This is an optimization exercise on Yosys and OpenROAD, whose aim is small area, not a production implementation. Only simulation tests tie the RTL to the original design; equivalence was not proved. The series may have gaps, and a smaller design here may also do less where the tests do not look. No driver is modelled on the clock port, so clocking that relies on it looks cheaper here than on a real chip. Power is estimated from default activity; no workload was simulated.

==> flow/design.v <==
`timescale 1ns / 1ps
module ALU_top(
    input clk,
    input [31:0] a,
    input [31:0] b,
    input [3:0] f,
    output reg [31:0] y,
    output reg [3:0] zero
    );
    reg  [31:0] a_r, b_r;
    reg  [3:0]  f_r;
    wire [31:0] y_c;
    wire [3:0]  zero_c;
    ALU u_alu(.a(a_r), .b(b_r), .f(f_r), .y(y_c), .zero(zero_c));
    always @(posedge clk) begin
        a_r  <= a;
        b_r  <= b;
        f_r  <= f;
        y    <= y_c;
        zero <= zero_c;
    end
endmodule

`timescale 1ns / 1ps
module ALU(
   input signed [31:0] a, b,
   input [3:0] f,
   output signed [31:0] y,
   output [3:0] zero
   );
   reg signed [31:0] result;
   always @ (*)
   case (f)
   0: result = a & b;
   1: result = a | b;
   2: result = a + b;
   3: result = a ^ b;
   4: result = a & ~b;
   5: result = a | ~b;
   6: result = a + ~b + 1;
   7: result = (a < b) ? 1 : 0;
   default: result = 0;
   endcase
   assign zero = (y == 0) ? 1 : 0;
   assign y = result;
endmodule
==> flow/run.sh <==
#!/bin/bash
# synth_recipe.tcl (not shown) runs the flow's synth.tcl, then flattens the netlist and writes it again
# the make line also repeats each setting of config.mk as NAME=value (left out here)
make -C /OpenROAD-flow-scripts/flow DESIGN_CONFIG=/design/flow/config.mk WORK_HOME=/design/flow/orfs CLKGATE_MAP_FILE= SYNTH_SCRIPT=/design/flow/synth_recipe.tcl finish
==> flow/config.mk <==
export PLATFORM = sky130hd
export DESIGN_NAME = ALU_top
export DESIGN_NICKNAME = ALU_top
export VERILOG_FILES = /design/flow/design.v
export SDC_FILE = /design/flow/constraint.sdc
export NUM_CORES = 4
export LEC_CHECK = 0
export CAP_MARGIN = 20
export CORE_MARGIN = 2
export CORE_UTILIZATION = 40
export SLEW_MARGIN = 20
==> flow/constraint.sdc <==
create_clock -name core_clock -period 4.5 [get_ports {clk}]
set_input_delay 0.9000 -clock core_clock [delete_from_list [all_inputs] [get_ports {clk}]]
set_output_delay 0.9000 -clock core_clock [all_outputs]
set_load 0.01 [all_outputs]
==> run_1/ff_map.png <==
Bar = 50 µm. Other sequential cells in the stronger grey, the rest of the logic in the fainter grey.
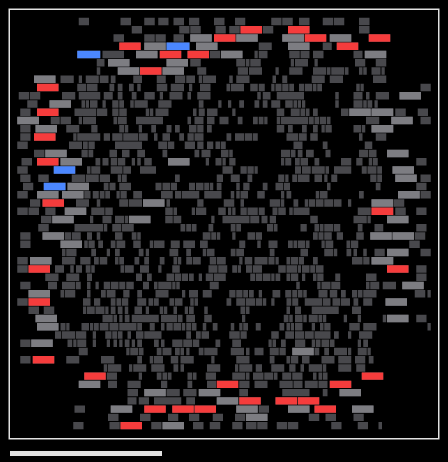
| colour | netlist name | flops | where |
|---|---|---|---|
| blue | f_r | 4 | upper left |
| red | a_r | 32 | all over the die |

==> run_1/clock_wires.png <==
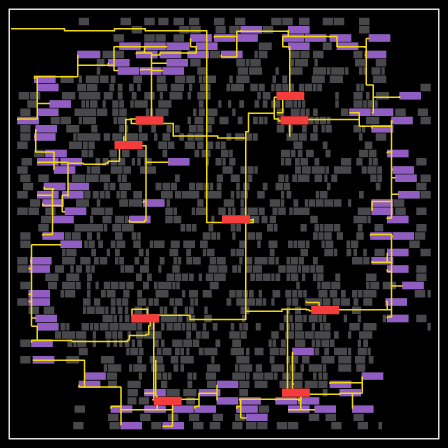
[red] clock-net drivers | count: 9
[purple] flip-flops | count: 101
[yellow] clock wires | length: 1380 µm
flops lie: all over the die

==> run_summary.xml, run 1 <==
<?xml version="1.0" encoding="UTF-8"?>
<metrics>
  <group name="power">
    <metric name="net-switching-power" unit="mW">0.951</metric>
    <metric name="clk-power" unit="mW">0.795</metric>
    <metric name="p_leak" unit="nW">3.69</metric>
    <metric name="seq-power" unit="mW">1.01</metric>
    <metric name="p_int" unit="mW">1.75</metric>
  </group>
  <group name="layout">
    <metric name="layout-area-overhead-vs-synth" unit="%">19.5</metric>
    <metric name="post-route-cell-area" unit="µm²">9000</metric>
    <metric name="antennaDiodeCount" unit="">0</metric>
    <metric name="final_cell_count_no_fill" unit="">1248</metric>
    <metric name="num-nonclk-buffers" unit="">116</metric>
    <metric name="layout.nets" unit="">1143</metric>
    <metric name="final_common_cell" unit="">clkdlybuf4s50_1</metric>
    <metric name="biggestCellCategory" unit="">multi-input combinational cells</metric>
    <metric name="seq_area" unit="µm²">2020</metric>
    <metric name="area_used_by_multi_input_combinational_logic" unit="µm²">5000</metric>
  </group>
  <group name="synthesis">
    <metric name="synth_largest_area_cell" unit="">dfxtp_1</metric>
    <metric name="synth_largest_type_area_fraction" unit="%">26.9</metric>
    <metric name="yosys.area_share.simple" unit="%">18.2</metric>
    <metric name="synth-xor-area-share" unit="%">4.66</metric>
    <metric name="synthMostInstantiatedCell" unit="">dfxtp_1</metric>
    <metric name="synth.mux.area_fraction" unit="%">1.06</metric>
    <metric name="synthAdderAreaFrac" unit="%">14.1</metric>
    <metric name="fraction_of_the_mapped_netlist_area_in_compound_gates" unit="%">28.3</metric>
  </group>
  <group name="detailed_routing">
    <metric name="wire_per_inst" unit="µm">20.2</metric>
    <metric name="dr.first_iter.drc_count" unit="">673</metric>
    <metric name="drc" unit="">0</metric>
    <metric name="route.top_layer_used" unit="">met4</metric>
    <metric name="antenna_nets_post_route" unit="">0</metric>
  </group>
  <group name="placement">
    <metric name="portBuffers" unit="">101</metric>
    <metric name="finalWeightedCongestion" unit="">0.942</metric>
    <metric name="pre_cts_ws" unit="ns">0.685</metric>
    <metric name="placed_cell_area" unit="µm²">8690</metric>
  </group>
  <group name="critical_path">
    <metric name="cp_cell_sequence" unit="">inv_1 &gt; ha_1 &gt; fa_1 &gt; and2b_1 &gt; o2111ai_1 &gt; a211oi_2 &gt; o21a_1 &gt; xnor2_1 &gt; o221ai_1 &gt; nor4_2 &gt; nand4b_1 &gt; nor4b_2 &gt; nand4_1 &gt; nor4_2</metric>
    <metric name="cp_num_buf_inv" unit="">1</metric>
    <metric name="critPathSlowestCell" unit="">a211oi_2</metric>
    <metric name="reg2reg_from" unit="">a_r[0]</metric>
    <metric name="worstPathArrival" unit="ns">4.20</metric>
    <metric name="crit_path_end_kind" unit="">flop</metric>
  </group>
  <group name="clock_tree">
    <metric name="cts_buffers" unit="">9</metric>
    <metric name="cts.path.max_buffers" unit="">2</metric>
    <metric name="clkLatencyLatePin" unit="ns">0.37</metric>
  </group>
  <group name="hold_path">
    <metric name="hold_endpoint" unit="">y[3]</metric>
    <metric name="worstHoldStart" unit="">a_r[3]</metric>
    <metric name="timing.hold.worst.class" unit="">reg -&gt; reg</metric>
  </group>
  <group name="run">
    <metric name="timing.max_cap.violations" unit="">0</metric>
  </group>
  <group name="sta">
    <metric name="timing.max_slew.rel_slack" unit="%">47.4</metric>
    <metric name="report.final.setup_viol" unit="">0</metric>
    <metric name="worst_clock_skew" unit="ns">0.0109</metric>
  </group>
  <group name="grt">
    <metric name="first_global_vias" unit="">7241</metric>
    <metric name="global_route.overflow_total" unit="">0</metric>
    <metric name="grt_busiest_layer" unit="">met2</metric>
  </group>
  <group name="run_status">
    <metric name="status" unit="">no timing/DRC/antenna violations</metric>
  </group>
  <group name="floorplanning">
    <metric name="ioPinCount" unit="">105</metric>
    <metric name="n_tap_cell" unit="">234</metric>
    <metric name="die_outline_height" unit="µm">141</metric>
    <metric name="floorplan.core_area" unit="µm²">18600</metric>
    <metric name="die_width" unit="µm">141</metric>
  </group>
</metrics>
==> run_1/m1.png <==
Bar = 50 µm. Cells faint in the background.
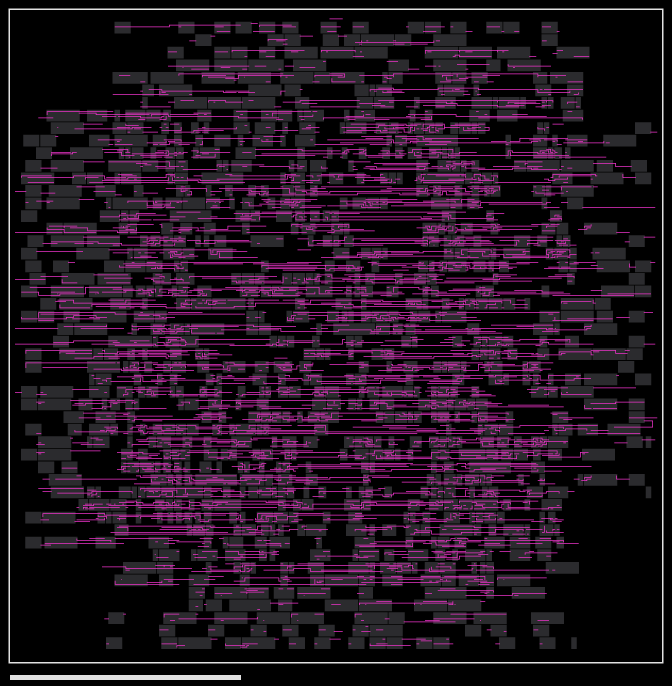
wire length on this layer: 11100 µm
share of all routed wire: 44%
longest straight run: 46.5 µm
main direction: horizontal
nets with wire on the layer: 1044

==> run_1/cts.png <==
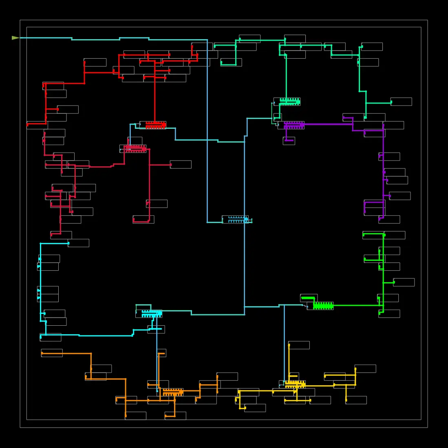
number of sinks on the clock net: 101
# H-tree levels: 3
master cell of the clock root buffer: clkbuf_16

## Run 2: files that changed since run 1, shown whole
==> flow/design.v <==
`timescale 1ns / 1ps
module ALU_top(
    input clk,
    input [31:0] a,
    input [31:0] b,
    input [3:0] f,
    output reg [31:0] y,
    output reg [3:0] zero
    );
    reg  [31:0] a_r, b_r;
    reg  [3:0]  f_r;
    wire [31:0] y_c;
    wire [3:0]  zero_c;
    ALU u_alu(.a(a_r), .b(b_r), .f(f_r), .y(y_c), .zero(zero_c));
    always @(posedge clk) begin
        a_r  <= a;
        b_r  <= b;
        f_r  <= f;
        y    <= y_c;
        zero <= zero_c;
    end
endmodule

`timescale 1ns / 1ps
module ALU(
   input signed [31:0] a, b,
   input [3:0] f,
   output signed [31:0] y,
   output [3:0] zero
   );
   wire bb0, p0, g0, bb1, pn1, gn1, bb2, p2, g2, bb3, pn3, gn3, bb4, p4, g4, bb5, pn5, gn5, sn0, ln0, yb0, cn1, s1, l1, y1, c2, sn2, ln2, y2, cn3, s3, l3, y3, c4, sn4, ln4, y4, cn5, s5, l5, y5, c6, bb6, p6, g6, bb7, pn7, gn7, bb8, p8, g8, bb9, pn9, gn9, bb10, p10, g10, bb11, pn11, gn11, bb12, p12, g12, bb13, pn13, gn13, sn6, ln6, y6, cn7, s7, l7, y7, c8, sn8, ln8, y8, cn9, s9, l9, y9, c10, sn10, ln10, y10, cn11, s11, l11, y11, c12, sn12, ln12, y12, cn13, s13, l13, y13, gx6, G6_7, Gn6_8, G6_9, Gn6_10, G6_11, Gn6_12, G6_13, Px6, Pw6, P6, Cn14, bb14, pn14, gn14, bb15, p15, g15, bb16, pn16, gn16, bb17, p17, g17, bb18, pn18, gn18, bb19, p19, g19, s14, l14, y14, c15, sn15, ln15, y15, cn16, s16, l16, y16, c17, sn17, ln17, y17, cn18, s18, l18, y18, c19, sn19, ln19, y19, gx14, Gn14_15, G14_16, Gn14_17, G14_18, Gn14_19, Px14, Pw14, Pn14, C20, bb20, p20, g20, bb21, pn21, gn21, bb22, p22, g22, bb23, pn23, gn23, bb24, p24, g24, sn20, ln20, y20, cn21, s21, l21, y21, c22, sn22, ln22, y22, cn23, s23, l23, y23, c24, sn24, ln24, y24, gx20, G20_21, Gn20_22, G20_23, Gn20_24, Px20, Pw20, P20, Cn25, bb25, pn25, gn25, bb26, p26, g26, bb27, pn27, gn27, bb28, p28, g28, s25, l25, y25, c26, sn26, ln26, y26, cn27, s27, l27, y27, c28, sn28, ln28, y28, gx25, Gn25_26, G25_27, Gn25_28, Px25, Pw25, Pn25, C29, bb29, p29, g29, bb30, pn30, gn30, bb31, p31, g31, sn29, ln29, y29, cn30, s30, l30, y30, c31, sn31, ln31, y31, cn32, slt, y0, z0, z1, z2, z3, z4, z5, z6, z7, m1, m2, zr;
   wire nkill, f0n, F1, F1n, F1b, F1nb, S7;
   alu_ctrl u_ctrl (.f(f), .nkill(nkill), .f0n(f0n), .F1(F1), .F1n(F1n), .F1b(F1b), .F1nb(F1nb), .S7(S7));
   g_xor2 u_bb0 (.a(b[0]), .b(f[2]), .y(bb0));
   g_xor2 u_p0 (.a(a[0]), .b(bb0), .y(p0));
   g_and3 u_g0 (.a(a[0]), .b(bb0), .c(nkill), .y(g0));
   g_xor2 u_bb1 (.a(b[1]), .b(f[2]), .y(bb1));
   g_xnor2 u_pn1 (.a(a[1]), .b(bb1), .y(pn1));
   g_nand3 u_gn1 (.a(a[1]), .b(bb1), .c(nkill), .y(gn1));
   g_xor2 u_bb2 (.a(b[2]), .b(f[2]), .y(bb2));
   g_xor2 u_p2 (.a(a[2]), .b(bb2), .y(p2));
   g_and3 u_g2 (.a(a[2]), .b(bb2), .c(nkill), .y(g2));
   g_xor2 u_bb3 (.a(b[3]), .b(f[2]), .y(bb3));
   g_xnor2 u_pn3 (.a(a[3]), .b(bb3), .y(pn3));
   g_nand3 u_gn3 (.a(a[3]), .b(bb3), .c(nkill), .y(gn3));
   g_xor2 u_bb4 (.a(b[4]), .b(f[2]), .y(bb4));
   g_xor2 u_p4 (.a(a[4]), .b(bb4), .y(p4));
   g_and3 u_g4 (.a(a[4]), .b(bb4), .c(nkill), .y(g4));
   g_xor2 u_bb5 (.a(b[5]), .b(f[2]), .y(bb5));
   g_xnor2 u_pn5 (.a(a[5]), .b(bb5), .y(pn5));
   g_nand3 u_gn5 (.a(a[5]), .b(bb5), .c(nkill), .y(gn5));
   g_xnor2 u_sn0 (.a(p0), .b(f[2]), .y(sn0));
   g_a21oi u_ln0 (.a1(f[0]), .a2(p0), .b1(g0), .y(ln0));
   g_o22ai u_yb0 (.a1(F1b), .a2(sn0), .b1(F1nb), .b2(ln0), .y(yb0));
   g_a21oi u_cn1 (.a1(p0), .a2(f[2]), .b1(g0), .y(cn1));
   g_xor2 u_s1 (.a(pn1), .b(cn1), .y(s1));
   g_o21ai u_l1 (.a1(f0n), .a2(pn1), .b1(gn1), .y(l1));
   g_a22o u_y1 (.a1(F1), .a2(s1), .b1(F1n), .b2(l1), .y(y1));
   g_o21ai u_c2 (.a1(pn1), .a2(cn1), .b1(gn1), .y(c2));
   g_xnor2 u_sn2 (.a(p2), .b(c2), .y(sn2));
   g_a21oi u_ln2 (.a1(f[0]), .a2(p2), .b1(g2), .y(ln2));
   g_o22ai u_y2 (.a1(F1b), .a2(sn2), .b1(F1nb), .b2(ln2), .y(y2));
   g_a21oi u_cn3 (.a1(p2), .a2(c2), .b1(g2), .y(cn3));
   g_xor2 u_s3 (.a(pn3), .b(cn3), .y(s3));
   g_o21ai u_l3 (.a1(f0n), .a2(pn3), .b1(gn3), .y(l3));
   g_a22o u_y3 (.a1(F1), .a2(s3), .b1(F1n), .b2(l3), .y(y3));
   g_o21ai u_c4 (.a1(pn3), .a2(cn3), .b1(gn3), .y(c4));
   g_xnor2 u_sn4 (.a(p4), .b(c4), .y(sn4));
   g_a21oi u_ln4 (.a1(f[0]), .a2(p4), .b1(g4), .y(ln4));
   g_o22ai u_y4 (.a1(F1b), .a2(sn4), .b1(F1nb), .b2(ln4), .y(y4));
   g_a21oi u_cn5 (.a1(p4), .a2(c4), .b1(g4), .y(cn5));
   g_xor2 u_s5 (.a(pn5), .b(cn5), .y(s5));
   g_o21ai u_l5 (.a1(f0n), .a2(pn5), .b1(gn5), .y(l5));
   g_a22o u_y5 (.a1(F1), .a2(s5), .b1(F1n), .b2(l5), .y(y5));
   g_o21ai u_c6 (.a1(pn5), .a2(cn5), .b1(gn5), .y(c6));
   g_xor2 u_bb6 (.a(b[6]), .b(f[2]), .y(bb6));
   g_xor2 u_p6 (.a(a[6]), .b(bb6), .y(p6));
   g_and3 u_g6 (.a(a[6]), .b(bb6), .c(nkill), .y(g6));
   g_xor2 u_bb7 (.a(b[7]), .b(f[2]), .y(bb7));
   g_xnor2 u_pn7 (.a(a[7]), .b(bb7), .y(pn7));
   g_nand3 u_gn7 (.a(a[7]), .b(bb7), .c(nkill), .y(gn7));
   g_xor2 u_bb8 (.a(b[8]), .b(f[2]), .y(bb8));
   g_xor2 u_p8 (.a(a[8]), .b(bb8), .y(p8));
   g_and3 u_g8 (.a(a[8]), .b(bb8), .c(nkill), .y(g8));
   g_xor2 u_bb9 (.a(b[9]), .b(f[2]), .y(bb9));
   g_xnor2 u_pn9 (.a(a[9]), .b(bb9), .y(pn9));
   g_nand3 u_gn9 (.a(a[9]), .b(bb9), .c(nkill), .y(gn9));
   g_xor2 u_bb10 (.a(b[10]), .b(f[2]), .y(bb10));
   g_xor2 u_p10 (.a(a[10]), .b(bb10), .y(p10));
   g_and3 u_g10 (.a(a[10]), .b(bb10), .c(nkill), .y(g10));
   g_xor2 u_bb11 (.a(b[11]), .b(f[2]), .y(bb11));
   g_xnor2 u_pn11 (.a(a[11]), .b(bb11), .y(pn11));
   g_nand3 u_gn11 (.a(a[11]), .b(bb11), .c(nkill), .y(gn11));
   g_xor2 u_bb12 (.a(b[12]), .b(f[2]), .y(bb12));
   g_xor2 u_p12 (.a(a[12]), .b(bb12), .y(p12));
   g_and3 u_g12 (.a(a[12]), .b(bb12), .c(nkill), .y(g12));
   g_xor2 u_bb13 (.a(b[13]), .b(f[2]), .y(bb13));
   g_xnor2 u_pn13 (.a(a[13]), .b(bb13), .y(pn13));
   g_nand3 u_gn13 (.a(a[13]), .b(bb13), .c(nkill), .y(gn13));
   g_xnor2 u_sn6 (.a(p6), .b(c6), .y(sn6));
   g_a21oi u_ln6 (.a1(f[0]), .a2(p6), .b1(g6), .y(ln6));
   g_o22ai u_y6 (.a1(F1b), .a2(sn6), .b1(F1nb), .b2(ln6), .y(y6));
   g_a21oi u_cn7 (.a1(p6), .a2(c6), .b1(g6), .y(cn7));
   g_xor2 u_s7 (.a(pn7), .b(cn7), .y(s7));
   g_o21ai u_l7 (.a1(f0n), .a2(pn7), .b1(gn7), .y(l7));
   g_a22o u_y7 (.a1(F1), .a2(s7), .b1(F1n), .b2(l7), .y(y7));
   g_o21ai u_c8 (.a1(pn7), .a2(cn7), .b1(gn7), .y(c8));
   g_xnor2 u_sn8 (.a(p8), .b(c8), .y(sn8));
   g_a21oi u_ln8 (.a1(f[0]), .a2(p8), .b1(g8), .y(ln8));
   g_o22ai u_y8 (.a1(F1b), .a2(sn8), .b1(F1nb), .b2(ln8), .y(y8));
   g_a21oi u_cn9 (.a1(p8), .a2(c8), .b1(g8), .y(cn9));
   g_xor2 u_s9 (.a(pn9), .b(cn9), .y(s9));
   g_o21ai u_l9 (.a1(f0n), .a2(pn9), .b1(gn9), .y(l9));
   g_a22o u_y9 (.a1(F1), .a2(s9), .b1(F1n), .b2(l9), .y(y9));
   g_o21ai u_c10 (.a1(pn9), .a2(cn9), .b1(gn9), .y(c10));
   g_xnor2 u_sn10 (.a(p10), .b(c10), .y(sn10));
   g_a21oi u_ln10 (.a1(f[0]), .a2(p10), .b1(g10), .y(ln10));
   g_o22ai u_y10 (.a1(F1b), .a2(sn10), .b1(F1nb), .b2(ln10), .y(y10));
   g_a21oi u_cn11 (.a1(p10), .a2(c10), .b1(g10), .y(cn11));
   g_xor2 u_s11 (.a(pn11), .b(cn11), .y(s11));
   g_o21ai u_l11 (.a1(f0n), .a2(pn11), .b1(gn11), .y(l11));
   g_a22o u_y11 (.a1(F1), .a2(s11), .b1(F1n), .b2(l11), .y(y11));
   g_o21ai u_c12 (.a1(pn11), .a2(cn11), .b1(gn11), .y(c12));
   g_xnor2 u_sn12 (.a(p12), .b(c12), .y(sn12));
   g_a21oi u_ln12 (.a1(f[0]), .a2(p12), .b1(g12), .y(ln12));
   g_o22ai u_y12 (.a1(F1b), .a2(sn12), .b1(F1nb), .b2(ln12), .y(y12));
   g_a21oi u_cn13 (.a1(p12), .a2(c12), .b1(g12), .y(cn13));
   g_xor2 u_s13 (.a(pn13), .b(cn13), .y(s13));
   g_o21ai u_l13 (.a1(f0n), .a2(pn13), .b1(gn13), .y(l13));
   g_a22o u_y13 (.a1(F1), .a2(s13), .b1(F1n), .b2(l13), .y(y13));
   g_nand3 u_gx6 (.a(a[6]), .b(bb6), .c(nkill), .y(gx6));
   g_o21ai u_G6_7 (.a1(pn7), .a2(gx6), .b1(gn7), .y(G6_7));
   g_a21oi u_Gn6_8 (.a1(p8), .a2(G6_7), .b1(g8), .y(Gn6_8));
   g_o21ai u_G6_9 (.a1(pn9), .a2(Gn6_8), .b1(gn9), .y(G6_9));
   g_a21oi u_Gn6_10 (.a1(p10), .a2(G6_9), .b1(g10), .y(Gn6_10));
   g_o21ai u_G6_11 (.a1(pn11), .a2(Gn6_10), .b1(gn11), .y(G6_11));
   g_a21oi u_Gn6_12 (.a1(p12), .a2(G6_11), .b1(g12), .y(Gn6_12));
   g_o21ai u_G6_13 (.a1(pn13), .a2(Gn6_12), .b1(gn13), .y(G6_13));
   g_nand4 u_Px6 (.a(p6), .b(p8), .c(p10), .d(p12), .y(Px6));
   g_nor4 u_Pw6 (.a(pn7), .b(pn9), .c(pn11), .d(pn13), .y(Pw6));
   g_nor2b u_P6 (.a(Px6), .bn(Pw6), .y(P6));
   g_a21oi u_Cn14 (.a1(P6), .a2(c6), .b1(G6_13), .y(Cn14));
   g_xor2 u_bb14 (.a(b[14]), .b(f[2]), .y(bb14));
   g_xnor2 u_pn14 (.a(a[14]), .b(bb14), .y(pn14));
   g_nand3 u_gn14 (.a(a[14]), .b(bb14), .c(nkill), .y(gn14));
   g_xor2 u_bb15 (.a(b[15]), .b(f[2]), .y(bb15));
   g_xor2 u_p15 (.a(a[15]), .b(bb15), .y(p15));
   g_and3 u_g15 (.a(a[15]), .b(bb15), .c(nkill), .y(g15));
   g_xor2 u_bb16 (.a(b[16]), .b(f[2]), .y(bb16));
   g_xnor2 u_pn16 (.a(a[16]), .b(bb16), .y(pn16));
   g_nand3 u_gn16 (.a(a[16]), .b(bb16), .c(nkill), .y(gn16));
   g_xor2 u_bb17 (.a(b[17]), .b(f[2]), .y(bb17));
   g_xor2 u_p17 (.a(a[17]), .b(bb17), .y(p17));
   g_and3 u_g17 (.a(a[17]), .b(bb17), .c(nkill), .y(g17));
   g_xor2 u_bb18 (.a(b[18]), .b(f[2]), .y(bb18));
   g_xnor2 u_pn18 (.a(a[18]), .b(bb18), .y(pn18));
   g_nand3 u_gn18 (.a(a[18]), .b(bb18), .c(nkill), .y(gn18));
   g_xor2 u_bb19 (.a(b[19]), .b(f[2]), .y(bb19));
   g_xor2 u_p19 (.a(a[19]), .b(bb19), .y(p19));
   g_and3 u_g19 (.a(a[19]), .b(bb19), .c(nkill), .y(g19));
   g_xor2 u_s14 (.a(pn14), .b(Cn14), .y(s14));
   g_o21ai u_l14 (.a1(f0n), .a2(pn14), .b1(gn14), .y(l14));
   g_a22o u_y14 (.a1(F1), .a2(s14), .b1(F1n), .b2(l14), .y(y14));
   g_o21ai u_c15 (.a1(pn14), .a2(Cn14), .b1(gn14), .y(c15));
   g_xnor2 u_sn15 (.a(p15), .b(c15), .y(sn15));
   g_a21oi u_ln15 (.a1(f[0]), .a2(p15), .b1(g15), .y(ln15));
   g_o22ai u_y15 (.a1(F1b), .a2(sn15), .b1(F1nb), .b2(ln15), .y(y15));
   g_a21oi u_cn16 (.a1(p15), .a2(c15), .b1(g15), .y(cn16));
   g_xor2 u_s16 (.a(pn16), .b(cn16), .y(s16));
   g_o21ai u_l16 (.a1(f0n), .a2(pn16), .b1(gn16), .y(l16));
   g_a22o u_y16 (.a1(F1), .a2(s16), .b1(F1n), .b2(l16), .y(y16));
   g_o21ai u_c17 (.a1(pn16), .a2(cn16), .b1(gn16), .y(c17));
   g_xnor2 u_sn17 (.a(p17), .b(c17), .y(sn17));
   g_a21oi u_ln17 (.a1(f[0]), .a2(p17), .b1(g17), .y(ln17));
   g_o22ai u_y17 (.a1(F1b), .a2(sn17), .b1(F1nb), .b2(ln17), .y(y17));
   g_a21oi u_cn18 (.a1(p17), .a2(c17), .b1(g17), .y(cn18));
   g_xor2 u_s18 (.a(pn18), .b(cn18), .y(s18));
   g_o21ai u_l18 (.a1(f0n), .a2(pn18), .b1(gn18), .y(l18));
   g_a22o u_y18 (.a1(F1), .a2(s18), .b1(F1n), .b2(l18), .y(y18));
   g_o21ai u_c19 (.a1(pn18), .a2(cn18), .b1(gn18), .y(c19));
   g_xnor2 u_sn19 (.a(p19), .b(c19), .y(sn19));
   g_a21oi u_ln19 (.a1(f[0]), .a2(p19), .b1(g19), .y(ln19));
   g_o22ai u_y19 (.a1(F1b), .a2(sn19), .b1(F1nb), .b2(ln19), .y(y19));
   g_and3 u_gx14 (.a(a[14]), .b(bb14), .c(nkill), .y(gx14));
   g_a21oi u_Gn14_15 (.a1(p15), .a2(gx14), .b1(g15), .y(Gn14_15));
   g_o21ai u_G14_16 (.a1(pn16), .a2(Gn14_15), .b1(gn16), .y(G14_16));
   g_a21oi u_Gn14_17 (.a1(p17), .a2(G14_16), .b1(g17), .y(Gn14_17));
   g_o21ai u_G14_18 (.a1(pn18), .a2(Gn14_17), .b1(gn18), .y(G14_18));
   g_a21oi u_Gn14_19 (.a1(p19), .a2(G14_18), .b1(g19), .y(Gn14_19));
   g_nand3 u_Px14 (.a(p15), .b(p17), .c(p19), .y(Px14));
   g_nor3 u_Pw14 (.a(pn14), .b(pn16), .c(pn18), .y(Pw14));
   g_nand2b u_Pn14 (.an(Px14), .b(Pw14), .y(Pn14));
   g_o21ai u_C20 (.a1(Pn14), .a2(Cn14), .b1(Gn14_19), .y(C20));
   g_xor2 u_bb20 (.a(b[20]), .b(f[2]), .y(bb20));
   g_xor2 u_p20 (.a(a[20]), .b(bb20), .y(p20));
   g_and3 u_g20 (.a(a[20]), .b(bb20), .c(nkill), .y(g20));
   g_xor2 u_bb21 (.a(b[21]), .b(f[2]), .y(bb21));
   g_xnor2 u_pn21 (.a(a[21]), .b(bb21), .y(pn21));
   g_nand3 u_gn21 (.a(a[21]), .b(bb21), .c(nkill), .y(gn21));
   g_xor2 u_bb22 (.a(b[22]), .b(f[2]), .y(bb22));
   g_xor2 u_p22 (.a(a[22]), .b(bb22), .y(p22));
   g_and3 u_g22 (.a(a[22]), .b(bb22), .c(nkill), .y(g22));
   g_xor2 u_bb23 (.a(b[23]), .b(f[2]), .y(bb23));
   g_xnor2 u_pn23 (.a(a[23]), .b(bb23), .y(pn23));
   g_nand3 u_gn23 (.a(a[23]), .b(bb23), .c(nkill), .y(gn23));
   g_xor2 u_bb24 (.a(b[24]), .b(f[2]), .y(bb24));
   g_xor2 u_p24 (.a(a[24]), .b(bb24), .y(p24));
   g_and3 u_g24 (.a(a[24]), .b(bb24), .c(nkill), .y(g24));
   g_xnor2 u_sn20 (.a(p20), .b(C20), .y(sn20));
   g_a21oi u_ln20 (.a1(f[0]), .a2(p20), .b1(g20), .y(ln20));
   g_o22ai u_y20 (.a1(F1b), .a2(sn20), .b1(F1nb), .b2(ln20), .y(y20));
   g_a21oi u_cn21 (.a1(p20), .a2(C20), .b1(g20), .y(cn21));
   g_xor2 u_s21 (.a(pn21), .b(cn21), .y(s21));
   g_o21ai u_l21 (.a1(f0n), .a2(pn21), .b1(gn21), .y(l21));
   g_a22o u_y21 (.a1(F1), .a2(s21), .b1(F1n), .b2(l21), .y(y21));
   g_o21ai u_c22 (.a1(pn21), .a2(cn21), .b1(gn21), .y(c22));
   g_xnor2 u_sn22 (.a(p22), .b(c22), .y(sn22));
   g_a21oi u_ln22 (.a1(f[0]), .a2(p22), .b1(g22), .y(ln22));
   g_o22ai u_y22 (.a1(F1b), .a2(sn22), .b1(F1nb), .b2(ln22), .y(y22));
   g_a21oi u_cn23 (.a1(p22), .a2(c22), .b1(g22), .y(cn23));
   g_xor2 u_s23 (.a(pn23), .b(cn23), .y(s23));
   g_o21ai u_l23 (.a1(f0n), .a2(pn23), .b1(gn23), .y(l23));
   g_a22o u_y23 (.a1(F1), .a2(s23), .b1(F1n), .b2(l23), .y(y23));
   g_o21ai u_c24 (.a1(pn23), .a2(cn23), .b1(gn23), .y(c24));
   g_xnor2 u_sn24 (.a(p24), .b(c24), .y(sn24));
   g_a21oi u_ln24 (.a1(f[0]), .a2(p24), .b1(g24), .y(ln24));
   g_o22ai u_y24 (.a1(F1b), .a2(sn24), .b1(F1nb), .b2(ln24), .y(y24));
   g_nand3 u_gx20 (.a(a[20]), .b(bb20), .c(nkill), .y(gx20));
   g_o21ai u_G20_21 (.a1(pn21), .a2(gx20), .b1(gn21), .y(G20_21));
   g_a21oi u_Gn20_22 (.a1(p22), .a2(G20_21), .b1(g22), .y(Gn20_22));
   g_o21ai u_G20_23 (.a1(pn23), .a2(Gn20_22), .b1(gn23), .y(G20_23));
   g_a21oi u_Gn20_24 (.a1(p24), .a2(G20_23), .b1(g24), .y(Gn20_24));
   g_nand3 u_Px20 (.a(p20), .b(p22), .c(p24), .y(Px20));
   g_nor2 u_Pw20 (.a(pn21), .b(pn23), .y(Pw20));
   g_nor2b u_P20 (.a(Px20), .bn(Pw20), .y(P20));
   g_a21boi u_Cn25 (.a1(P20), .a2(C20), .b1n(Gn20_24), .y(Cn25));
   g_xor2 u_bb25 (.a(b[25]), .b(f[2]), .y(bb25));
   g_xnor2 u_pn25 (.a(a[25]), .b(bb25), .y(pn25));
   g_nand3 u_gn25 (.a(a[25]), .b(bb25), .c(nkill), .y(gn25));
   g_xor2 u_bb26 (.a(b[26]), .b(f[2]), .y(bb26));
   g_xor2 u_p26 (.a(a[26]), .b(bb26), .y(p26));
   g_and3 u_g26 (.a(a[26]), .b(bb26), .c(nkill), .y(g26));
   g_xor2 u_bb27 (.a(b[27]), .b(f[2]), .y(bb27));
   g_xnor2 u_pn27 (.a(a[27]), .b(bb27), .y(pn27));
   g_nand3 u_gn27 (.a(a[27]), .b(bb27), .c(nkill), .y(gn27));
   g_xor2 u_bb28 (.a(b[28]), .b(f[2]), .y(bb28));
   g_xor2 u_p28 (.a(a[28]), .b(bb28), .y(p28));
   g_and3 u_g28 (.a(a[28]), .b(bb28), .c(nkill), .y(g28));
   g_xor2 u_s25 (.a(pn25), .b(Cn25), .y(s25));
   g_o21ai u_l25 (.a1(f0n), .a2(pn25), .b1(gn25), .y(l25));
   g_a22o u_y25 (.a1(F1), .a2(s25), .b1(F1n), .b2(l25), .y(y25));
   g_o21ai u_c26 (.a1(pn25), .a2(Cn25), .b1(gn25), .y(c26));
   g_xnor2 u_sn26 (.a(p26), .b(c26), .y(sn26));
   g_a21oi u_ln26 (.a1(f[0]), .a2(p26), .b1(g26), .y(ln26));
   g_o22ai u_y26 (.a1(F1b), .a2(sn26), .b1(F1nb), .b2(ln26), .y(y26));
   g_a21oi u_cn27 (.a1(p26), .a2(c26), .b1(g26), .y(cn27));
   g_xor2 u_s27 (.a(pn27), .b(cn27), .y(s27));
   g_o21ai u_l27 (.a1(f0n), .a2(pn27), .b1(gn27), .y(l27));
   g_a22o u_y27 (.a1(F1), .a2(s27), .b1(F1n), .b2(l27), .y(y27));
   g_o21ai u_c28 (.a1(pn27), .a2(cn27), .b1(gn27), .y(c28));
   g_xnor2 u_sn28 (.a(p28), .b(c28), .y(sn28));
   g_a21oi u_ln28 (.a1(f[0]), .a2(p28), .b1(g28), .y(ln28));
   g_o22ai u_y28 (.a1(F1b), .a2(sn28), .b1(F1nb), .b2(ln28), .y(y28));
   g_and3 u_gx25 (.a(a[25]), .b(bb25), .c(nkill), .y(gx25));
   g_a21oi u_Gn25_26 (.a1(p26), .a2(gx25), .b1(g26), .y(Gn25_26));
   g_o21ai u_G25_27 (.a1(pn27), .a2(Gn25_26), .b1(gn27), .y(G25_27));
   g_a21oi u_Gn25_28 (.a1(p28), .a2(G25_27), .b1(g28), .y(Gn25_28));
   g_nand2 u_Px25 (.a(p26), .b(p28), .y(Px25));
   g_nor2 u_Pw25 (.a(pn25), .b(pn27), .y(Pw25));
   g_nand2b u_Pn25 (.an(Px25), .b(Pw25), .y(Pn25));
   g_o21ai u_C29 (.a1(Pn25), .a2(Cn25), .b1(Gn25_28), .y(C29));
   g_xor2 u_bb29 (.a(b[29]), .b(f[2]), .y(bb29));
   g_xor2 u_p29 (.a(a[29]), .b(bb29), .y(p29));
   g_and3 u_g29 (.a(a[29]), .b(bb29), .c(nkill), .y(g29));
   g_xor2 u_bb30 (.a(b[30]), .b(f[2]), .y(bb30));
   g_xnor2 u_pn30 (.a(a[30]), .b(bb30), .y(pn30));
   g_nand3 u_gn30 (.a(a[30]), .b(bb30), .c(nkill), .y(gn30));
   g_xor2 u_bb31 (.a(b[31]), .b(f[2]), .y(bb31));
   g_xor2 u_p31 (.a(a[31]), .b(bb31), .y(p31));
   g_and3 u_g31 (.a(a[31]), .b(bb31), .c(nkill), .y(g31));
   g_xnor2 u_sn29 (.a(p29), .b(C29), .y(sn29));
   g_a21oi u_ln29 (.a1(f[0]), .a2(p29), .b1(g29), .y(ln29));
   g_o22ai u_y29 (.a1(F1b), .a2(sn29), .b1(F1nb), .b2(ln29), .y(y29));
   g_a21oi u_cn30 (.a1(p29), .a2(C29), .b1(g29), .y(cn30));
   g_xor2 u_s30 (.a(pn30), .b(cn30), .y(s30));
   g_o21ai u_l30 (.a1(f0n), .a2(pn30), .b1(gn30), .y(l30));
   g_a22o u_y30 (.a1(F1), .a2(s30), .b1(F1n), .b2(l30), .y(y30));
   g_o21ai u_c31 (.a1(pn30), .a2(cn30), .b1(gn30), .y(c31));
   g_xnor2 u_sn31 (.a(p31), .b(c31), .y(sn31));
   g_a21oi u_ln31 (.a1(f[0]), .a2(p31), .b1(g31), .y(ln31));
   g_o22ai u_y31 (.a1(F1b), .a2(sn31), .b1(F1nb), .b2(ln31), .y(y31));
   g_a21oi u_cn32 (.a1(p31), .a2(c31), .b1(g31), .y(cn32));
   g_xnor2 u_slt (.a(p31), .b(cn32), .y(slt));
   g_a21o u_y0 (.a1(S7), .a2(slt), .b1(yb0), .y(y0));
   g_nor4 u_z0 (.a(y1), .b(y2), .c(y3), .d(y4), .y(z0));
   g_nor4 u_z1 (.a(y5), .b(y6), .c(y7), .d(y8), .y(z1));
   g_nor4 u_z2 (.a(y9), .b(y10), .c(y11), .d(y12), .y(z2));
   g_nor4 u_z3 (.a(y13), .b(y14), .c(y15), .d(y16), .y(z3));
   g_nor4 u_z4 (.a(y17), .b(y18), .c(y19), .d(y20), .y(z4));
   g_nor4 u_z5 (.a(y21), .b(y22), .c(y23), .d(y24), .y(z5));
   g_nor4 u_z6 (.a(y25), .b(y26), .c(y27), .d(y28), .y(z6));
   g_nor2 u_z7 (.a(y29), .b(y30), .y(z7));
   g_nand4 u_m1 (.a(z0), .b(z1), .c(z2), .d(z3), .y(m1));
   g_nand4 u_m2 (.a(z4), .b(z5), .c(z6), .d(z7), .y(m2));
   g_nor4 u_zr (.a(m1), .b(m2), .c(y31), .d(y0), .y(zr));
   assign y = {y31, y30, y29, y28, y27, y26, y25, y24, y23, y22, y21, y20, y19, y18, y17, y16, y15, y14, y13, y12, y11, y10, y9, y8, y7, y6, y5, y4, y3, y2, y1, y0};
   assign zero = {3'b000, zr};
endmodule
module alu_ctrl(input [3:0] f, output nkill, f0n, F1, F1n, F1b, F1nb, S7);
   wire en = ~f[3] & ~(f[2] & f[1] & f[0]);
   assign nkill = ~(~f[2] & f[1] & f[0]);
   assign f0n = ~f[0];
   assign F1 = f[1] & en;
   assign F1n = ~f[1] & en;
   assign F1b = ~(f[1] & en);
   assign F1nb = ~(~f[1] & en);
   assign S7 = ~f[3] & f[2] & f[1] & f[0];
endmodule
module g_a21boi(input a1, a2, b1n, output y);
   assign y = ~((a1 & a2) | ~b1n);
endmodule
module g_a21o(input a1, a2, b1, output y);
   assign y = (a1 & a2) | b1;
endmodule
module g_a21oi(input a1, a2, b1, output y);
   assign y = ~((a1 & a2) | b1);
endmodule
module g_a22o(input a1, a2, b1, b2, output y);
   assign y = (a1 & a2) | (b1 & b2);
endmodule
module g_and3(input a, b, c, output y);
   assign y = ~(~a | ~b | ~c);
endmodule
module g_nand2(input a, b, output y);
   assign y = ~(a & b);
endmodule
module g_nand2b(input an, b, output y);
   assign y = ~(~an & b);
endmodule
module g_nand3(input a, b, c, output y);
   assign y = ~(a & b & c);
endmodule
module g_nand4(input a, b, c, d, output y);
   assign y = ~(a & b & c & d);
endmodule
module g_nor2(input a, b, output y);
   assign y = ~(a | b);
endmodule
module g_nor2b(input a, bn, output y);
   assign y = ~(a | ~bn);
endmodule
module g_nor3(input a, b, c, output y);
   assign y = ~(a | b | c);
endmodule
module g_nor4(input a, b, c, d, output y);
   assign y = ~(a | b | c | d);
endmodule
module g_o21ai(input a1, a2, b1, output y);
   assign y = ~((a1 | a2) & b1);
endmodule
module g_o22ai(input a1, a2, b1, b2, output y);
   assign y = ~((a1 | a2) & (b1 | b2));
endmodule
module g_xnor2(input a, b, output y);
   assign y = (a & b) | (~a & ~b);
endmodule
module g_xor2(input a, b, output y);
   assign y = (a & ~b) | (~a & b);
endmodule
==> flow/config.mk <==
export PLATFORM = sky130hd
export DESIGN_NAME = ALU_top
export DESIGN_NICKNAME = ALU_top
export VERILOG_FILES = /design/flow/design.v
export SDC_FILE = /design/flow/constraint.sdc
export NUM_CORES = 4
export LEC_CHECK = 0
export CAP_MARGIN = 20
export CORE_MARGIN = 2
export CORE_UTILIZATION = 40
export SLEW_MARGIN = 20
export SYNTH_HIERARCHICAL = 1
export SYNTH_MINIMUM_KEEP_SIZE = 1
==> run_2/ff_map.png <==
Bar = 20 µm. Other sequential cells in the stronger grey, the rest of the logic in the fainter grey.
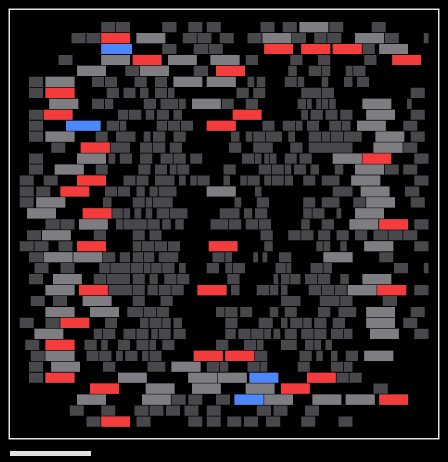
| colour | netlist name | flops |
|---|---|---|
| red | a_r | 32 |
| blue | f_r | 4 |
not coloured: 65

==> run_summary.xml, run 2 <==
<?xml version="1.0" encoding="UTF-8"?>
<metrics>
  <group name="run_status">
    <metric name="status" unit="">no timing/DRC/antenna violations</metric>
  </group>
  <group name="placement">
    <metric name="placed_cell_area" unit="µm²">5430</metric>
    <metric name="finalWeightedCongestion" unit="">0.862</metric>
    <metric name="pre_cts_ws" unit="ns">0.172</metric>
  </group>
  <group name="power">
    <metric name="seq-power" unit="mW">0.996</metric>
    <metric name="p_leak" unit="nW">2.16</metric>
    <metric name="clk-power" unit="mW">0.608</metric>
    <metric name="net-switching-power" unit="mW">0.673</metric>
  </group>
  <group name="synthesis">
    <metric name="yosys.area_share.simple" unit="%">10.7</metric>
    <metric name="fraction_of_the_mapped_netlist_area_in_compound_gates" unit="%">19.8</metric>
    <metric name="synthAdderAreaFrac" unit="%">0</metric>
    <metric name="synth-xor-area-share" unit="%">20.3</metric>
    <metric name="synthMostInstantiatedCell" unit="">dfxtp_1</metric>
    <metric name="synth.mux.area_fraction" unit="%">0</metric>
  </group>
  <group name="layout">
    <metric name="post-route-cell-area" unit="µm²">5700</metric>
    <metric name="layout.nets" unit="">576</metric>
    <metric name="final_cell_count_no_fill" unit="">648</metric>
    <metric name="seq_area" unit="µm²">2030</metric>
    <metric name="antennaDiodeCount" unit="">0</metric>
  </group>
  <group name="detailed_routing">
    <metric name="dr.first_iter.drc_count" unit="">84</metric>
    <metric name="wire_per_inst" unit="µm">15.1</metric>
    <metric name="drc" unit="">0</metric>
    <metric name="detailroute.wirelength.met3" unit="µm">391</metric>
    <metric name="route.top_layer_used" unit="">met4</metric>
  </group>
  <group name="clock_tree">
    <metric name="numClockSinks" unit="">101</metric>
    <metric name="clkLatencyLatePin" unit="ns">0.37</metric>
    <metric name="cts.path.max_buffers" unit="">2</metric>
    <metric name="cts_buffers" unit="">9</metric>
    <metric name="cts.htree.levels" unit="">3</metric>
    <metric name="cts_root_buffer" unit="">clkbuf_8</metric>
  </group>
  <group name="critical_path">
    <metric name="worstPathArrival" unit="ns">4.48</metric>
    <metric name="critPathSlowestCell" unit="">dfxtp_4</metric>
    <metric name="reg2reg_from" unit="">f_r[2]</metric>
    <metric name="crit_path_end_kind" unit="">flop</metric>
    <metric name="cp_num_buf_inv" unit="">1</metric>
  </group>
  <group name="floorplanning">
    <metric name="n_tap_cell" unit="">136</metric>
    <metric name="die_width" unit="µm">106</metric>
    <metric name="floorplan.core_area" unit="µm²">10200</metric>
    <metric name="ioPinCount" unit="">105</metric>
  </group>
  <group name="run">
    <metric name="timing.max_cap.violations" unit="">0</metric>
  </group>
  <group name="grt">
    <metric name="first_global_vias" unit="">3217</metric>
  </group>
  <group name="hold_path">
    <metric name="timing.hold.worst.class" unit="">reg -&gt; reg</metric>
    <metric name="hold_endpoint" unit="">y[30]</metric>
  </group>
  <group name="sta">
    <metric name="report.final.setup_viol" unit="">0</metric>
  </group>
</metrics>
==> run_2/m1.png <==
Bar = 20 µm. Cells faint in the background.
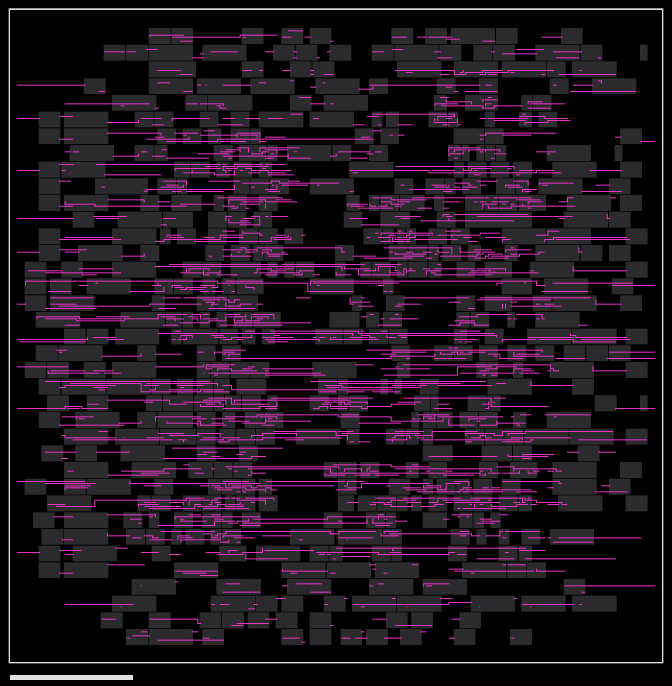
main direction: horizontal
wire length on this layer: 4660 µm
share of all routed wire: 48%
nets with wire on the layer: 520

--- run 3: outline of the changes from run 2 ---
flow/design.v: 369 -> 354 lines; modules unchanged: 16
  ALU: edited, 284 -> 267 lines
  alu_ctrl: edited, 10 -> 9 lines
  g_a222oi: new, 3 lines
  g_and2: new, 3 lines
  g_o21bai: new, 3 lines
  removed: g_a22o, g_and3
==> module g_o21bai as of run 3 <==
module g_o21bai(input a1, a2, b1n, output y);
   assign y = ~((a1 | a2) & ~b1n);
endmodule
==> module g_and2 as of run 3 <==
module g_and2(input a, b, output y);
   assign y = ~(~a | ~b);
endmodule
==> module g_a222oi as of run 3 <==
module g_a222oi(input a1, a2, b1, b2, c1, c2, output y);
   assign y = ~((a1 & a2) | (b1 & b2) | (c1 & c2));
endmodule
==> module alu_ctrl as of run 3 <==
module alu_ctrl(input [3:0] f, output K1, K2, K3, K1n, K2n, K3n, S7);
   assign K1 = ~f[3] & f[1] & ~f[0];
   assign K2 = ~f[3] & ~f[1];
   assign K3 = f[3] | (~f[1] & ~f[0]) | (f[2] & f[1] & f[0]);
   assign K1n = ~(~f[3] & f[1] & ~f[0]);
   assign K2n = ~(~f[3] & ~f[1]);
   assign K3n = ~(f[3] | (~f[1] & ~f[0]) | (f[2] & f[1] & f[0]));
   assign S7 = ~f[3] & f[2] & f[1] & f[0];
endmodule
==> flow/flow/run.sh (new file) <==
#!/bin/bash
# The standard layout (standard.sh), with these changes:
#  - synthesis maps to the x1 (or x0) size of every cell: the platform's
#    don't-use list plus the larger sizes (flow/synth_dont_use.txt); ABC
#    otherwise upsizes the one-gate modules for a load they do not have.
#    Placement and timing repair may still use every size;
#  - the port buffers are the smallest buffer cell (buf_1);
#  - clock tree: clkbuf_8 buffers and no dummy loads.
# Each step's output goes to a log file of its own here; ORFS's own logs are
# under orfs/logs.
set -euo pipefail
bash standard.sh synth "DONT_USE_CELLS=$(cat flow/synth_dont_use.txt)" > synth.log 2>&1
export BUFFER_PORTS_ARGS="-buffer_cell sky130_fd_sc_hd__buf_1"
export CTS_ARGS="-sink_clustering_enable -repair_clock_nets -dont_use_dummy_load -buf_list sky130_fd_sc_hd__clkbuf_8"
bash standard.sh > layout.log 2>&1
==> flow/flow/synth_dont_use.txt (new file) <==
sky130_fd_sc_hd__probe_p_8 sky130_fd_sc_hd__probec_p_8 sky130_fd_sc_hd__lpflow_bleeder_1 sky130_fd_sc_hd__lpflow_clkbufkapwr_1 sky130_fd_sc_hd__lpflow_clkbufkapwr_16 sky130_fd_sc_hd__lpflow_clkbufkapwr_2 sky130_fd_sc_hd__lpflow_clkbufkapwr_4 sky130_fd_sc_hd__lpflow_clkbufkapwr_8 sky130_fd_sc_hd__lpflow_clkinvkapwr_1 sky130_fd_sc_hd__lpflow_clkinvkapwr_16 sky130_fd_sc_hd__lpflow_clkinvkapwr_2 sky130_fd_sc_hd__lpflow_clkinvkapwr_4 sky130_fd_sc_hd__lpflow_clkinvkapwr_8 sky130_fd_sc_hd__lpflow_decapkapwr_12 sky130_fd_sc_hd__lpflow_decapkapwr_3 sky130_fd_sc_hd__lpflow_decapkapwr_4 sky130_fd_sc_hd__lpflow_decapkapwr_6 sky130_fd_sc_hd__lpflow_decapkapwr_8 sky130_fd_sc_hd__lpflow_inputiso0n_1 sky130_fd_sc_hd__lpflow_inputiso0p_1 sky130_fd_sc_hd__lpflow_inputiso1n_1 sky130_fd_sc_hd__lpflow_inputiso1p_1 sky130_fd_sc_hd__lpflow_inputisolatch_1 sky130_fd_sc_hd__lpflow_isobufsrc_1 sky130_fd_sc_hd__lpflow_isobufsrc_16 sky130_fd_sc_hd__lpflow_isobufsrc_2 sky130_fd_sc_hd__lpflow_isobufsrc_4 sky130_fd_sc_hd__lpflow_isobufsrc_8 sky130_fd_sc_hd__lpflow_isobufsrckapwr_16 sky130_fd_sc_hd__lpflow_lsbuf_lh_hl_isowell_tap_1 sky130_fd_sc_hd__lpflow_lsbuf_lh_hl_isowell_tap_2 sky130_fd_sc_hd__lpflow_lsbuf_lh_hl_isowell_tap_4 sky130_fd_sc_hd__lpflow_lsbuf_lh_isowell_4 sky130_fd_sc_hd__lpflow_lsbuf_lh_isowell_tap_1 sky130_fd_sc_hd__lpflow_lsbuf_lh_isowell_tap_2 sky130_fd_sc_hd__lpflow_lsbuf_lh_isowell_tap_4 sky130_fd_sc_hd__a2111o_2 sky130_fd_sc_hd__a2111o_4 sky130_fd_sc_hd__a2111oi_2 sky130_fd_sc_hd__a2111oi_4 sky130_fd_sc_hd__a211o_2 sky130_fd_sc_hd__a211o_4 sky130_fd_sc_hd__a211oi_2 sky130_fd_sc_hd__a211oi_4 sky130_fd_sc_hd__a21bo_2 sky130_fd_sc_hd__a21bo_4 sky130_fd_sc_hd__a21boi_2 sky130_fd_sc_hd__a21boi_4 sky130_fd_sc_hd__a21o_2 sky130_fd_sc_hd__a21o_4 sky130_fd_sc_hd__a21oi_2 sky130_fd_sc_hd__a21oi_4 sky130_fd_sc_hd__a221o_2 sky130_fd_sc_hd__a221o_4 sky130_fd_sc_hd__a221oi_2 sky130_fd_sc_hd__a221oi_4 sky130_fd_sc_hd__a22o_2 sky130_fd_sc_hd__a22o_4 sky130_fd_sc_hd__a22oi_2 sky130_fd_sc_hd__a22oi_4 sky130_fd_sc_hd__a2bb2o_2 sky130_fd_sc_hd__a2bb2o_4 sky130_fd_sc_hd__a2bb2oi_2 sky130_fd_sc_hd__a2bb2oi_4 sky130_fd_sc_hd__a311o_2 sky130_fd_sc_hd__a311o_4 sky130_fd_sc_hd__a311oi_2 sky130_fd_sc_hd__a311oi_4 sky130_fd_sc_hd__a31o_2 sky130_fd_sc_hd__a31o_4 sky130_fd_sc_hd__a31oi_2 sky130_fd_sc_hd__a31oi_4 sky130_fd_sc_hd__a32o_2 sky130_fd_sc_hd__a32o_4 sky130_fd_sc_hd__a32oi_2 sky130_fd_sc_hd__a32oi_4 sky130_fd_sc_hd__a41o_2 sky130_fd_sc_hd__a41o_4 sky130_fd_sc_hd__a41oi_2 sky130_fd_sc_hd__a41oi_4 sky130_fd_sc_hd__and2_2 sky130_fd_sc_hd__and2_4 sky130_fd_sc_hd__and2b_2 sky130_fd_sc_hd__and2b_4 sky130_fd_sc_hd__and3_2 sky130_fd_sc_hd__and3_4 sky130_fd_sc_hd__and3b_2 sky130_fd_sc_hd__and3b_4 sky130_fd_sc_hd__and4_2 sky130_fd_sc_hd__and4_4 sky130_fd_sc_hd__and4b_2 sky130_fd_sc_hd__and4b_4 sky130_fd_sc_hd__and4bb_2 sky130_fd_sc_hd__and4bb_4 sky130_fd_sc_hd__buf_12 sky130_fd_sc_hd__buf_16 sky130_fd_sc_hd__buf_2 sky130_fd_sc_hd__buf_6 sky130_fd_sc_hd__buf_8 sky130_fd_sc_hd__bufbuf_16 sky130_fd_sc_hd__bufbuf_8 sky130_fd_sc_hd__bufinv_16 sky130_fd_sc_hd__bufinv_8 sky130_fd_sc_hd__clkbuf_16 sky130_fd_sc_hd__clkbuf_2 sky130_fd_sc_hd__clkbuf_4 sky130_fd_sc_hd__clkbuf_8 sky130_fd_sc_hd__clkdlybuf4s15_2 sky130_fd_sc_hd__clkdlybuf4s18_2 sky130_fd_sc_hd__clkdlybuf4s25_2 sky130_fd_sc_hd__clkdlybuf4s50_2 sky130_fd_sc_hd__clkinv_16 sky130_fd_sc_hd__clkinv_2 sky130_fd_sc_hd__clkinv_4 sky130_fd_sc_hd__clkinv_8 sky130_fd_sc_hd__clkinvlp_2 sky130_fd_sc_hd__clkinvlp_4 sky130_fd_sc_hd__decap_12 sky130_fd_sc_hd__decap_3 sky130_fd_sc_hd__decap_4 sky130_fd_sc_hd__decap_6 sky130_fd_sc_hd__decap_8 sky130_fd_sc_hd__dfbbn_2 sky130_fd_sc_hd__dfrbp_2 sky130_fd_sc_hd__dfrtp_2 sky130_fd_sc_hd__dfrtp_4 sky130_fd_sc_hd__dfsbp_2 sky130_fd_sc_hd__dfstp_2 sky130_fd_sc_hd__dfstp_4 sky130_fd_sc_hd__dfxbp_2 sky130_fd_sc_hd__dfxtp_2 sky130_fd_sc_hd__dfxtp_4 sky130_fd_sc_hd__diode_2 sky130_fd_sc_hd__dlclkp_2 sky130_fd_sc_hd__dlclkp_4 sky130_fd_sc_hd__dlrbn_2 sky130_fd_sc_hd__dlrbp_2 sky130_fd_sc_hd__dlrtn_2 sky130_fd_sc_hd__dlrtn_4 sky130_fd_sc_hd__dlrtp_2 sky130_fd_sc_hd__dlrtp_4 sky130_fd_sc_hd__dlxbn_2 sky130_fd_sc_hd__dlxtn_2 sky130_fd_sc_hd__dlxtn_4 sky130_fd_sc_hd__ebufn_2 sky130_fd_sc_hd__ebufn_4 sky130_fd_sc_hd__ebufn_8 sky130_fd_sc_hd__einvn_2 sky130_fd_sc_hd__einvn_4 sky130_fd_sc_hd__einvn_8 sky130_fd_sc_hd__einvp_2 sky130_fd_sc_hd__einvp_4 sky130_fd_sc_hd__einvp_8 sky130_fd_sc_hd__fa_2 sky130_fd_sc_hd__fa_4 sky130_fd_sc_hd__ha_2 sky130_fd_sc_hd__ha_4 sky130_fd_sc_hd__inv_12 sky130_fd_sc_hd__inv_16 sky130_fd_sc_hd__inv_2 sky130_fd_sc_hd__inv_4 sky130_fd_sc_hd__inv_6 sky130_fd_sc_hd__inv_8 sky130_fd_sc_hd__maj3_2 sky130_fd_sc_hd__maj3_4 sky130_fd_sc_hd__mux2_2 sky130_fd_sc_hd__mux2_4 sky130_fd_sc_hd__mux2_8 sky130_fd_sc_hd__mux2i_2 sky130_fd_sc_hd__mux2i_4 sky130_fd_sc_hd__mux4_2 sky130_fd_sc_hd__mux4_4 sky130_fd_sc_hd__nand2_2 sky130_fd_sc_hd__nand2_4 sky130_fd_sc_hd__nand2_8 sky130_fd_sc_hd__nand2b_2 sky130_fd_sc_hd__nand2b_4 sky130_fd_sc_hd__nand3_2 sky130_fd_sc_hd__nand3_4 sky130_fd_sc_hd__nand3b_2 sky130_fd_sc_hd__nand3b_4 sky130_fd_sc_hd__nand4_2 sky130_fd_sc_hd__nand4_4 sky130_fd_sc_hd__nand4b_2 sky130_fd_sc_hd__nand4b_4 sky130_fd_sc_hd__nand4bb_2 sky130_fd_sc_hd__nand4bb_4 sky130_fd_sc_hd__nor2_2 sky130_fd_sc_hd__nor2_4 sky130_fd_sc_hd__nor2_8 sky130_fd_sc_hd__nor2b_2 sky130_fd_sc_hd__nor2b_4 sky130_fd_sc_hd__nor3_2 sky130_fd_sc_hd__nor3_4 sky130_fd_sc_hd__nor3b_2 sky130_fd_sc_hd__nor3b_4 sky130_fd_sc_hd__nor4_2 sky130_fd_sc_hd__nor4_4 sky130_fd_sc_hd__nor4b_2 sky130_fd_sc_hd__nor4b_4 sky130_fd_sc_hd__nor4bb_2 sky130_fd_sc_hd__nor4bb_4 sky130_fd_sc_hd__o2111a_2 sky130_fd_sc_hd__o2111a_4 sky130_fd_sc_hd__o2111ai_2 sky130_fd_sc_hd__o2111ai_4 sky130_fd_sc_hd__o211a_2 sky130_fd_sc_hd__o211a_4 sky130_fd_sc_hd__o211ai_2 sky130_fd_sc_hd__o211ai_4 sky130_fd_sc_hd__o21a_2 sky130_fd_sc_hd__o21a_4 sky130_fd_sc_hd__o21ai_2 sky130_fd_sc_hd__o21ai_4 sky130_fd_sc_hd__o21ba_2 sky130_fd_sc_hd__o21ba_4 sky130_fd_sc_hd__o21bai_2 sky130_fd_sc_hd__o21bai_4 sky130_fd_sc_hd__o221a_2 sky130_fd_sc_hd__o221a_4 sky130_fd_sc_hd__o221ai_2 sky130_fd_sc_hd__o221ai_4 sky130_fd_sc_hd__o22a_2 sky130_fd_sc_hd__o22a_4 sky130_fd_sc_hd__o22ai_2 sky130_fd_sc_hd__o22ai_4 sky130_fd_sc_hd__o2bb2a_2 sky130_fd_sc_hd__o2bb2a_4 sky130_fd_sc_hd__o2bb2ai_2 sky130_fd_sc_hd__o2bb2ai_4 sky130_fd_sc_hd__o311a_2 sky130_fd_sc_hd__o311a_4 sky130_fd_sc_hd__o311ai_2 sky130_fd_sc_hd__o311ai_4 sky130_fd_sc_hd__o31a_2 sky130_fd_sc_hd__o31a_4 sky130_fd_sc_hd__o31ai_2 sky130_fd_sc_hd__o31ai_4 sky130_fd_sc_hd__o32a_2 sky130_fd_sc_hd__o32a_4 sky130_fd_sc_hd__o32ai_2 sky130_fd_sc_hd__o32ai_4 sky130_fd_sc_hd__o41a_2 sky130_fd_sc_hd__o41a_4 sky130_fd_sc_hd__o41ai_2 sky130_fd_sc_hd__o41ai_4 sky130_fd_sc_hd__or2_2 sky130_fd_sc_hd__or2_4 sky130_fd_sc_hd__or2b_2 sky130_fd_sc_hd__or2b_4 sky130_fd_sc_hd__or3_2 sky130_fd_sc_hd__or3_4 sky130_fd_sc_hd__or3b_2 sky130_fd_sc_hd__or3b_4 sky130_fd_sc_hd__or4_2 sky130_fd_sc_hd__or4_4 sky130_fd_sc_hd__or4b_2 sky130_fd_sc_hd__or4b_4 sky130_fd_sc_hd__or4bb_2 sky130_fd_sc_hd__or4bb_4 sky130_fd_sc_hd__sdfbbn_2 sky130_fd_sc_hd__sdfrbp_2 sky130_fd_sc_hd__sdfrtp_2 sky130_fd_sc_hd__sdfrtp_4 sky130_fd_sc_hd__sdfsbp_2 sky130_fd_sc_hd__sdfstp_2 sky130_fd_sc_hd__sdfstp_4 sky130_fd_sc_hd__sdfxbp_2 sky130_fd_sc_hd__sdfxtp_2 sky130_fd_sc_hd__sdfxtp_4 sky130_fd_sc_hd__sdlclkp_2 sky130_fd_sc_hd__sdlclkp_4 sky130_fd_sc_hd__sedfxbp_2 sky130_fd_sc_hd__sedfxtp_2 sky130_fd_sc_hd__sedfxtp_4 sky130_fd_sc_hd__xnor2_2 sky130_fd_sc_hd__xnor2_4 sky130_fd_sc_hd__xnor3_2 sky130_fd_sc_hd__xnor3_4 sky130_fd_sc_hd__xor2_2 sky130_fd_sc_hd__xor2_4 sky130_fd_sc_hd__xor3_2 sky130_fd_sc_hd__xor3_4
==> flow/standard.sh (new file) <==
#!/bin/bash
# synth_recipe.tcl (not shown) runs the flow's synth.tcl, then flattens the netlist and writes it again
# the make line also repeats each setting of config.mk as NAME=value (left out here)
make -C /OpenROAD-flow-scripts/flow DESIGN_CONFIG=/design/flow/config.mk WORK_HOME=/design/flow/orfs CLKGATE_MAP_FILE= SYNTH_SCRIPT=/design/flow/synth_recipe.tcl "${@:-finish}"
--- a/flow/config.mk
+++ b/flow/config.mk
@@ -8,5 +8,5 @@
 export CAP_MARGIN = 20
 export CORE_MARGIN = 2
-export CORE_UTILIZATION = 40
+export CORE_UTILIZATION = 70
 export SLEW_MARGIN = 20
 export SYNTH_HIERARCHICAL = 1
removed: flow/run.sh
==> run_3/ff_map.png <==
Bar = 20 µm. Other sequential cells in the stronger grey, the rest of the logic in the fainter grey.
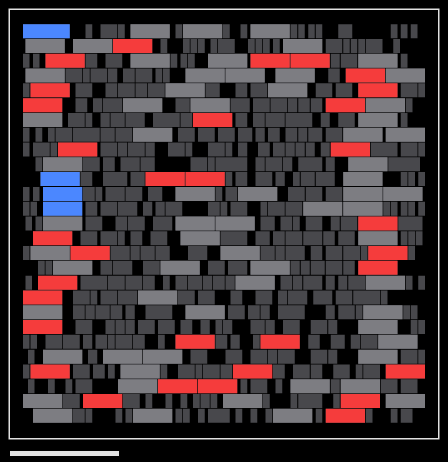
| colour | netlist name | flops |
|---|---|---|
| blue | f_r | 4 |
| red | a_r | 32 |

==> run_summary.xml, run 3 <==
<?xml version="1.0" encoding="UTF-8"?>
<metrics>
  <group name="placement">
    <metric name="pre_cts_ws" unit="ns">0.279</metric>
    <metric name="finalWeightedCongestion" unit="">0.853</metric>
    <metric name="placed_cell_area" unit="µm²">4410</metric>
    <metric name="portBuffers" unit="">101</metric>
  </group>
  <group name="detailed_routing">
    <metric name="antenna_nets_post_route" unit="">0</metric>
    <metric name="route.top_layer_used" unit="">met4</metric>
    <metric name="dr.first_iter.drc_count" unit="">357</metric>
    <metric name="detailedRoute.firstPassIterationCount" unit="">6</metric>
    <metric name="drc" unit="">0</metric>
    <metric name="detailroute.wirelength.met3" unit="µm">768</metric>
    <metric name="wire_per_inst" unit="µm">16.2</metric>
  </group>
  <group name="layout">
    <metric name="layout-area-overhead-vs-synth" unit="%">17.3</metric>
    <metric name="num-nonclk-buffers" unit="">106</metric>
    <metric name="final_cell_count_no_fill" unit="">555</metric>
    <metric name="post-route-cell-area" unit="µm²">4580</metric>
    <metric name="seq_area" unit="µm²">2030</metric>
    <metric name="area_used_by_multi_input_combinational_logic" unit="µm²">1920</metric>
    <metric name="antennaDiodeCount" unit="">0</metric>
    <metric name="layout.nets" unit="">554</metric>
    <metric name="biggestCellCategory" unit="">flip-flops and latches</metric>
  </group>
  <group name="hold_path">
    <metric name="hold_endpoint" unit="">a_r[25]</metric>
    <metric name="timing.hold.worst.class" unit="">in -&gt; reg</metric>
    <metric name="worstHoldStart" unit="">a[25]</metric>
  </group>
  <group name="critical_path">
    <metric name="worstPathArrival" unit="ns">4.56</metric>
    <metric name="cp_num_buf_inv" unit="">0</metric>
    <metric name="crit_path_end_kind" unit="">flop</metric>
    <metric name="reg2reg_from" unit="">f_r[2]</metric>
    <metric name="critPathSlowestCell" unit="">dfxtp_4</metric>
    <metric name="cp_cell_sequence" unit="">xor2_1 &gt; xor2_1 &gt; a21oi_1 &gt; o21ai_1 &gt; a21oi_1 &gt; o21ai_1 &gt; a21oi_1 &gt; o21ai_2 &gt; a21oi_1 &gt; o21ai_1 &gt; a21oi_1 &gt; o21ai_1 &gt; a21oi_1 &gt; o21ai_1 &gt; a222oi_1 &gt; xnor2_1 &gt; nor4_2 &gt; nand4_1 &gt; nor4_1</metric>
  </group>
  <group name="clock_tree">
    <metric name="clkLatencyLatePin" unit="ns">0.35</metric>
    <metric name="cts.htree.levels" unit="">3</metric>
    <metric name="numClockSinks" unit="">101</metric>
    <metric name="cts_root_buffer" unit="">clkbuf_8</metric>
    <metric name="cts.path.max_buffers" unit="">2</metric>
  </group>
  <group name="synthesis">
    <metric name="synth-xor-area-share" unit="%">21.8</metric>
    <metric name="fraction_of_the_mapped_netlist_area_in_compound_gates" unit="%">16.4</metric>
    <metric name="yosys.area_share.simple" unit="%">9.16</metric>
    <metric name="synthAdderAreaFrac" unit="%">0</metric>
    <metric name="synth_largest_type_area_fraction" unit="%">51.8</metric>
    <metric name="synth_largest_area_cell" unit="">dfxtp_1</metric>
    <metric name="synthMostInstantiatedCell" unit="">dfxtp_1</metric>
    <metric name="synth.mux.area_fraction" unit="%">0</metric>
    <metric name="synth_area_per_cell" unit="µm²">10.6</metric>
    <metric name="netlist_instances" unit="">369</metric>
  </group>
  <group name="sta">
    <metric name="timing.max_slew.rel_slack" unit="%">50.8</metric>
    <metric name="worst_clock_skew" unit="ns">0.0127</metric>
    <metric name="report.final.setup_viol" unit="">0</metric>
  </group>
  <group name="grt">
    <metric name="first_global_vias" unit="">3108</metric>
    <metric name="grt_busiest_layer" unit="">met2</metric>
    <metric name="grt_use_met3" unit="%">8.30</metric>
    <metric name="global_route.overflow_total" unit="">0</metric>
  </group>
  <group name="floorplanning">
    <metric name="floorplan.core_area" unit="µm²">5440</metric>
    <metric name="ioPinCount" unit="">105</metric>
    <metric name="n_tap_cell" unit="">72</metric>
  </group>
  <group name="power">
    <metric name="p_leak" unit="nW">1.70</metric>
    <metric name="combinational_share_of_power" unit="%">28.0</metric>
    <metric name="seq-power" unit="mW">1.07</metric>
    <metric name="net-switching-power" unit="mW">0.655</metric>
    <metric name="clk-power" unit="mW">0.429</metric>
  </group>
  <group name="run">
    <metric name="timing.max_cap.violations" unit="">0</metric>
  </group>
  <group name="run_status">
    <metric name="status" unit="">no timing/DRC/antenna violations</metric>
  </group>
</metrics>
==> run_3/layers.png <==
Bar = 20 µm. Two of the layers only.
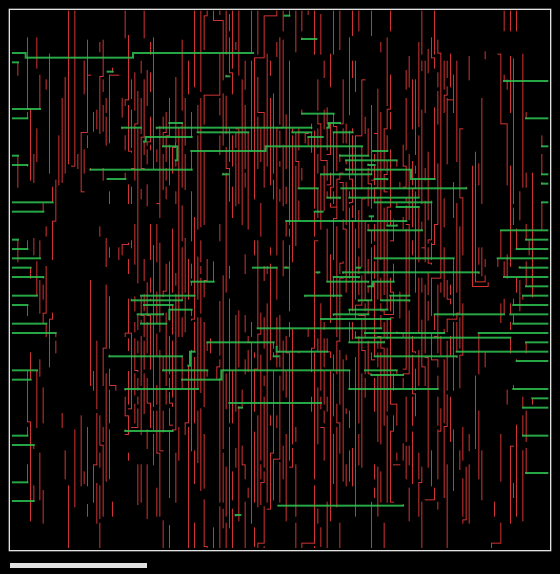
| colour | layer | wire length |
|---|---|---|
| green | M3 | 769 µm |
| red | M2 | 4640 µm |

==> inputs of run 4 (changes only) <==
--- a/flow/config.mk
+++ b/flow/config.mk
@@ -7,7 +7,7 @@
 export LEC_CHECK = 0
 export CAP_MARGIN = 20
 export CORE_MARGIN = 2
-export CORE_UTILIZATION = 70
+export CORE_UTILIZATION = 40
 export SLEW_MARGIN = 20
 export SYNTH_HIERARCHICAL = 1
 export SYNTH_MINIMUM_KEEP_SIZE = 1
==> run_4/m1.png <==
Bar = 20 µm. Cells faint in the background.
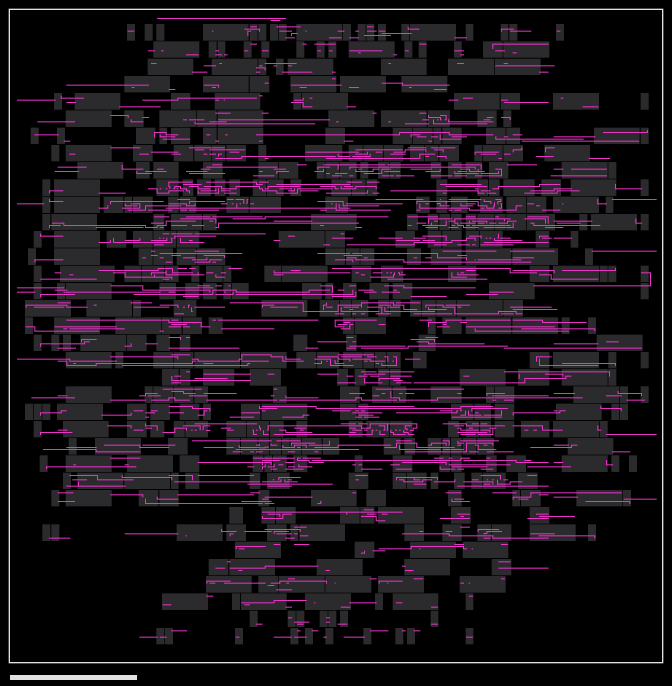
nets with wire on the layer: 482
longest straight run: 28.1 µm

==> run_summary.xml, run 4 <==
<?xml version="1.0" encoding="UTF-8"?>
<metrics>
  <group name="power">
    <metric name="net-switching-power" unit="mW">0.634</metric>
    <metric name="p_int" unit="mW">1.43</metric>
    <metric name="clk-power" unit="mW">0.431</metric>
    <metric name="p_leak" unit="nW">1.69</metric>
    <metric name="seq-power" unit="mW">1.07</metric>
    <metric name="combinational_share_of_power" unit="%">27.4</metric>
  </group>
  <group name="synthesis">
    <metric name="synthAdderAreaFrac" unit="%">0</metric>
    <metric name="synth_largest_type_area_fraction" unit="%">51.8</metric>
    <metric name="synth_largest_area_cell" unit="">dfxtp_1</metric>
    <metric name="yosys.area_share.simple" unit="%">9.16</metric>
    <metric name="synth_area_per_cell" unit="µm²">10.6</metric>
    <metric name="synth.mux.area_fraction" unit="%">0</metric>
  </group>
  <group name="clock_tree">
    <metric name="cts_root_buffer" unit="">clkbuf_8</metric>
    <metric name="numClockSinks" unit="">101</metric>
    <metric name="cts_buffers" unit="">9</metric>
    <metric name="cts.path.max_buffers" unit="">2</metric>
  </group>
  <group name="detailed_routing">
    <metric name="drc" unit="">0</metric>
    <metric name="detailroute.wirelength.met3" unit="µm">596</metric>
    <metric name="wire_per_inst" unit="µm">14.2</metric>
    <metric name="dr.first_iter.drc_count" unit="">213</metric>
    <metric name="antenna_nets_post_route" unit="">0</metric>
    <metric name="detailedRoute.firstPassIterationCount" unit="">8</metric>
  </group>
  <group name="layout">
    <metric name="final_cell_count_no_fill" unit="">616</metric>
    <metric name="final_common_cell" unit="">buf_1</metric>
    <metric name="post-route-cell-area" unit="µm²">4650</metric>
    <metric name="seq_area" unit="µm²">2030</metric>
    <metric name="area_used_by_multi_input_combinational_logic" unit="µm²">1910</metric>
  </group>
  <group name="run_status">
    <metric name="status" unit="">no timing/DRC/antenna violations</metric>
  </group>
  <group name="hold_path">
    <metric name="worstHoldStart" unit="">a[30]</metric>
    <metric name="timing.hold.worst.class" unit="">in -&gt; reg</metric>
    <metric name="hold_endpoint" unit="">a_r[30]</metric>
  </group>
  <group name="critical_path">
    <metric name="critPathSlowestCell" unit="">a222oi_1</metric>
    <metric name="worstPathArrival" unit="ns">4.37</metric>
    <metric name="crit_path_end_kind" unit="">flop</metric>
  </group>
  <group name="placement">
    <metric name="placed_cell_area" unit="µm²">4480</metric>
    <metric name="portBuffers" unit="">101</metric>
  </group>
  <group name="floorplanning">
    <metric name="n_tap_cell" unit="">133</metric>
    <metric name="ioPinCount" unit="">105</metric>
    <metric name="die_outline_height" unit="µm">103</metric>
    <metric name="floorplan.core_area" unit="µm²">9640</metric>
  </group>
  <group name="grt">
    <metric name="grt_busiest_layer" unit="">met2</metric>
    <metric name="first_global_vias" unit="">2790</metric>
    <metric name="global_route.overflow_total" unit="">0</metric>
  </group>
  <group name="sta">
    <metric name="timing.max_slew.rel_slack" unit="%">51.1</metric>
  </group>
</metrics>
==> run_4/layers.png <==
Bar = 20 µm. Two of the layers only.
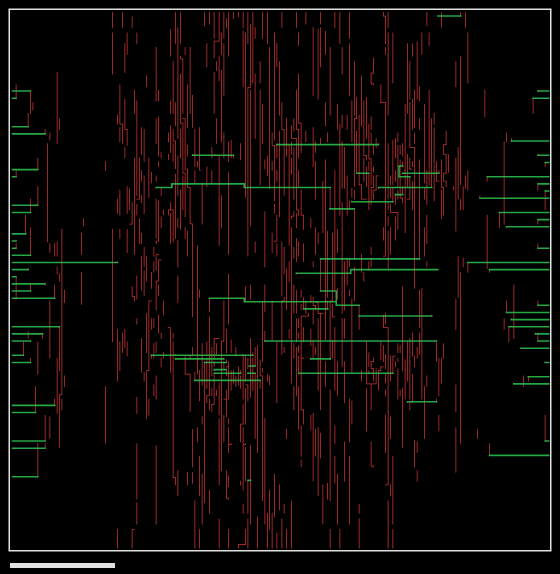
| colour | layer | wire length |
|---|---|---|
| green | M3 | 597 µm |
| red | M2 | 4090 µm |

==> inputs of run 5 (changes only) <==
==> flow/flow/run.sh (replaced) <==
#!/bin/bash
# The standard layout (standard.sh), with these changes:
#  - synthesis maps to the x1 (or x0) size of every cell: the platform's
#    don't-use list plus the larger sizes (flow/synth_dont_use.txt); ABC
#    otherwise upsizes the one-gate modules for a load they do not have.
#    Placement and timing repair may still use every size;
#  - the port buffers are the smallest buffer cell (buf_1);
#  - clock tree: clkbuf_4 buffers and no dummy loads, then each clock buffer
#    is sized to the smallest clkbuf that keeps the slew at the flip-flop
#    clock pins under 120 ps (flow/clk_size.tcl).
# Each step's output goes to a log file of its own here; ORFS's own logs are
# under orfs/logs.
set -euo pipefail
R=orfs/results/sky130hd/ALU_top/base
bash standard.sh synth "DONT_USE_CELLS=$(cat flow/synth_dont_use.txt)" > synth.log 2>&1
export BUFFER_PORTS_ARGS="-buffer_cell sky130_fd_sc_hd__buf_1"
export CTS_ARGS="-sink_clustering_enable -repair_clock_nets -dont_use_dummy_load -buf_list sky130_fd_sc_hd__clkbuf_4"
bash standard.sh cts > place_cts.log 2>&1
ODB_IN=$R/4_cts.odb ODB_OUT=$R/4_cts.odb SDC_IN=$R/4_cts.sdc \
  LIB=$FLOW_HOME/platforms/sky130hd/lib/sky130_fd_sc_hd__tt_025C_1v80.lib \
  PLATFORM_DIR=$FLOW_HOME/platforms/sky130hd CLK_SLEW_TARGET=0.120 CLK_ROOT_SLEW_TARGET=0.25 \
  openroad -no_splash -exit flow/clk_size.tcl > clk_size.log 2>&1
bash standard.sh > route_finish.log 2>&1
==> flow/flow/clk_size.tcl (new file) <==
# Sizes each clock buffer to the smallest clkbuf that keeps the slew at the
# pins it drives under a target, leaves first, then re-legalizes placement.
read_db $::env(ODB_IN)
read_liberty $::env(LIB)
read_sdc $::env(SDC_IN)
source $::env(PLATFORM_DIR)/setRC.tcl
set_propagated_clock [all_clocks]
estimate_parasitics -placement
set target $::env(CLK_SLEW_TARGET)
set sizes {sky130_fd_sc_hd__clkbuf_1 sky130_fd_sc_hd__clkbuf_2 sky130_fd_sc_hd__clkbuf_4 sky130_fd_sc_hd__clkbuf_8 sky130_fd_sc_hd__clkbuf_16}
proc load_slew {inst} {
  set mx 0
  set out [get_pins -of_objects [get_cells $inst] -filter "direction == output"]
  set net [get_nets -of_objects $out]
  foreach p [get_pins -of_objects $net -filter "direction == input"] {
    set s [get_property $p slew_max]
    if {$s > $mx} { set mx $s }
  }
  return $mx
}
proc drives_flops {inst} {
  set out [get_pins -of_objects [get_cells $inst] -filter "direction == output"]
  set net [get_nets -of_objects $out]
  foreach p [get_pins -of_objects $net -filter "direction == input"] {
    if {[string match *CLK [get_full_name $p]]} { return 1 }
  }
  return 0
}
set bufs {}
foreach i [get_cells -hierarchical *] {
  if {[string match *clkbuf* [get_property $i ref_name]]} { lappend bufs [get_full_name $i] }
}
set leaves {}; set others {}
foreach b $bufs { if {[drives_flops $b]} { lappend leaves $b } else { lappend others $b } }
foreach pass {1 2} {
  foreach b [concat $leaves $others] {
    set t [expr {[lsearch $leaves $b] >= 0 ? $target : $::env(CLK_ROOT_SLEW_TARGET)}]
    foreach s $sizes {
      replace_cell [get_cells $b] [get_lib_cells */$s]
      estimate_parasitics -placement
      if {[load_slew $b] <= $t} { break }
    }
    puts "clock buffer $b: [get_property [get_cells $b] ref_name] slew [load_slew $b]"
  }
}
detailed_placement
check_placement
estimate_parasitics -placement
set mx 0
foreach p [get_pins -hierarchical */CLK] { set s [get_property $p slew_max]; if {$s > $mx} {set mx $s} }
puts "max flop clock slew $mx"
write_db $::env(ODB_OUT)
==> run_5/m1.png <==
Bar = 20 µm. Cells faint in the background.
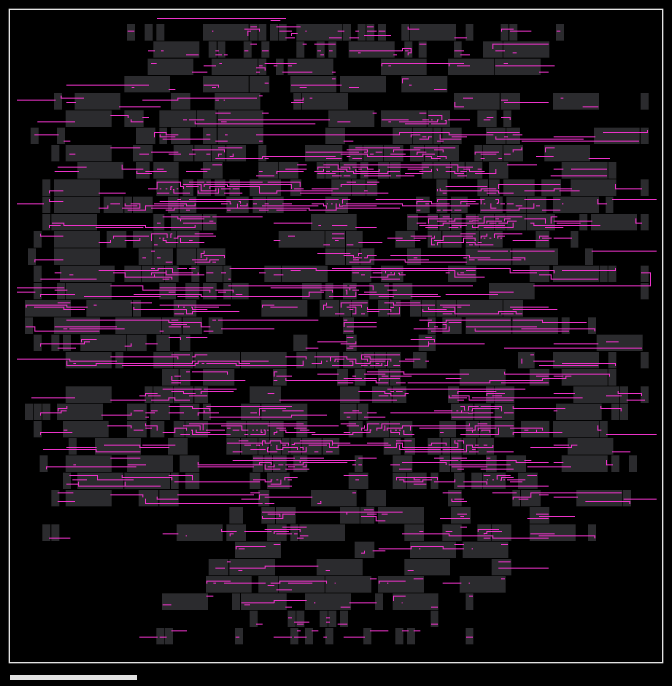
share of all routed wire: 44%
main direction: horizontal
wire length on this layer: 3880 µm
longest straight run: 28.1 µm
nets with wire on the layer: 482

==> run_summary.xml, run 5 <==
<?xml version="1.0" encoding="UTF-8"?>
<metrics>
  <group name="floorplanning">
    <metric name="die_width" unit="µm">103</metric>
    <metric name="ioPinCount" unit="">105</metric>
    <metric name="n_tap_cell" unit="">133</metric>
    <metric name="floorplan.core_area" unit="µm²">9640</metric>
    <metric name="die_outline_height" unit="µm">103</metric>
  </group>
  <group name="placement">
    <metric name="finalWeightedCongestion" unit="">0.848</metric>
    <metric name="portBuffers" unit="">101</metric>
    <metric name="pre_cts_ws" unit="ns">0.164</metric>
    <metric name="placed_cell_area" unit="µm²">4480</metric>
  </group>
  <group name="clock_tree">
    <metric name="cts.path.max_buffers" unit="">2</metric>
    <metric name="clkLatencyLatePin" unit="ns">0.42</metric>
    <metric name="numClockSinks" unit="">101</metric>
    <metric name="cts_root_buffer" unit="">clkbuf_4</metric>
    <metric name="cts.htree.levels" unit="">3</metric>
    <metric name="cts_buffers" unit="">9</metric>
  </group>
  <group name="power">
    <metric name="power_leader" unit="">registers</metric>
    <metric name="net-switching-power" unit="mW">0.630</metric>
    <metric name="combinational_share_of_power" unit="%">28.0</metric>
    <metric name="clk-power" unit="mW">0.387</metric>
    <metric name="p_int" unit="mW">1.39</metric>
    <metric name="seq-power" unit="mW">1.07</metric>
    <metric name="p_leak" unit="nW">1.68</metric>
  </group>
  <group name="layout">
    <metric name="final_common_cell" unit="">buf_1</metric>
    <metric name="seq_area" unit="µm²">2030</metric>
    <metric name="post-route-cell-area" unit="µm²">4630</metric>
    <metric name="antennaDiodeCount" unit="">0</metric>
    <metric name="layout.nets" unit="">554</metric>
    <metric name="layout-area-overhead-vs-synth" unit="%">18.5</metric>
    <metric name="area_used_by_multi_input_combinational_logic" unit="µm²">1910</metric>
    <metric name="post_route_cells_drive_above_1_share" unit="%">4.76</metric>
  </group>
  <group name="detailed_routing">
    <metric name="detailedRoute.firstPassIterationCount" unit="">6</metric>
    <metric name="dr.first_iter.drc_count" unit="">161</metric>
    <metric name="detailroute.wirelength.met3" unit="µm">678</metric>
    <metric name="route.top_layer_used" unit="">met4</metric>
    <metric name="drc" unit="">0</metric>
  </group>
  <group name="synthesis">
    <metric name="synth-xor-area-share" unit="%">21.8</metric>
    <metric name="fraction_of_the_mapped_netlist_area_in_compound_gates" unit="%">16.4</metric>
    <metric name="yosys.area_share.simple" unit="%">9.16</metric>
    <metric name="synth_largest_type_area_fraction" unit="%">51.8</metric>
    <metric name="synthMostInstantiatedCell" unit="">dfxtp_1</metric>
    <metric name="synth_area_per_cell" unit="µm²">10.6</metric>
    <metric name="synth_largest_area_cell" unit="">dfxtp_1</metric>
    <metric name="synth.mux.area_fraction" unit="%">0</metric>
  </group>
  <group name="grt">
    <metric name="grt_use_met3" unit="%">3.73</metric>
    <metric name="grt_busiest_layer" unit="">met2</metric>
    <metric name="first_global_vias" unit="">2800</metric>
  </group>
  <group name="critical_path">
    <metric name="cp_cell_sequence" unit="">xor2_1 &gt; xor2_1 &gt; a21oi_1 &gt; o21ai_1 &gt; a21oi_1 &gt; o21ai_1 &gt; a21oi_1 &gt; o21ai_1 &gt; a21oi_2 &gt; o21ai_1 &gt; a21oi_1 &gt; o21ai_1 &gt; a21oi_1 &gt; o21ai_1 &gt; a222oi_1 &gt; xnor2_1 &gt; nor4_2 &gt; nand4_1 &gt; nor4_1</metric>
    <metric name="cp_num_buf_inv" unit="">0</metric>
    <metric name="worstPathArrival" unit="ns">4.49</metric>
    <metric name="critPathSlowestCell" unit="">a222oi_1</metric>
    <metric name="crit_path_end_kind" unit="">flop</metric>
  </group>
  <group name="sta">
    <metric name="report.final.setup_viol" unit="">0</metric>
    <metric name="worst_clock_skew" unit="ns">0.0302</metric>
    <metric name="timing.max_slew.rel_slack" unit="%">51.8</metric>
  </group>
  <group name="hold_path">
    <metric name="timing.hold.worst.class" unit="">in -&gt; reg</metric>
    <metric name="worstHoldStart" unit="">b[13]</metric>
    <metric name="hold_endpoint" unit="">b_r[13]</metric>
  </group>
  <group name="run_status">
    <metric name="status" unit="">no timing/DRC/antenna violations</metric>
  </group>
</metrics>
==> run_5/layers.png <==
Bar = 20 µm. Two of the layers only.
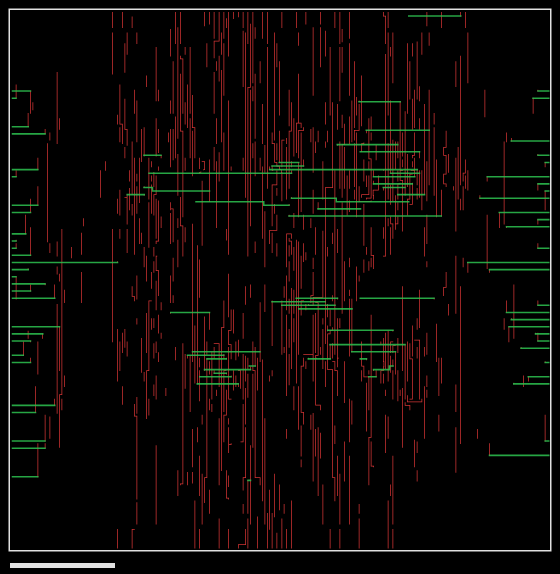
| colour | layer | wire length |
|---|---|---|
| red | M2 | 4050 µm |
| green | M3 | 679 µm |

==> inputs of run 6 (changes only) <==
--- a/flow/config.mk
+++ b/flow/config.mk
@@ -7,7 +7,7 @@
 export LEC_CHECK = 0
 export CAP_MARGIN = 20
 export CORE_MARGIN = 2
-export CORE_UTILIZATION = 40
+export CORE_UTILIZATION = 70
 export SLEW_MARGIN = 20
 export SYNTH_HIERARCHICAL = 1
 export SYNTH_MINIMUM_KEEP_SIZE = 1
==> run_6/layers.png <==
Bar = 20 µm. Two of the layers only.
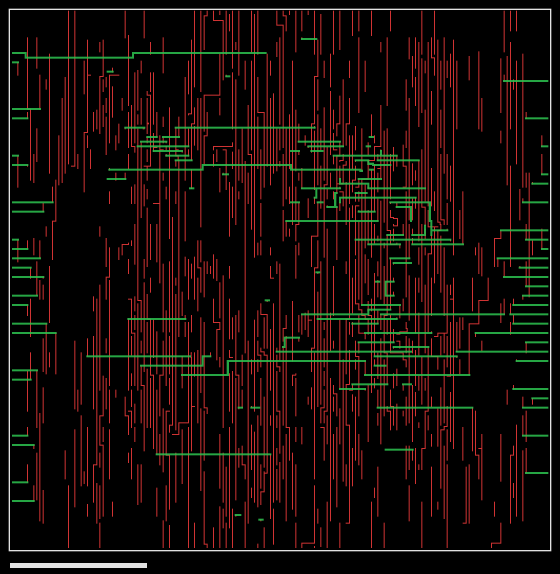
| colour | layer | wire length |
|---|---|---|
| green | M3 | 698 µm |
| red | M2 | 4530 µm |

==> run_summary.xml, run 6 <==
<?xml version="1.0" encoding="UTF-8"?>
<metrics>
  <group name="run_status">
    <metric name="status" unit="">no timing/DRC/antenna violations</metric>
  </group>
  <group name="clock_tree">
    <metric name="cts_buffers" unit="">9</metric>
    <metric name="cts_root_buffer" unit="">clkbuf_4</metric>
    <metric name="cts.path.max_buffers" unit="">2</metric>
    <metric name="numClockSinks" unit="">101</metric>
    <metric name="clkLatencyLatePin" unit="ns">0.44</metric>
  </group>
  <group name="critical_path">
    <metric name="worstPathArrival" unit="ns">4.50</metric>
    <metric name="reg2reg_from" unit="">f_r[2]</metric>
    <metric name="cp_num_buf_inv" unit="">0</metric>
    <metric name="critPathSlowestCell" unit="">dfxtp_4</metric>
    <metric name="crit_path_end_kind" unit="">flop</metric>
  </group>
  <group name="synthesis">
    <metric name="synthAdderAreaFrac" unit="%">0</metric>
    <metric name="synth.mux.area_fraction" unit="%">0</metric>
    <metric name="synthMostInstantiatedCell" unit="">dfxtp_1</metric>
    <metric name="synth_largest_type_area_fraction" unit="%">51.8</metric>
    <metric name="synth-xor-area-share" unit="%">21.8</metric>
    <metric name="synth_largest_area_cell" unit="">dfxtp_1</metric>
    <metric name="fraction_of_the_mapped_netlist_area_in_compound_gates" unit="%">16.4</metric>
    <metric name="synth_area_per_cell" unit="µm²">10.6</metric>
  </group>
  <group name="layout">
    <metric name="final_cell_count_no_fill" unit="">555</metric>
    <metric name="post-route-cell-area" unit="µm²">4540</metric>
    <metric name="layout-area-overhead-vs-synth" unit="%">16.4</metric>
    <metric name="area_used_by_multi_input_combinational_logic" unit="µm²">1910</metric>
    <metric name="post_route_cells_drive_above_1_share" unit="%">4.97</metric>
    <metric name="biggestCellCategory" unit="">flip-flops and latches</metric>
    <metric name="antennaDiodeCount" unit="">0</metric>
  </group>
  <group name="placement">
    <metric name="pre_cts_ws" unit="ns">0.279</metric>
    <metric name="portBuffers" unit="">101</metric>
  </group>
  <group name="detailed_routing">
    <metric name="detailedRoute.firstPassIterationCount" unit="">6</metric>
    <metric name="dr.first_iter.drc_count" unit="">321</metric>
    <metric name="detailroute.wirelength.met3" unit="µm">698</metric>
  </group>
  <group name="sta">
    <metric name="timing.max_slew.rel_slack" unit="%">51.5</metric>
    <metric name="worst_clock_skew" unit="ns">0.0347</metric>
    <metric name="report.final.setup_viol" unit="">0</metric>
  </group>
  <group name="hold_path">
    <metric name="timing.hold.worst.class" unit="">in -&gt; reg</metric>
    <metric name="hold_endpoint" unit="">a_r[19]</metric>
    <metric name="worstHoldStart" unit="">a[19]</metric>
  </group>
  <group name="power">
    <metric name="clk-power" unit="mW">0.379</metric>
    <metric name="seq-power" unit="mW">1.07</metric>
    <metric name="p_leak" unit="nW">1.68</metric>
  </group>
  <group name="floorplanning">
    <metric name="ioPinCount" unit="">105</metric>
    <metric name="die_outline_height" unit="µm">78.7</metric>
    <metric name="n_tap_cell" unit="">72</metric>
  </group>
  <group name="grt">
    <metric name="grt_busiest_layer" unit="">met2</metric>
  </group>
</metrics>
==> run_6/ff_map.png <==
Bar = 20 µm. Other sequential cells in the stronger grey, the rest of the logic in the fainter grey.
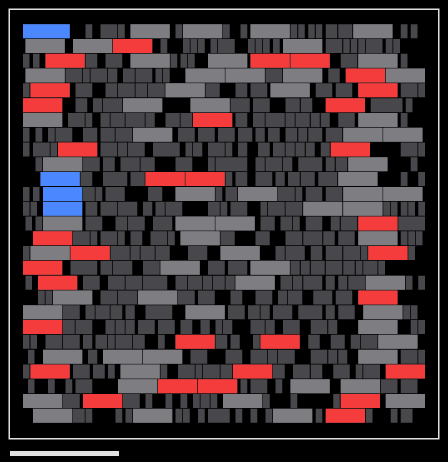
| colour | netlist name | flops |
|---|---|---|
| red | a_r | 32 |
| blue | f_r | 4 |

==> inputs of run 7 (changes only) <==
--- a/flow/config.mk
+++ b/flow/config.mk
@@ -5,9 +5,9 @@
 export SDC_FILE = /design/flow/constraint.sdc
 export NUM_CORES = 4
 export LEC_CHECK = 0
-export CAP_MARGIN = 20
+export CAP_MARGIN = 0
 export CORE_MARGIN = 2
 export CORE_UTILIZATION = 70
-export SLEW_MARGIN = 20
+export SLEW_MARGIN = 0
 export SYNTH_HIERARCHICAL = 1
 export SYNTH_MINIMUM_KEEP_SIZE = 1
==> run_7/cts.png <==
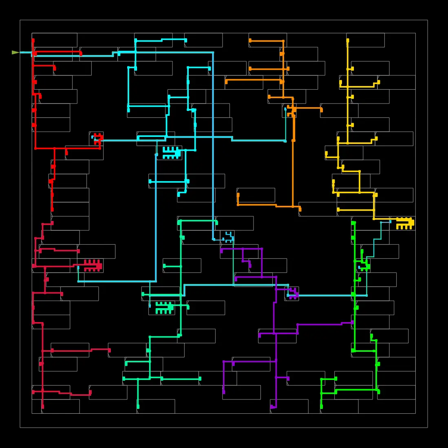
master cell of the clock root buffer: clkbuf_4
Inserted Clock Buffers: 9
total number of sequential cells: 101

==> run_summary.xml, run 7 <==
<?xml version="1.0" encoding="UTF-8"?>
<metrics>
  <group name="run_status">
    <metric name="status" unit="">no timing/DRC/antenna violations</metric>
  </group>
  <group name="critical_path">
    <metric name="worstPathArrival" unit="ns">4.50</metric>
    <metric name="cp-start-kind" unit="">flop</metric>
    <metric name="reg2reg_from" unit="">f_r[2]</metric>
    <metric name="setup.worst_path.start" unit="">f_r[2]</metric>
    <metric name="critPathKind" unit="">reg -&gt; reg</metric>
    <metric name="critPathSlowestCell" unit="">dfxtp_4</metric>
    <metric name="max_stage_delay" unit="ns">0.41</metric>
    <metric name="crit_path_end_kind" unit="">flop</metric>
    <metric name="required_time_of_the_worst_setup_path" unit="ns">4.82</metric>
    <metric name="cp_cell_sequence" unit="">xor2_1 &gt; xor2_1 &gt; a21oi_1 &gt; o21ai_1 &gt; a21oi_1 &gt; o21ai_1 &gt; a21oi_1 &gt; o21ai_1 &gt; a21oi_1 &gt; o21ai_1 &gt; a21oi_1 &gt; o21ai_1 &gt; a21oi_1 &gt; o21ai_1 &gt; a222oi_1 &gt; xnor2_1 &gt; nor4_1 &gt; nand4_1 &gt; nor4_1</metric>
    <metric name="critPathMaxFanout" unit="">9</metric>
    <metric name="cp_num_buf_inv" unit="">0</metric>
    <metric name="worstRegToRegCells" unit="">19</metric>
    <metric name="levels_on_crit_path" unit="">19</metric>
  </group>
  <group name="synthesis">
    <metric name="synthAdderAreaFrac" unit="%">0</metric>
    <metric name="synthMostInstantiatedCell" unit="">dfxtp_1</metric>
    <metric name="synth.mux.area_fraction" unit="%">0</metric>
    <metric name="synth-edff-count" unit="">0</metric>
    <metric name="synth_seq_cells" unit="">101</metric>
    <metric name="netlist_instances" unit="">369</metric>
    <metric name="synth-xor-area-share" unit="%">21.8</metric>
    <metric name="synth_largest_area_cell" unit="">dfxtp_1</metric>
    <metric name="yosys_warnings" unit="">7</metric>
    <metric name="yosys.area_share.simple" unit="%">9.16</metric>
    <metric name="synth_largest_type_area_fraction" unit="%">51.8</metric>
    <metric name="fraction_of_the_mapped_netlist_area_in_compound_gates" unit="%">16.4</metric>
    <metric name="synth_area_per_cell" unit="µm²">10.6</metric>
    <metric name="synth_top_cells_by_count" unit="">101 x dfxtp_1, 49 x xor2_1, 48 x xnor2_1, 25 x a21oi_1, 25 x o21ai_1</metric>
  </group>
  <group name="power">
    <metric name="power_leader" unit="">registers</metric>
    <metric name="p_int" unit="mW">1.38</metric>
    <metric name="post-layout-total-power" unit="mW">2.03</metric>
    <metric name="worst_vdd_ir" unit="µV">327</metric>
    <metric name="net-switching-power" unit="mW">0.647</metric>
    <metric name="clk-power" unit="mW">0.379</metric>
    <metric name="p_leak" unit="nW">1.68</metric>
    <metric name="combinational_share_of_power" unit="%">28.5</metric>
    <metric name="seq-power" unit="mW">1.07</metric>
  </group>
  <group name="layout">
    <metric name="layout.nets" unit="">554</metric>
    <metric name="final_util" unit="%">83.6</metric>
    <metric name="post_route_cells_drive_above_1_share" unit="%">4.97</metric>
    <metric name="final_cell_count_no_fill" unit="">555</metric>
    <metric name="most_frequent_cells_in_the_layout" unit="">101 x buf_1, 100 x dfxtp_1, 49 x xor2_1</metric>
    <metric name="fill_cells" unit="">338</metric>
    <metric name="seq_area" unit="µm²">2030</metric>
    <metric name="antennaDiodeCount" unit="">0</metric>
    <metric name="num-nonclk-buffers" unit="">106</metric>
    <metric name="final_common_cell" unit="">buf_1</metric>
    <metric name="biggestCellCategory" unit="">flip-flops and latches</metric>
    <metric name="area_used_by_multi_input_combinational_logic" unit="µm²">1910</metric>
    <metric name="n_all_inverters" unit="">2</metric>
    <metric name="layout.clock.cell_area_share" unit="%">2.04</metric>
    <metric name="proportion_of_cell_area_occupied_by_multi_input_gates" unit="%">42.1</metric>
    <metric name="multi_input_gates" unit="">265</metric>
    <metric name="layout-area-overhead-vs-synth" unit="%">16.4</metric>
    <metric name="post-route-cell-area" unit="µm²">4540</metric>
    <metric name="largest_registers_ranked_by_flip_flop_count" unit="">a_r (32), b_r (32), y (32)</metric>
  </group>
  <group name="sta">
    <metric name="final-hold-violation-count" unit="">0</metric>
    <metric name="min_period" unit="ns">4.19</metric>
    <metric name="report.final.setup_viol" unit="">0</metric>
    <metric name="worst_clock_skew" unit="ns">0.0347</metric>
    <metric name="holdWs" unit="ns">0.542</metric>
    <metric name="timing.max_slew.rel_slack" unit="%">51.5</metric>
  </group>
  <group name="detailed_routing">
    <metric name="detailedRoute.firstPassIterationCount" unit="">6</metric>
    <metric name="viasPerCell" unit="">5.88</metric>
    <metric name="detail_route.wirelength" unit="µm">8770</metric>
    <metric name="wire_per_inst" unit="µm">15.8</metric>
    <metric name="wire_length_on_met2" unit="µm">4530</metric>
    <metric name="drc" unit="">0</metric>
    <metric name="route.top_layer_used" unit="">met4</metric>
    <metric name="antenna_nets_post_route" unit="">0</metric>
    <metric name="detailroute.wirelength.met3" unit="µm">698</metric>
    <metric name="dr.first_iter.drc_count" unit="">321</metric>
  </group>
  <group name="clock_tree">
    <metric name="numClockSinks" unit="">101</metric>
    <metric name="cts_hold_buf" unit="">0</metric>
    <metric name="clock_tree_from_tritoncts" unit="">done</metric>
    <metric name="post_cts.resized_instances" unit="">0</metric>
    <metric name="cts.htree.levels" unit="">3</metric>
    <metric name="cts.path.max_buffers" unit="">2</metric>
    <metric name="clkLatencyLatePin" unit="ns">0.44</metric>
  </group>
  <group name="hold_path">
    <metric name="hold_endpoint" unit="">a_r[19]</metric>
    <metric name="worstHoldStart" unit="">a[19]</metric>
    <metric name="timing.hold.worst.class" unit="">in -&gt; reg</metric>
  </group>
  <group name="floorplanning">
    <metric name="floorplan.die_area" unit="µm²">6190</metric>
    <metric name="die_outline_height" unit="µm">78.7</metric>
    <metric name="ioPinCount" unit="">105</metric>
    <metric name="floorplan.core_area" unit="µm²">5440</metric>
    <metric name="n_tap_cell" unit="">72</metric>
    <metric name="die_width" unit="µm">78.7</metric>
  </group>
  <group name="placement">
    <metric name="finalWeightedCongestion" unit="">0.853</metric>
    <metric name="placed_cell_area" unit="µm²">4410</metric>
    <metric name="placed_cells_incl_taps" unit="">546</metric>
    <metric name="portBuffers" unit="">101</metric>
    <metric name="pre_cts_ws" unit="ns">0.279</metric>
  </group>
  <group name="grt">
    <metric name="first_global_vias" unit="">3136</metric>
    <metric name="grt_busiest_layer" unit="">met2</metric>
    <metric name="globalRouteMet1Util" unit="%">32.2</metric>
    <metric name="grt_use_met3" unit="%">8.07</metric>
    <metric name="global_route.overflow_total" unit="">0</metric>
  </group>
  <group name="run">
    <metric name="timing.max_cap.violations" unit="">0</metric>
  </group>
</metrics>
==> run_7/clock_wires.png <==
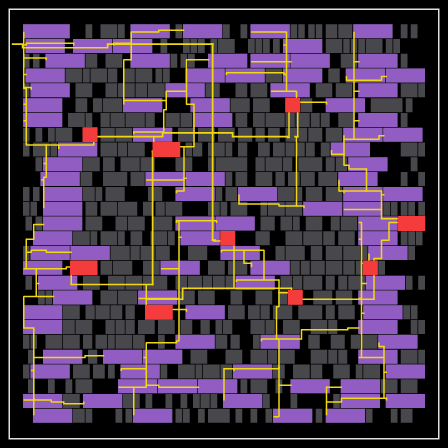
[yellow] clock wires | length: 918 µm
[red] clock-net drivers | count: 9
[purple] flip-flops | count: 101
routed clock nets: 10

==> inputs of run 8 (changes only) <==
--- a/flow/design.v
+++ b/flow/design.v
@@ -28,7 +28,7 @@
    output signed [31:0] y,
    output [3:0] zero
    );
-   wire bb0, p0, g0, bb1, pn1, gn1, bb2, p2, g2, bb3, pn3, gn3, bb4, p4, g4, bb5, pn5, gn5, qn0, yb0, cn1, l1, q1, y1, c2, qn2, y2, cn3, l3, q3, y3, c4, qn4, y4, cn5, l5, q5, y5, c6, bb6, p6, g6, bb7, pn7, gn7, bb8, p8, g8, bb9, pn9, gn9, bb10, p10, g10, bb11, pn11, gn11, bb12, p12, g12, bb13, pn13, gn13, qn6, y6, cn7, l7, q7, y7, c8, qn8, y8, cn9, l9, q9, y9, c10, qn10, y10, cn11, l11, q11, y11, c12, qn12, y12, cn13, l13, q13, y13, gx6, G6_7, Gn6_8, G6_9, Gn6_10, G6_11, Gn6_12, G6_13, Px6, Pw6, P6, Cn14, bb14, pn14, gn14, bb15, p15, g15, bb16, pn16, gn16, bb17, p17, g17, bb18, pn18, gn18, bb19, p19, g19, l14, q14, y14, c15, qn15, y15, cn16, l16, q16, y16, c17, qn17, y17, cn18, l18, q18, y18, c19, qn19, y19, gx14, Gn14_15, G14_16, Gn14_17, G14_18, Gn14_19, Px14, Pw14, Pn14, C20, bb20, p20, g20, bb21, pn21, gn21, bb22, p22, g22, bb23, pn23, gn23, bb24, p24, g24, qn20, y20, cn21, l21, q21, y21, c22, qn22, y22, cn23, l23, q23, y23, c24, qn24, y24, gx20, G20_21, Gn20_22, G20_23, Gn20_24, Px20, Pw20, P20, Cn25, bb25, pn25, gn25, bb26, p26, g26, bb27, pn27, gn27, bb28, p28, g28, l25, q25, y25, c26, qn26, y26, cn27, l27, q27, y27, c28, qn28, y28, gx25, Gn25_26, G25_27, Gn25_28, Px25, Pw25, Pn25, C29, bb29, p29, g29, bb30, pn30, gn30, bb31, p31, g31, qn29, y29, cn30, l30, q30, y30, c31, qn31, y31, cn32, slt, y0, z0, z1, z2, z3, z4, z5, z6, z7, m1, m2, zr;
+   wire bb0, p0, g0, bb1, pn1, gn1, bb2, p2, g2, bb3, pn3, gn3, bb4, p4, g4, bb5, pn5, gn5, qn0, yb0, cn1, l1, q1, y1, c2, qn2, y2, cn3, l3, q3, y3, c4, qn4, y4, cn5, l5, q5, y5, c6, bb6, p6, g6, bb7, pn7, gn7, bb8, p8, g8, bb9, pn9, gn9, bb10, p10, g10, bb11, pn11, gn11, bb12, p12, g12, bb13, pn13, gn13, qn6, y6, cn7, l7, q7, y7, c8, qn8, y8, cn9, l9, q9, y9, c10, qn10, y10, cn11, l11, q11, y11, c12, qn12, y12, cn13, l13, q13, y13, gx6, G6_7, Gn6_8, G6_9, Gn6_10, G6_11, Gn6_12, G6_13, Px6, Pw6, P6, Cn14, bb14, pn14, gn14, bb15, p15, g15, bb16, pn16, gn16, bb17, p17, g17, bb18, pn18, gn18, bb19, p19, g19, l14, q14, y14, c15, qn15, y15, cn16, l16, q16, y16, c17, qn17, y17, cn18, l18, q18, y18, c19, qn19, y19, gx14, Gn14_15, G14_16, Gn14_17, G14_18, Gn14_19, Px14, Pw14, Pn14, C20, bb20, p20, g20, bb21, pn21, gn21, bb22, p22, g22, bb23, pn23, gn23, bb24, p24, g24, qn20, y20, cn21, l21, q21, y21, c22, qn22, y22, cn23, l23, q23, y23, c24, qn24, y24, gx20, G20_21, Gn20_22, G20_23, Gn20_24, Px20, Pw20, P20, Cn25, bb25, pn25, gn25, bb26, p26, g26, bb27, pn27, gn27, bb28, p28, g28, l25, q25, y25, c26, qn26, y26, cn27, l27, q27, y27, c28, qn28, y28, gx25, Gn25_26, G25_27, Gn25_28, Px25, Pw25, Pn25, C29, bb29, p29, g29, bb30, pn30, gn30, bb31, p31, g31, qn29, y29, cn30, l30, q30, y30, c31, qn31, y31, cn32, slt, y0, zf0, zf1, zf2, zf3, zf4, zf5, zf6, zf7, zf8, zf9, zf10, zn0, zn1, zn2, zr;
    wire K1, K2, K3, K1n, K2n, K3n, S7;
    alu_ctrl u_ctrl (.f(f), .K1(K1), .K2(K2), .K3(K3), .K1n(K1n), .K2n(K2n), .K3n(K3n), .S7(S7));
    g_xor2 u_bb0 (.a(b[0]), .b(f[2]), .y(bb0));
@@ -275,17 +275,21 @@
    g_a21oi u_cn32 (.a1(p31), .a2(c31), .b1(g31), .y(cn32));
    g_xnor2 u_slt (.a(p31), .b(cn32), .y(slt));
    g_a21o u_y0 (.a1(S7), .a2(slt), .b1(yb0), .y(y0));
-   g_nor4 u_z0 (.a(y1), .b(y2), .c(y3), .d(y4), .y(z0));
-   g_nor4 u_z1 (.a(y5), .b(y6), .c(y7), .d(y8), .y(z1));
-   g_nor4 u_z2 (.a(y9), .b(y10), .c(y11), .d(y12), .y(z2));
-   g_nor4 u_z3 (.a(y13), .b(y14), .c(y15), .d(y16), .y(z3));
-   g_nor4 u_z4 (.a(y17), .b(y18), .c(y19), .d(y20), .y(z4));
-   g_nor4 u_z5 (.a(y21), .b(y22), .c(y23), .d(y24), .y(z5));
-   g_nor4 u_z6 (.a(y25), .b(y26), .c(y27), .d(y28), .y(z6));
-   g_nor2 u_z7 (.a(y29), .b(y30), .y(z7));
-   g_nand4 u_m1 (.a(z0), .b(z1), .c(z2), .d(z3), .y(m1));
-   g_nand4 u_m2 (.a(z4), .b(z5), .c(z6), .d(z7), .y(m2));
-   g_nor4 u_zr (.a(m1), .b(m2), .c(y31), .d(y0), .y(zr));
+   g_nor2 u_zf0 (.a(y19), .b(y24), .y(zf0));
+   g_nor2 u_zf1 (.a(y28), .b(y31), .y(zf1));
+   g_nor2 u_zf2 (.a(y13), .b(y18), .y(zf2));
+   g_nor2 u_zf3 (.a(y23), .b(y27), .y(zf3));
+   g_nor2 u_zf4 (.a(y30), .b(y12), .y(zf4));
+   g_nor3 u_zf5 (.a(y17), .b(y22), .c(y26), .y(zf5));
+   g_nor3 u_zf6 (.a(y29), .b(y11), .c(y16), .y(zf6));
+   g_nor3 u_zf7 (.a(y21), .b(y25), .c(y10), .y(zf7));
+   g_nor4 u_zf8 (.a(y15), .b(y20), .c(y9), .d(y14), .y(zf8));
+   g_nor4 u_zf9 (.a(y8), .b(y7), .c(y6), .d(y5), .y(zf9));
+   g_nor4 u_zf10 (.a(y4), .b(y3), .c(y2), .d(y1), .y(zf10));
+   g_nand4 u_zn0 (.a(zf0), .b(zf1), .c(zf2), .d(zf3), .y(zn0));
+   g_nand4 u_zn1 (.a(zf4), .b(zf5), .c(zf6), .d(zf7), .y(zn1));
+   g_nand3 u_zn2 (.a(zf8), .b(zf9), .c(zf10), .y(zn2));
+   g_nor4 u_zr (.a(y0), .b(zn0), .c(zn1), .d(zn2), .y(zr));
    assign y = {y31, y30, y29, y28, y27, y26, y25, y24, y23, y22, y21, y20, y19, y18, y17, y16, y15, y14, y13, y12, y11, y10, y9, y8, y7, y6, y5, y4, y3, y2, y1, y0};
    assign zero = {3'b000, zr};
 endmodule
==> flow/config.mk (replaced) <==
export PLATFORM = sky130hd
export DESIGN_NAME = ALU_top
export DESIGN_NICKNAME = ALU_top
export VERILOG_FILES = /design/flow/design.v
export SDC_FILE = /design/flow/constraint.sdc
export NUM_CORES = 4
export LEC_CHECK = 0
export CAP_MARGIN = 20
export CORE_MARGIN = 2
export CORE_UTILIZATION = 80
export SLEW_MARGIN = 20
export SYNTH_HIERARCHICAL = 1
export SYNTH_MINIMUM_KEEP_SIZE = 1
==> run_summary.xml, run 8 <==
<?xml version="1.0" encoding="UTF-8"?>
<metrics>
  <group name="synthesis">
    <metric name="synth-xor-area-share" unit="%">21.7</metric>
    <metric name="synthAdderAreaFrac" unit="%">0</metric>
    <metric name="synth.top_cells.by_area" unit="">dfxtp_1 52%, xor2_1 11%, xnor2_1 11%</metric>
    <metric name="synth_top_cells_by_count" unit="">101 x dfxtp_1, 49 x xor2_1, 48 x xnor2_1, 25 x a21oi_1, 25 x o21ai_1</metric>
    <metric name="netlist_instances" unit="">373</metric>
    <metric name="synth_sequential_area_ratio" unit="%">51.6</metric>
    <metric name="synth-edff-count" unit="">0</metric>
    <metric name="fraction_of_the_mapped_netlist_area_in_compound_gates" unit="%">16.4</metric>
    <metric name="synth_largest_type_area_fraction" unit="%">51.6</metric>
    <metric name="synth_seq_cells" unit="">101</metric>
    <metric name="postSynth.topFlopCell" unit="">dfxtp_1</metric>
    <metric name="synth_area_per_cell" unit="µm²">10.5</metric>
    <metric name="synthMostInstantiatedCell" unit="">dfxtp_1</metric>
    <metric name="synth_largest_area_cell" unit="">dfxtp_1</metric>
    <metric name="syn-cell-area" unit="µm²">3920</metric>
    <metric name="async_flop_share" unit="%">0</metric>
    <metric name="synth_top_family_by_area" unit="">XOR/XNOR gates</metric>
    <metric name="yosys_warnings" unit="">7</metric>
    <metric name="synth.distinct_cells" unit="">27</metric>
    <metric name="yosys.area_share.simple" unit="%">9.40</metric>
    <metric name="synth.mux.area_fraction" unit="%">0</metric>
  </group>
  <group name="run_status">
    <metric name="stop_stage" unit="">5_1_grt</metric>
    <metric name="status" unit="">stopped before the end</metric>
    <metric name="error" unit="">[ERROR GRT-0232] Routing congestion too high. Check the congestion heatmap in the GUI.</metric>
  </group>
  <group name="clock_tree">
    <metric name="cts_hold_buf" unit="">0</metric>
    <metric name="cts_root_buffer" unit="">clkbuf_4</metric>
    <metric name="post_cts.resized_instances" unit="">3</metric>
    <metric name="numClockSinks" unit="">101</metric>
    <metric name="cts.path.max_buffers" unit="">2</metric>
    <metric name="cts_buffers" unit="">9</metric>
    <metric name="postCtsSetupBuffers" unit="">3</metric>
    <metric name="cts.htree.levels" unit="">3</metric>
  </group>
  <group name="grt">
    <metric name="globalRouteMet1Util" unit="%">84.6</metric>
    <metric name="grt_max_degree" unit="">18</metric>
    <metric name="global_route.overflow_total" unit="">446</metric>
    <metric name="grt_usage" unit="%">95.6</metric>
    <metric name="grt_busiest_layer" unit="">met2</metric>
    <metric name="grt_use_met2" unit="%">128</metric>
    <metric name="grt_use_met3" unit="%">65.0</metric>
  </group>
  <group name="placement">
    <metric name="pre_cts_ws" unit="ns">0.113</metric>
    <metric name="placed_cell_area" unit="µm²">4400</metric>
    <metric name="placed_cells_incl_taps" unit="">543</metric>
    <metric name="hpwlAfterDp" unit="µm">7650</metric>
    <metric name="portBuffers" unit="">101</metric>
    <metric name="finalWeightedCongestion" unit="">0.905</metric>
  </group>
  <group name="sta">
    <metric name="worst_endpoint_after_grt_repair" unit="">zero[0]$_DFF_P_/D</metric>
    <metric name="worst-ep-kind" unit="">sequential cell input</metric>
  </group>
  <group name="floorplanning">
    <metric name="ioPinCount" unit="">105</metric>
    <metric name="core.rowCount" unit="">25</metric>
    <metric name="die_outline_height" unit="µm">74.0</metric>
    <metric name="die_width" unit="µm">74.0</metric>
    <metric name="start_util" unit="%">82.9</metric>
  </group>
</metrics>
==> inputs of run 9 (changes only) <==
--- a/flow/config.mk
+++ b/flow/config.mk
@@ -7,7 +7,7 @@
 export LEC_CHECK = 0
 export CAP_MARGIN = 20
 export CORE_MARGIN = 2
-export CORE_UTILIZATION = 80
+export CORE_UTILIZATION = 55
 export SLEW_MARGIN = 20
 export SYNTH_HIERARCHICAL = 1
 export SYNTH_MINIMUM_KEEP_SIZE = 1
==> run_9/m1.png <==
Bar = 20 µm. Cells faint in the background.
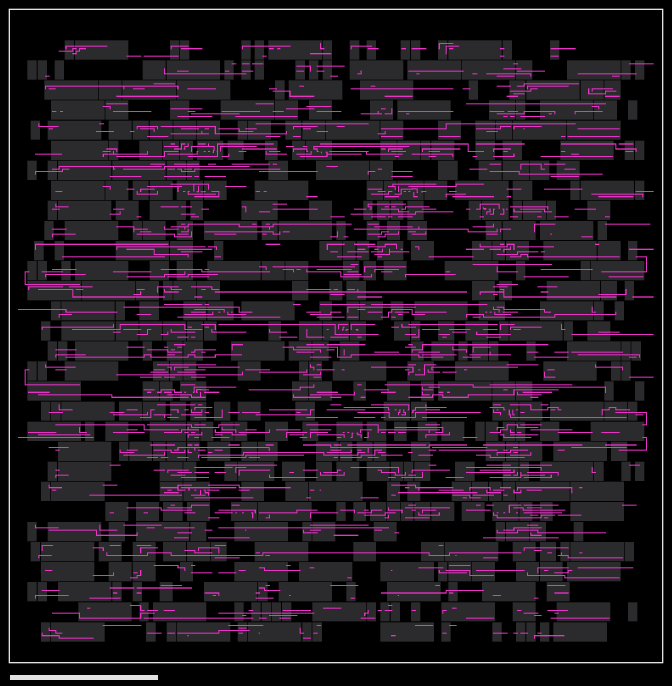
main direction: horizontal
share of all routed wire: 42%
longest straight run: 34.0 µm
wire length on this layer: 3630 µm
nets with wire on the layer: 502

==> run_summary.xml, run 9 <==
<?xml version="1.0" encoding="UTF-8"?>
<metrics>
  <group name="critical_path">
    <metric name="max_stage_delay" unit="ns">0.47</metric>
    <metric name="reg2reg_from" unit="">f_r[2]</metric>
    <metric name="levels_on_crit_path" unit="">19</metric>
    <metric name="critPathKind" unit="">reg -&gt; reg</metric>
    <metric name="cp_num_buf_inv" unit="">0</metric>
    <metric name="crit_path_end_kind" unit="">flop</metric>
    <metric name="worstRegToRegCells" unit="">19</metric>
    <metric name="worstPathArrival" unit="ns">4.41</metric>
  </group>
  <group name="detailed_routing">
    <metric name="wire_per_inst" unit="µm">14.8</metric>
    <metric name="detailroute.wirelength.met3" unit="µm">655</metric>
  </group>
  <group name="sta">
    <metric name="min_period" unit="ns">4.07</metric>
    <metric name="timing.max_slew.rel_slack" unit="%">49.6</metric>
    <metric name="final-hold-violation-count" unit="">0</metric>
    <metric name="report.final.setup_viol" unit="">0</metric>
    <metric name="worst_clock_skew" unit="ns">0.0350</metric>
  </group>
  <group name="layout">
    <metric name="final_common_cell" unit="">buf_1</metric>
    <metric name="num-nonclk-buffers" unit="">106</metric>
    <metric name="final_util" unit="%">66.6</metric>
    <metric name="final_cell_count_no_fill" unit="">583</metric>
    <metric name="antennaDiodeCount" unit="">0</metric>
    <metric name="seq_area" unit="µm²">2020</metric>
    <metric name="proportion_of_cell_area_occupied_by_multi_input_gates" unit="%">41.5</metric>
    <metric name="biggestCellCategory" unit="">flip-flops and latches</metric>
    <metric name="area_used_by_multi_input_combinational_logic" unit="µm²">1890</metric>
    <metric name="numSequentialCells" unit="">101</metric>
  </group>
  <group name="grt">
    <metric name="grt_busiest_layer" unit="">met2</metric>
    <metric name="globalRouteMet1Util" unit="%">26.7</metric>
    <metric name="global_route.overflow_total" unit="">0</metric>
    <metric name="first_global_vias" unit="">3000</metric>
    <metric name="grt_usage" unit="%">22.8</metric>
  </group>
  <group name="power">
    <metric name="p_int" unit="mW">1.38</metric>
    <metric name="combinational_share_of_power" unit="%">28.5</metric>
    <metric name="clk-power" unit="mW">0.376</metric>
    <metric name="power_leader" unit="">registers</metric>
    <metric name="worst_vdd_ir" unit="µV">248</metric>
  </group>
  <group name="synthesis">
    <metric name="synth-xor-area-share" unit="%">21.7</metric>
    <metric name="synth_seq_cells" unit="">101</metric>
    <metric name="postSynth.topFlopCell" unit="">dfxtp_1</metric>
    <metric name="fraction_of_the_mapped_netlist_area_in_compound_gates" unit="%">16.4</metric>
    <metric name="yosys.area_share.simple" unit="%">9.40</metric>
    <metric name="synthAdderAreaFrac" unit="%">0</metric>
    <metric name="syn-cell-area" unit="µm²">3920</metric>
    <metric name="yosys_warnings" unit="">7</metric>
    <metric name="synth_area_per_cell" unit="µm²">10.5</metric>
    <metric name="synth_largest_type_area_fraction" unit="%">51.6</metric>
    <metric name="synth.mux.area_fraction" unit="%">0</metric>
  </group>
  <group name="placement">
    <metric name="pre_cts_ws" unit="ns">0.409</metric>
    <metric name="placed_cells_incl_taps" unit="">574</metric>
    <metric name="portBuffers" unit="">101</metric>
  </group>
  <group name="floorplanning">
    <metric name="die_width" unit="µm">88.4</metric>
    <metric name="n_tap_cell" unit="">96</metric>
    <metric name="die_outline_height" unit="µm">88.4</metric>
    <metric name="ioPinCount" unit="">105</metric>
    <metric name="start_util" unit="%">57.3</metric>
    <metric name="floorplan.core_area" unit="µm²">6830</metric>
  </group>
  <group name="hold_path">
    <metric name="hold_endpoint" unit="">a_r[30]</metric>
  </group>
  <group name="clock_tree">
    <metric name="postCtsSetupBuffers" unit="">0</metric>
    <metric name="cts_root_buffer" unit="">clkbuf_4</metric>
    <metric name="post_cts.resized_instances" unit="">0</metric>
    <metric name="cts_buffers" unit="">9</metric>
    <metric name="clock_tree_from_tritoncts" unit="">done</metric>
  </group>
  <group name="run_status">
    <metric name="status" unit="">no timing/DRC/antenna violations</metric>
  </group>
  <group name="run">
    <metric name="timing.max_cap.violations" unit="">0</metric>
  </group>
</metrics>
==> run_9/clock_wires.png <==
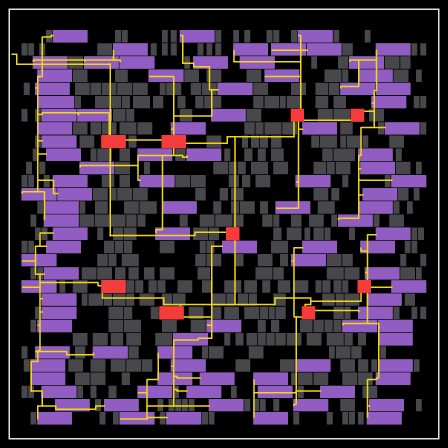
[red] clock-net drivers | count: 9
[yellow] clock wires | length: 932 µm
[purple] flip-flops | count: 101
routed clock nets: 10

==> inputs of run 10 (changes only) <==
--- a/flow/config.mk
+++ b/flow/config.mk
@@ -7,7 +7,7 @@
 export LEC_CHECK = 0
 export CAP_MARGIN = 20
 export CORE_MARGIN = 2
-export CORE_UTILIZATION = 55
+export CORE_UTILIZATION = 70
 export SLEW_MARGIN = 20
 export SYNTH_HIERARCHICAL = 1
 export SYNTH_MINIMUM_KEEP_SIZE = 1
==> run_10/clock_wires.png <==
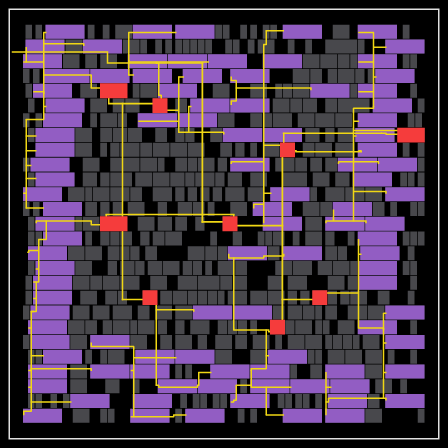
[red] clock-net drivers | count: 9
[yellow] clock wires | length: 852 µm
[purple] flip-flops | count: 101
flops lie: all over the die
routed clock nets: 10

==> run_summary.xml, run 10 <==
<?xml version="1.0" encoding="UTF-8"?>
<metrics>
  <group name="run_status">
    <metric name="status" unit="">no timing/DRC/antenna violations</metric>
  </group>
  <group name="clock_tree">
    <metric name="cts_root_buffer" unit="">clkbuf_4</metric>
    <metric name="cts_buffers" unit="">9</metric>
    <metric name="postCtsSetupBuffers" unit="">0</metric>
    <metric name="numClockSinks" unit="">101</metric>
    <metric name="cts.htree.levels" unit="">3</metric>
    <metric name="post_cts.resized_instances" unit="">0</metric>
    <metric name="clock_tree_from_tritoncts" unit="">done</metric>
    <metric name="cts.path.max_buffers" unit="">2</metric>
  </group>
  <group name="sta">
    <metric name="worst_clock_skew" unit="ns">0.0343</metric>
    <metric name="min_period" unit="ns">4.09</metric>
    <metric name="final-hold-violation-count" unit="">0</metric>
    <metric name="holdWs" unit="ns">0.547</metric>
    <metric name="timing.max_slew.rel_slack" unit="%">28.6</metric>
    <metric name="report.final.setup_viol" unit="">0</metric>
  </group>
  <group name="placement">
    <metric name="pre_cts_ws" unit="ns">0.338</metric>
    <metric name="portBuffers" unit="">101</metric>
    <metric name="placed_cells_incl_taps" unit="">548</metric>
  </group>
  <group name="synthesis">
    <metric name="synth_area_per_cell" unit="µm²">10.5</metric>
    <metric name="yosys.area_share.simple" unit="%">9.40</metric>
    <metric name="synth-xor-area-share" unit="%">21.7</metric>
    <metric name="syn-cell-area" unit="µm²">3920</metric>
    <metric name="synthMostInstantiatedCell" unit="">dfxtp_1</metric>
    <metric name="async_flop_share" unit="%">0</metric>
    <metric name="netlist_instances" unit="">373</metric>
    <metric name="synth-edff-count" unit="">0</metric>
    <metric name="yosys_warnings" unit="">7</metric>
    <metric name="synth_sequential_area_ratio" unit="%">51.6</metric>
    <metric name="postSynth.topFlopCell" unit="">dfxtp_1</metric>
    <metric name="synth.distinct_cells" unit="">27</metric>
    <metric name="synth_top_family_by_area" unit="">XOR/XNOR gates</metric>
    <metric name="fraction_of_the_mapped_netlist_area_in_compound_gates" unit="%">16.4</metric>
    <metric name="synth.top_cells.by_area" unit="">dfxtp_1 52%, xor2_1 11%, xnor2_1 11%</metric>
    <metric name="synth_top_cells_by_count" unit="">101 x dfxtp_1, 49 x xor2_1, 48 x xnor2_1, 25 x a21oi_1, 25 x o21ai_1</metric>
  </group>
  <group name="hold_path">
    <metric name="timing.hold.worst.class" unit="">in -&gt; reg</metric>
    <metric name="hold_endpoint" unit="">b_r[2]</metric>
  </group>
  <group name="detailed_routing">
    <metric name="viasPerCell" unit="">5.74</metric>
    <metric name="detailroute.wirelength.met3" unit="µm">707</metric>
    <metric name="antenna_nets_post_route" unit="">0</metric>
    <metric name="dr.first_iter.drc_count" unit="">299</metric>
    <metric name="wire_per_inst" unit="µm">15.3</metric>
    <metric name="drc" unit="">0</metric>
    <metric name="route.top_layer_used" unit="">met4</metric>
    <metric name="detail_route.wirelength" unit="µm">8550</metric>
    <metric name="detailedRoute.firstPassIterationCount" unit="">7</metric>
  </group>
  <group name="power">
    <metric name="power_leader" unit="">registers</metric>
    <metric name="combinational_share_of_power" unit="%">28.7</metric>
    <metric name="net-switching-power" unit="mW">0.638</metric>
    <metric name="worst_vdd_ir" unit="µV">325</metric>
    <metric name="seq-power" unit="mW">1.07</metric>
  </group>
  <group name="layout">
    <metric name="fill_cells" unit="">364</metric>
    <metric name="biggestCellCategory" unit="">flip-flops and latches</metric>
    <metric name="layout.nets" unit="">556</metric>
    <metric name="n_all_inverters" unit="">2</metric>
    <metric name="post-route-cell-area" unit="µm²">4510</metric>
    <metric name="layout.clock.cell_area_share" unit="%">1.91</metric>
    <metric name="antennaDiodeCount" unit="">0</metric>
    <metric name="final_cell_count_no_fill" unit="">557</metric>
    <metric name="post_route_cells_drive_above_1_share" unit="%">3.92</metric>
    <metric name="multi_input_gates" unit="">269</metric>
    <metric name="seq_area" unit="µm²">2030</metric>
    <metric name="final_common_cell" unit="">buf_1</metric>
    <metric name="numSequentialCells" unit="">101</metric>
    <metric name="largest_registers_ranked_by_flip_flop_count" unit="">a_r (32), b_r (32), y (32)</metric>
    <metric name="num-nonclk-buffers" unit="">104</metric>
    <metric name="area_used_by_multi_input_combinational_logic" unit="µm²">1900</metric>
  </group>
  <group name="critical_path">
    <metric name="critPathKind" unit="">reg -&gt; reg</metric>
    <metric name="cp-start-kind" unit="">flop</metric>
    <metric name="reg2reg_from" unit="">f_r[2]</metric>
    <metric name="cp_cell_sequence" unit="">xor2_2 &gt; xor2_2 &gt; a21oi_1 &gt; o21ai_1 &gt; a21oi_1 &gt; o21ai_1 &gt; a21oi_1 &gt; o21ai_1 &gt; a21oi_1 &gt; o21ai_1 &gt; a21oi_1 &gt; o21ai_1 &gt; a21oi_1 &gt; o21ai_1 &gt; a222oi_1 &gt; xnor2_1 &gt; nor2_1 &gt; nand4_1 &gt; nor4_1</metric>
    <metric name="cp_num_buf_inv" unit="">0</metric>
    <metric name="setup.worst_path.start" unit="">f_r[2]</metric>
    <metric name="levels_on_crit_path" unit="">19</metric>
  </group>
  <group name="floorplanning">
    <metric name="floorplan.core_area" unit="µm²">5440</metric>
    <metric name="floorplan.die_area" unit="µm²">6210</metric>
    <metric name="die_outline_height" unit="µm">78.8</metric>
    <metric name="n_tap_cell" unit="">72</metric>
  </group>
  <group name="grt">
    <metric name="global_route.overflow_total" unit="">0</metric>
    <metric name="grt_max_degree" unit="">18</metric>
    <metric name="first_global_vias" unit="">3126</metric>
    <metric name="globalRouteMet1Util" unit="%">32.3</metric>
    <metric name="grt_busiest_layer" unit="">met2</metric>
    <metric name="grt_use_met3" unit="%">6.14</metric>
    <metric name="grt_use_met2" unit="%">48.7</metric>
  </group>
</metrics>
==> run_10/cts.png <==
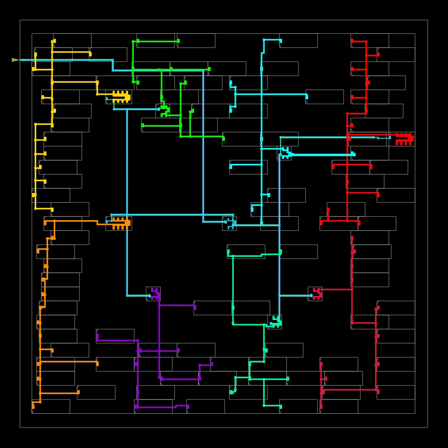


==> layout pictures side by side <==
Register map, names as in the netlist.
Bar = 20 µm. Other sequential cells in the stronger grey, the rest of the logic in the fainter grey.
shot_01.png
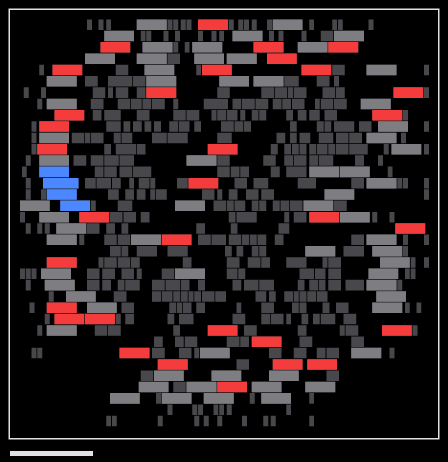
shot_02.png
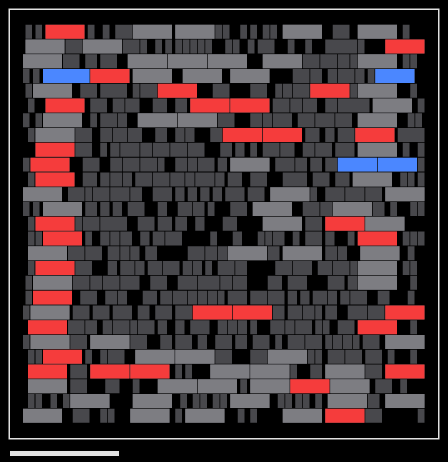
shot_03.png
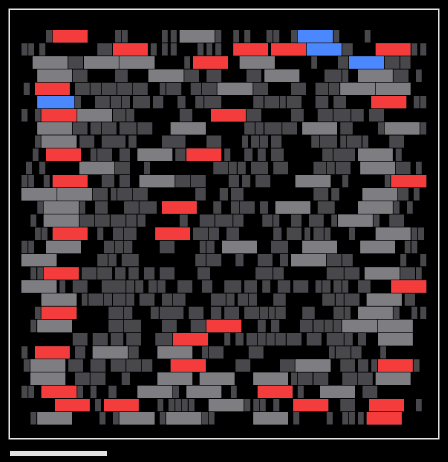
shot_02.png comes from run 10.
shot_01.png comes from run 4.
shot_03.png comes from run 9.
The one with the smallest die is shot_02.png.

Key to shot_03.png:
| colour | netlist name | flops |
|---|---|---|
| red | a_r | 32 |
| blue | f_r | 4 |
not coloured: 65

-- afterwards: timing with drivers on the ports --
No port has a modelled driver above. Below, the same layouts with a new extraction and two added sets of constraints. Step 1 (the two cells are an assumption about what drives the block):
set clk [get_ports {clk}]
set_driving_cell -lib_cell sky130_fd_sc_hd__clkbuf_16 $clk
set_driving_cell -lib_cell sky130_fd_sc_hd__buf_2 [delete_from_list [all_inputs] $clk]
Step 2 also shifts input and output timing later by t, the mid clock arrival at the registers, as if the neighbouring blocks saw the same clock. a / b / c = no drivers / after step 1 / after step 2; a / b = the first two.
| run | shift t [ns] | setup slack, ns | worst hold slack (ns) |
|---|---|---|---|
| run 1 | 0.409 | 0.584 / 0.584 / 0.584 | 0.699 / 0.699 / 0.699 |
| run 2 | 0.398 | 0.309 / 0.309 / 0.309 | 0.745 / 0.745 / 0.745 |
| run 3 | 0.377 | 0.208 / 0.208 / 0.208 | 0.629 / 0.621 / 0.644 |
| run 4 | 0.372 | 0.399 / 0.399 / 0.399 | 0.626 / 0.619 / 0.646 |
| run 5 | 0.437 | 0.336 / 0.336 / 0.336 | 0.561 / 0.554 / 0.642 |
| run 6 | 0.448 | 0.315 / 0.315 / 0.315 | 0.542 / 0.536 / 0.650 |
| run 7 | 0.448 | 0.315 / 0.315 / 0.315 | 0.542 / 0.536 / 0.650 |
| run 9 | 0.453 | 0.428 / 0.428 / 0.428 | 0.545 / 0.540 / 0.654 |
| run 10 | 0.443 | 0.413 / 0.413 / 0.413 | 0.547 / 0.542 / 0.654 |
After both steps setup and hold are still met in every run listed.
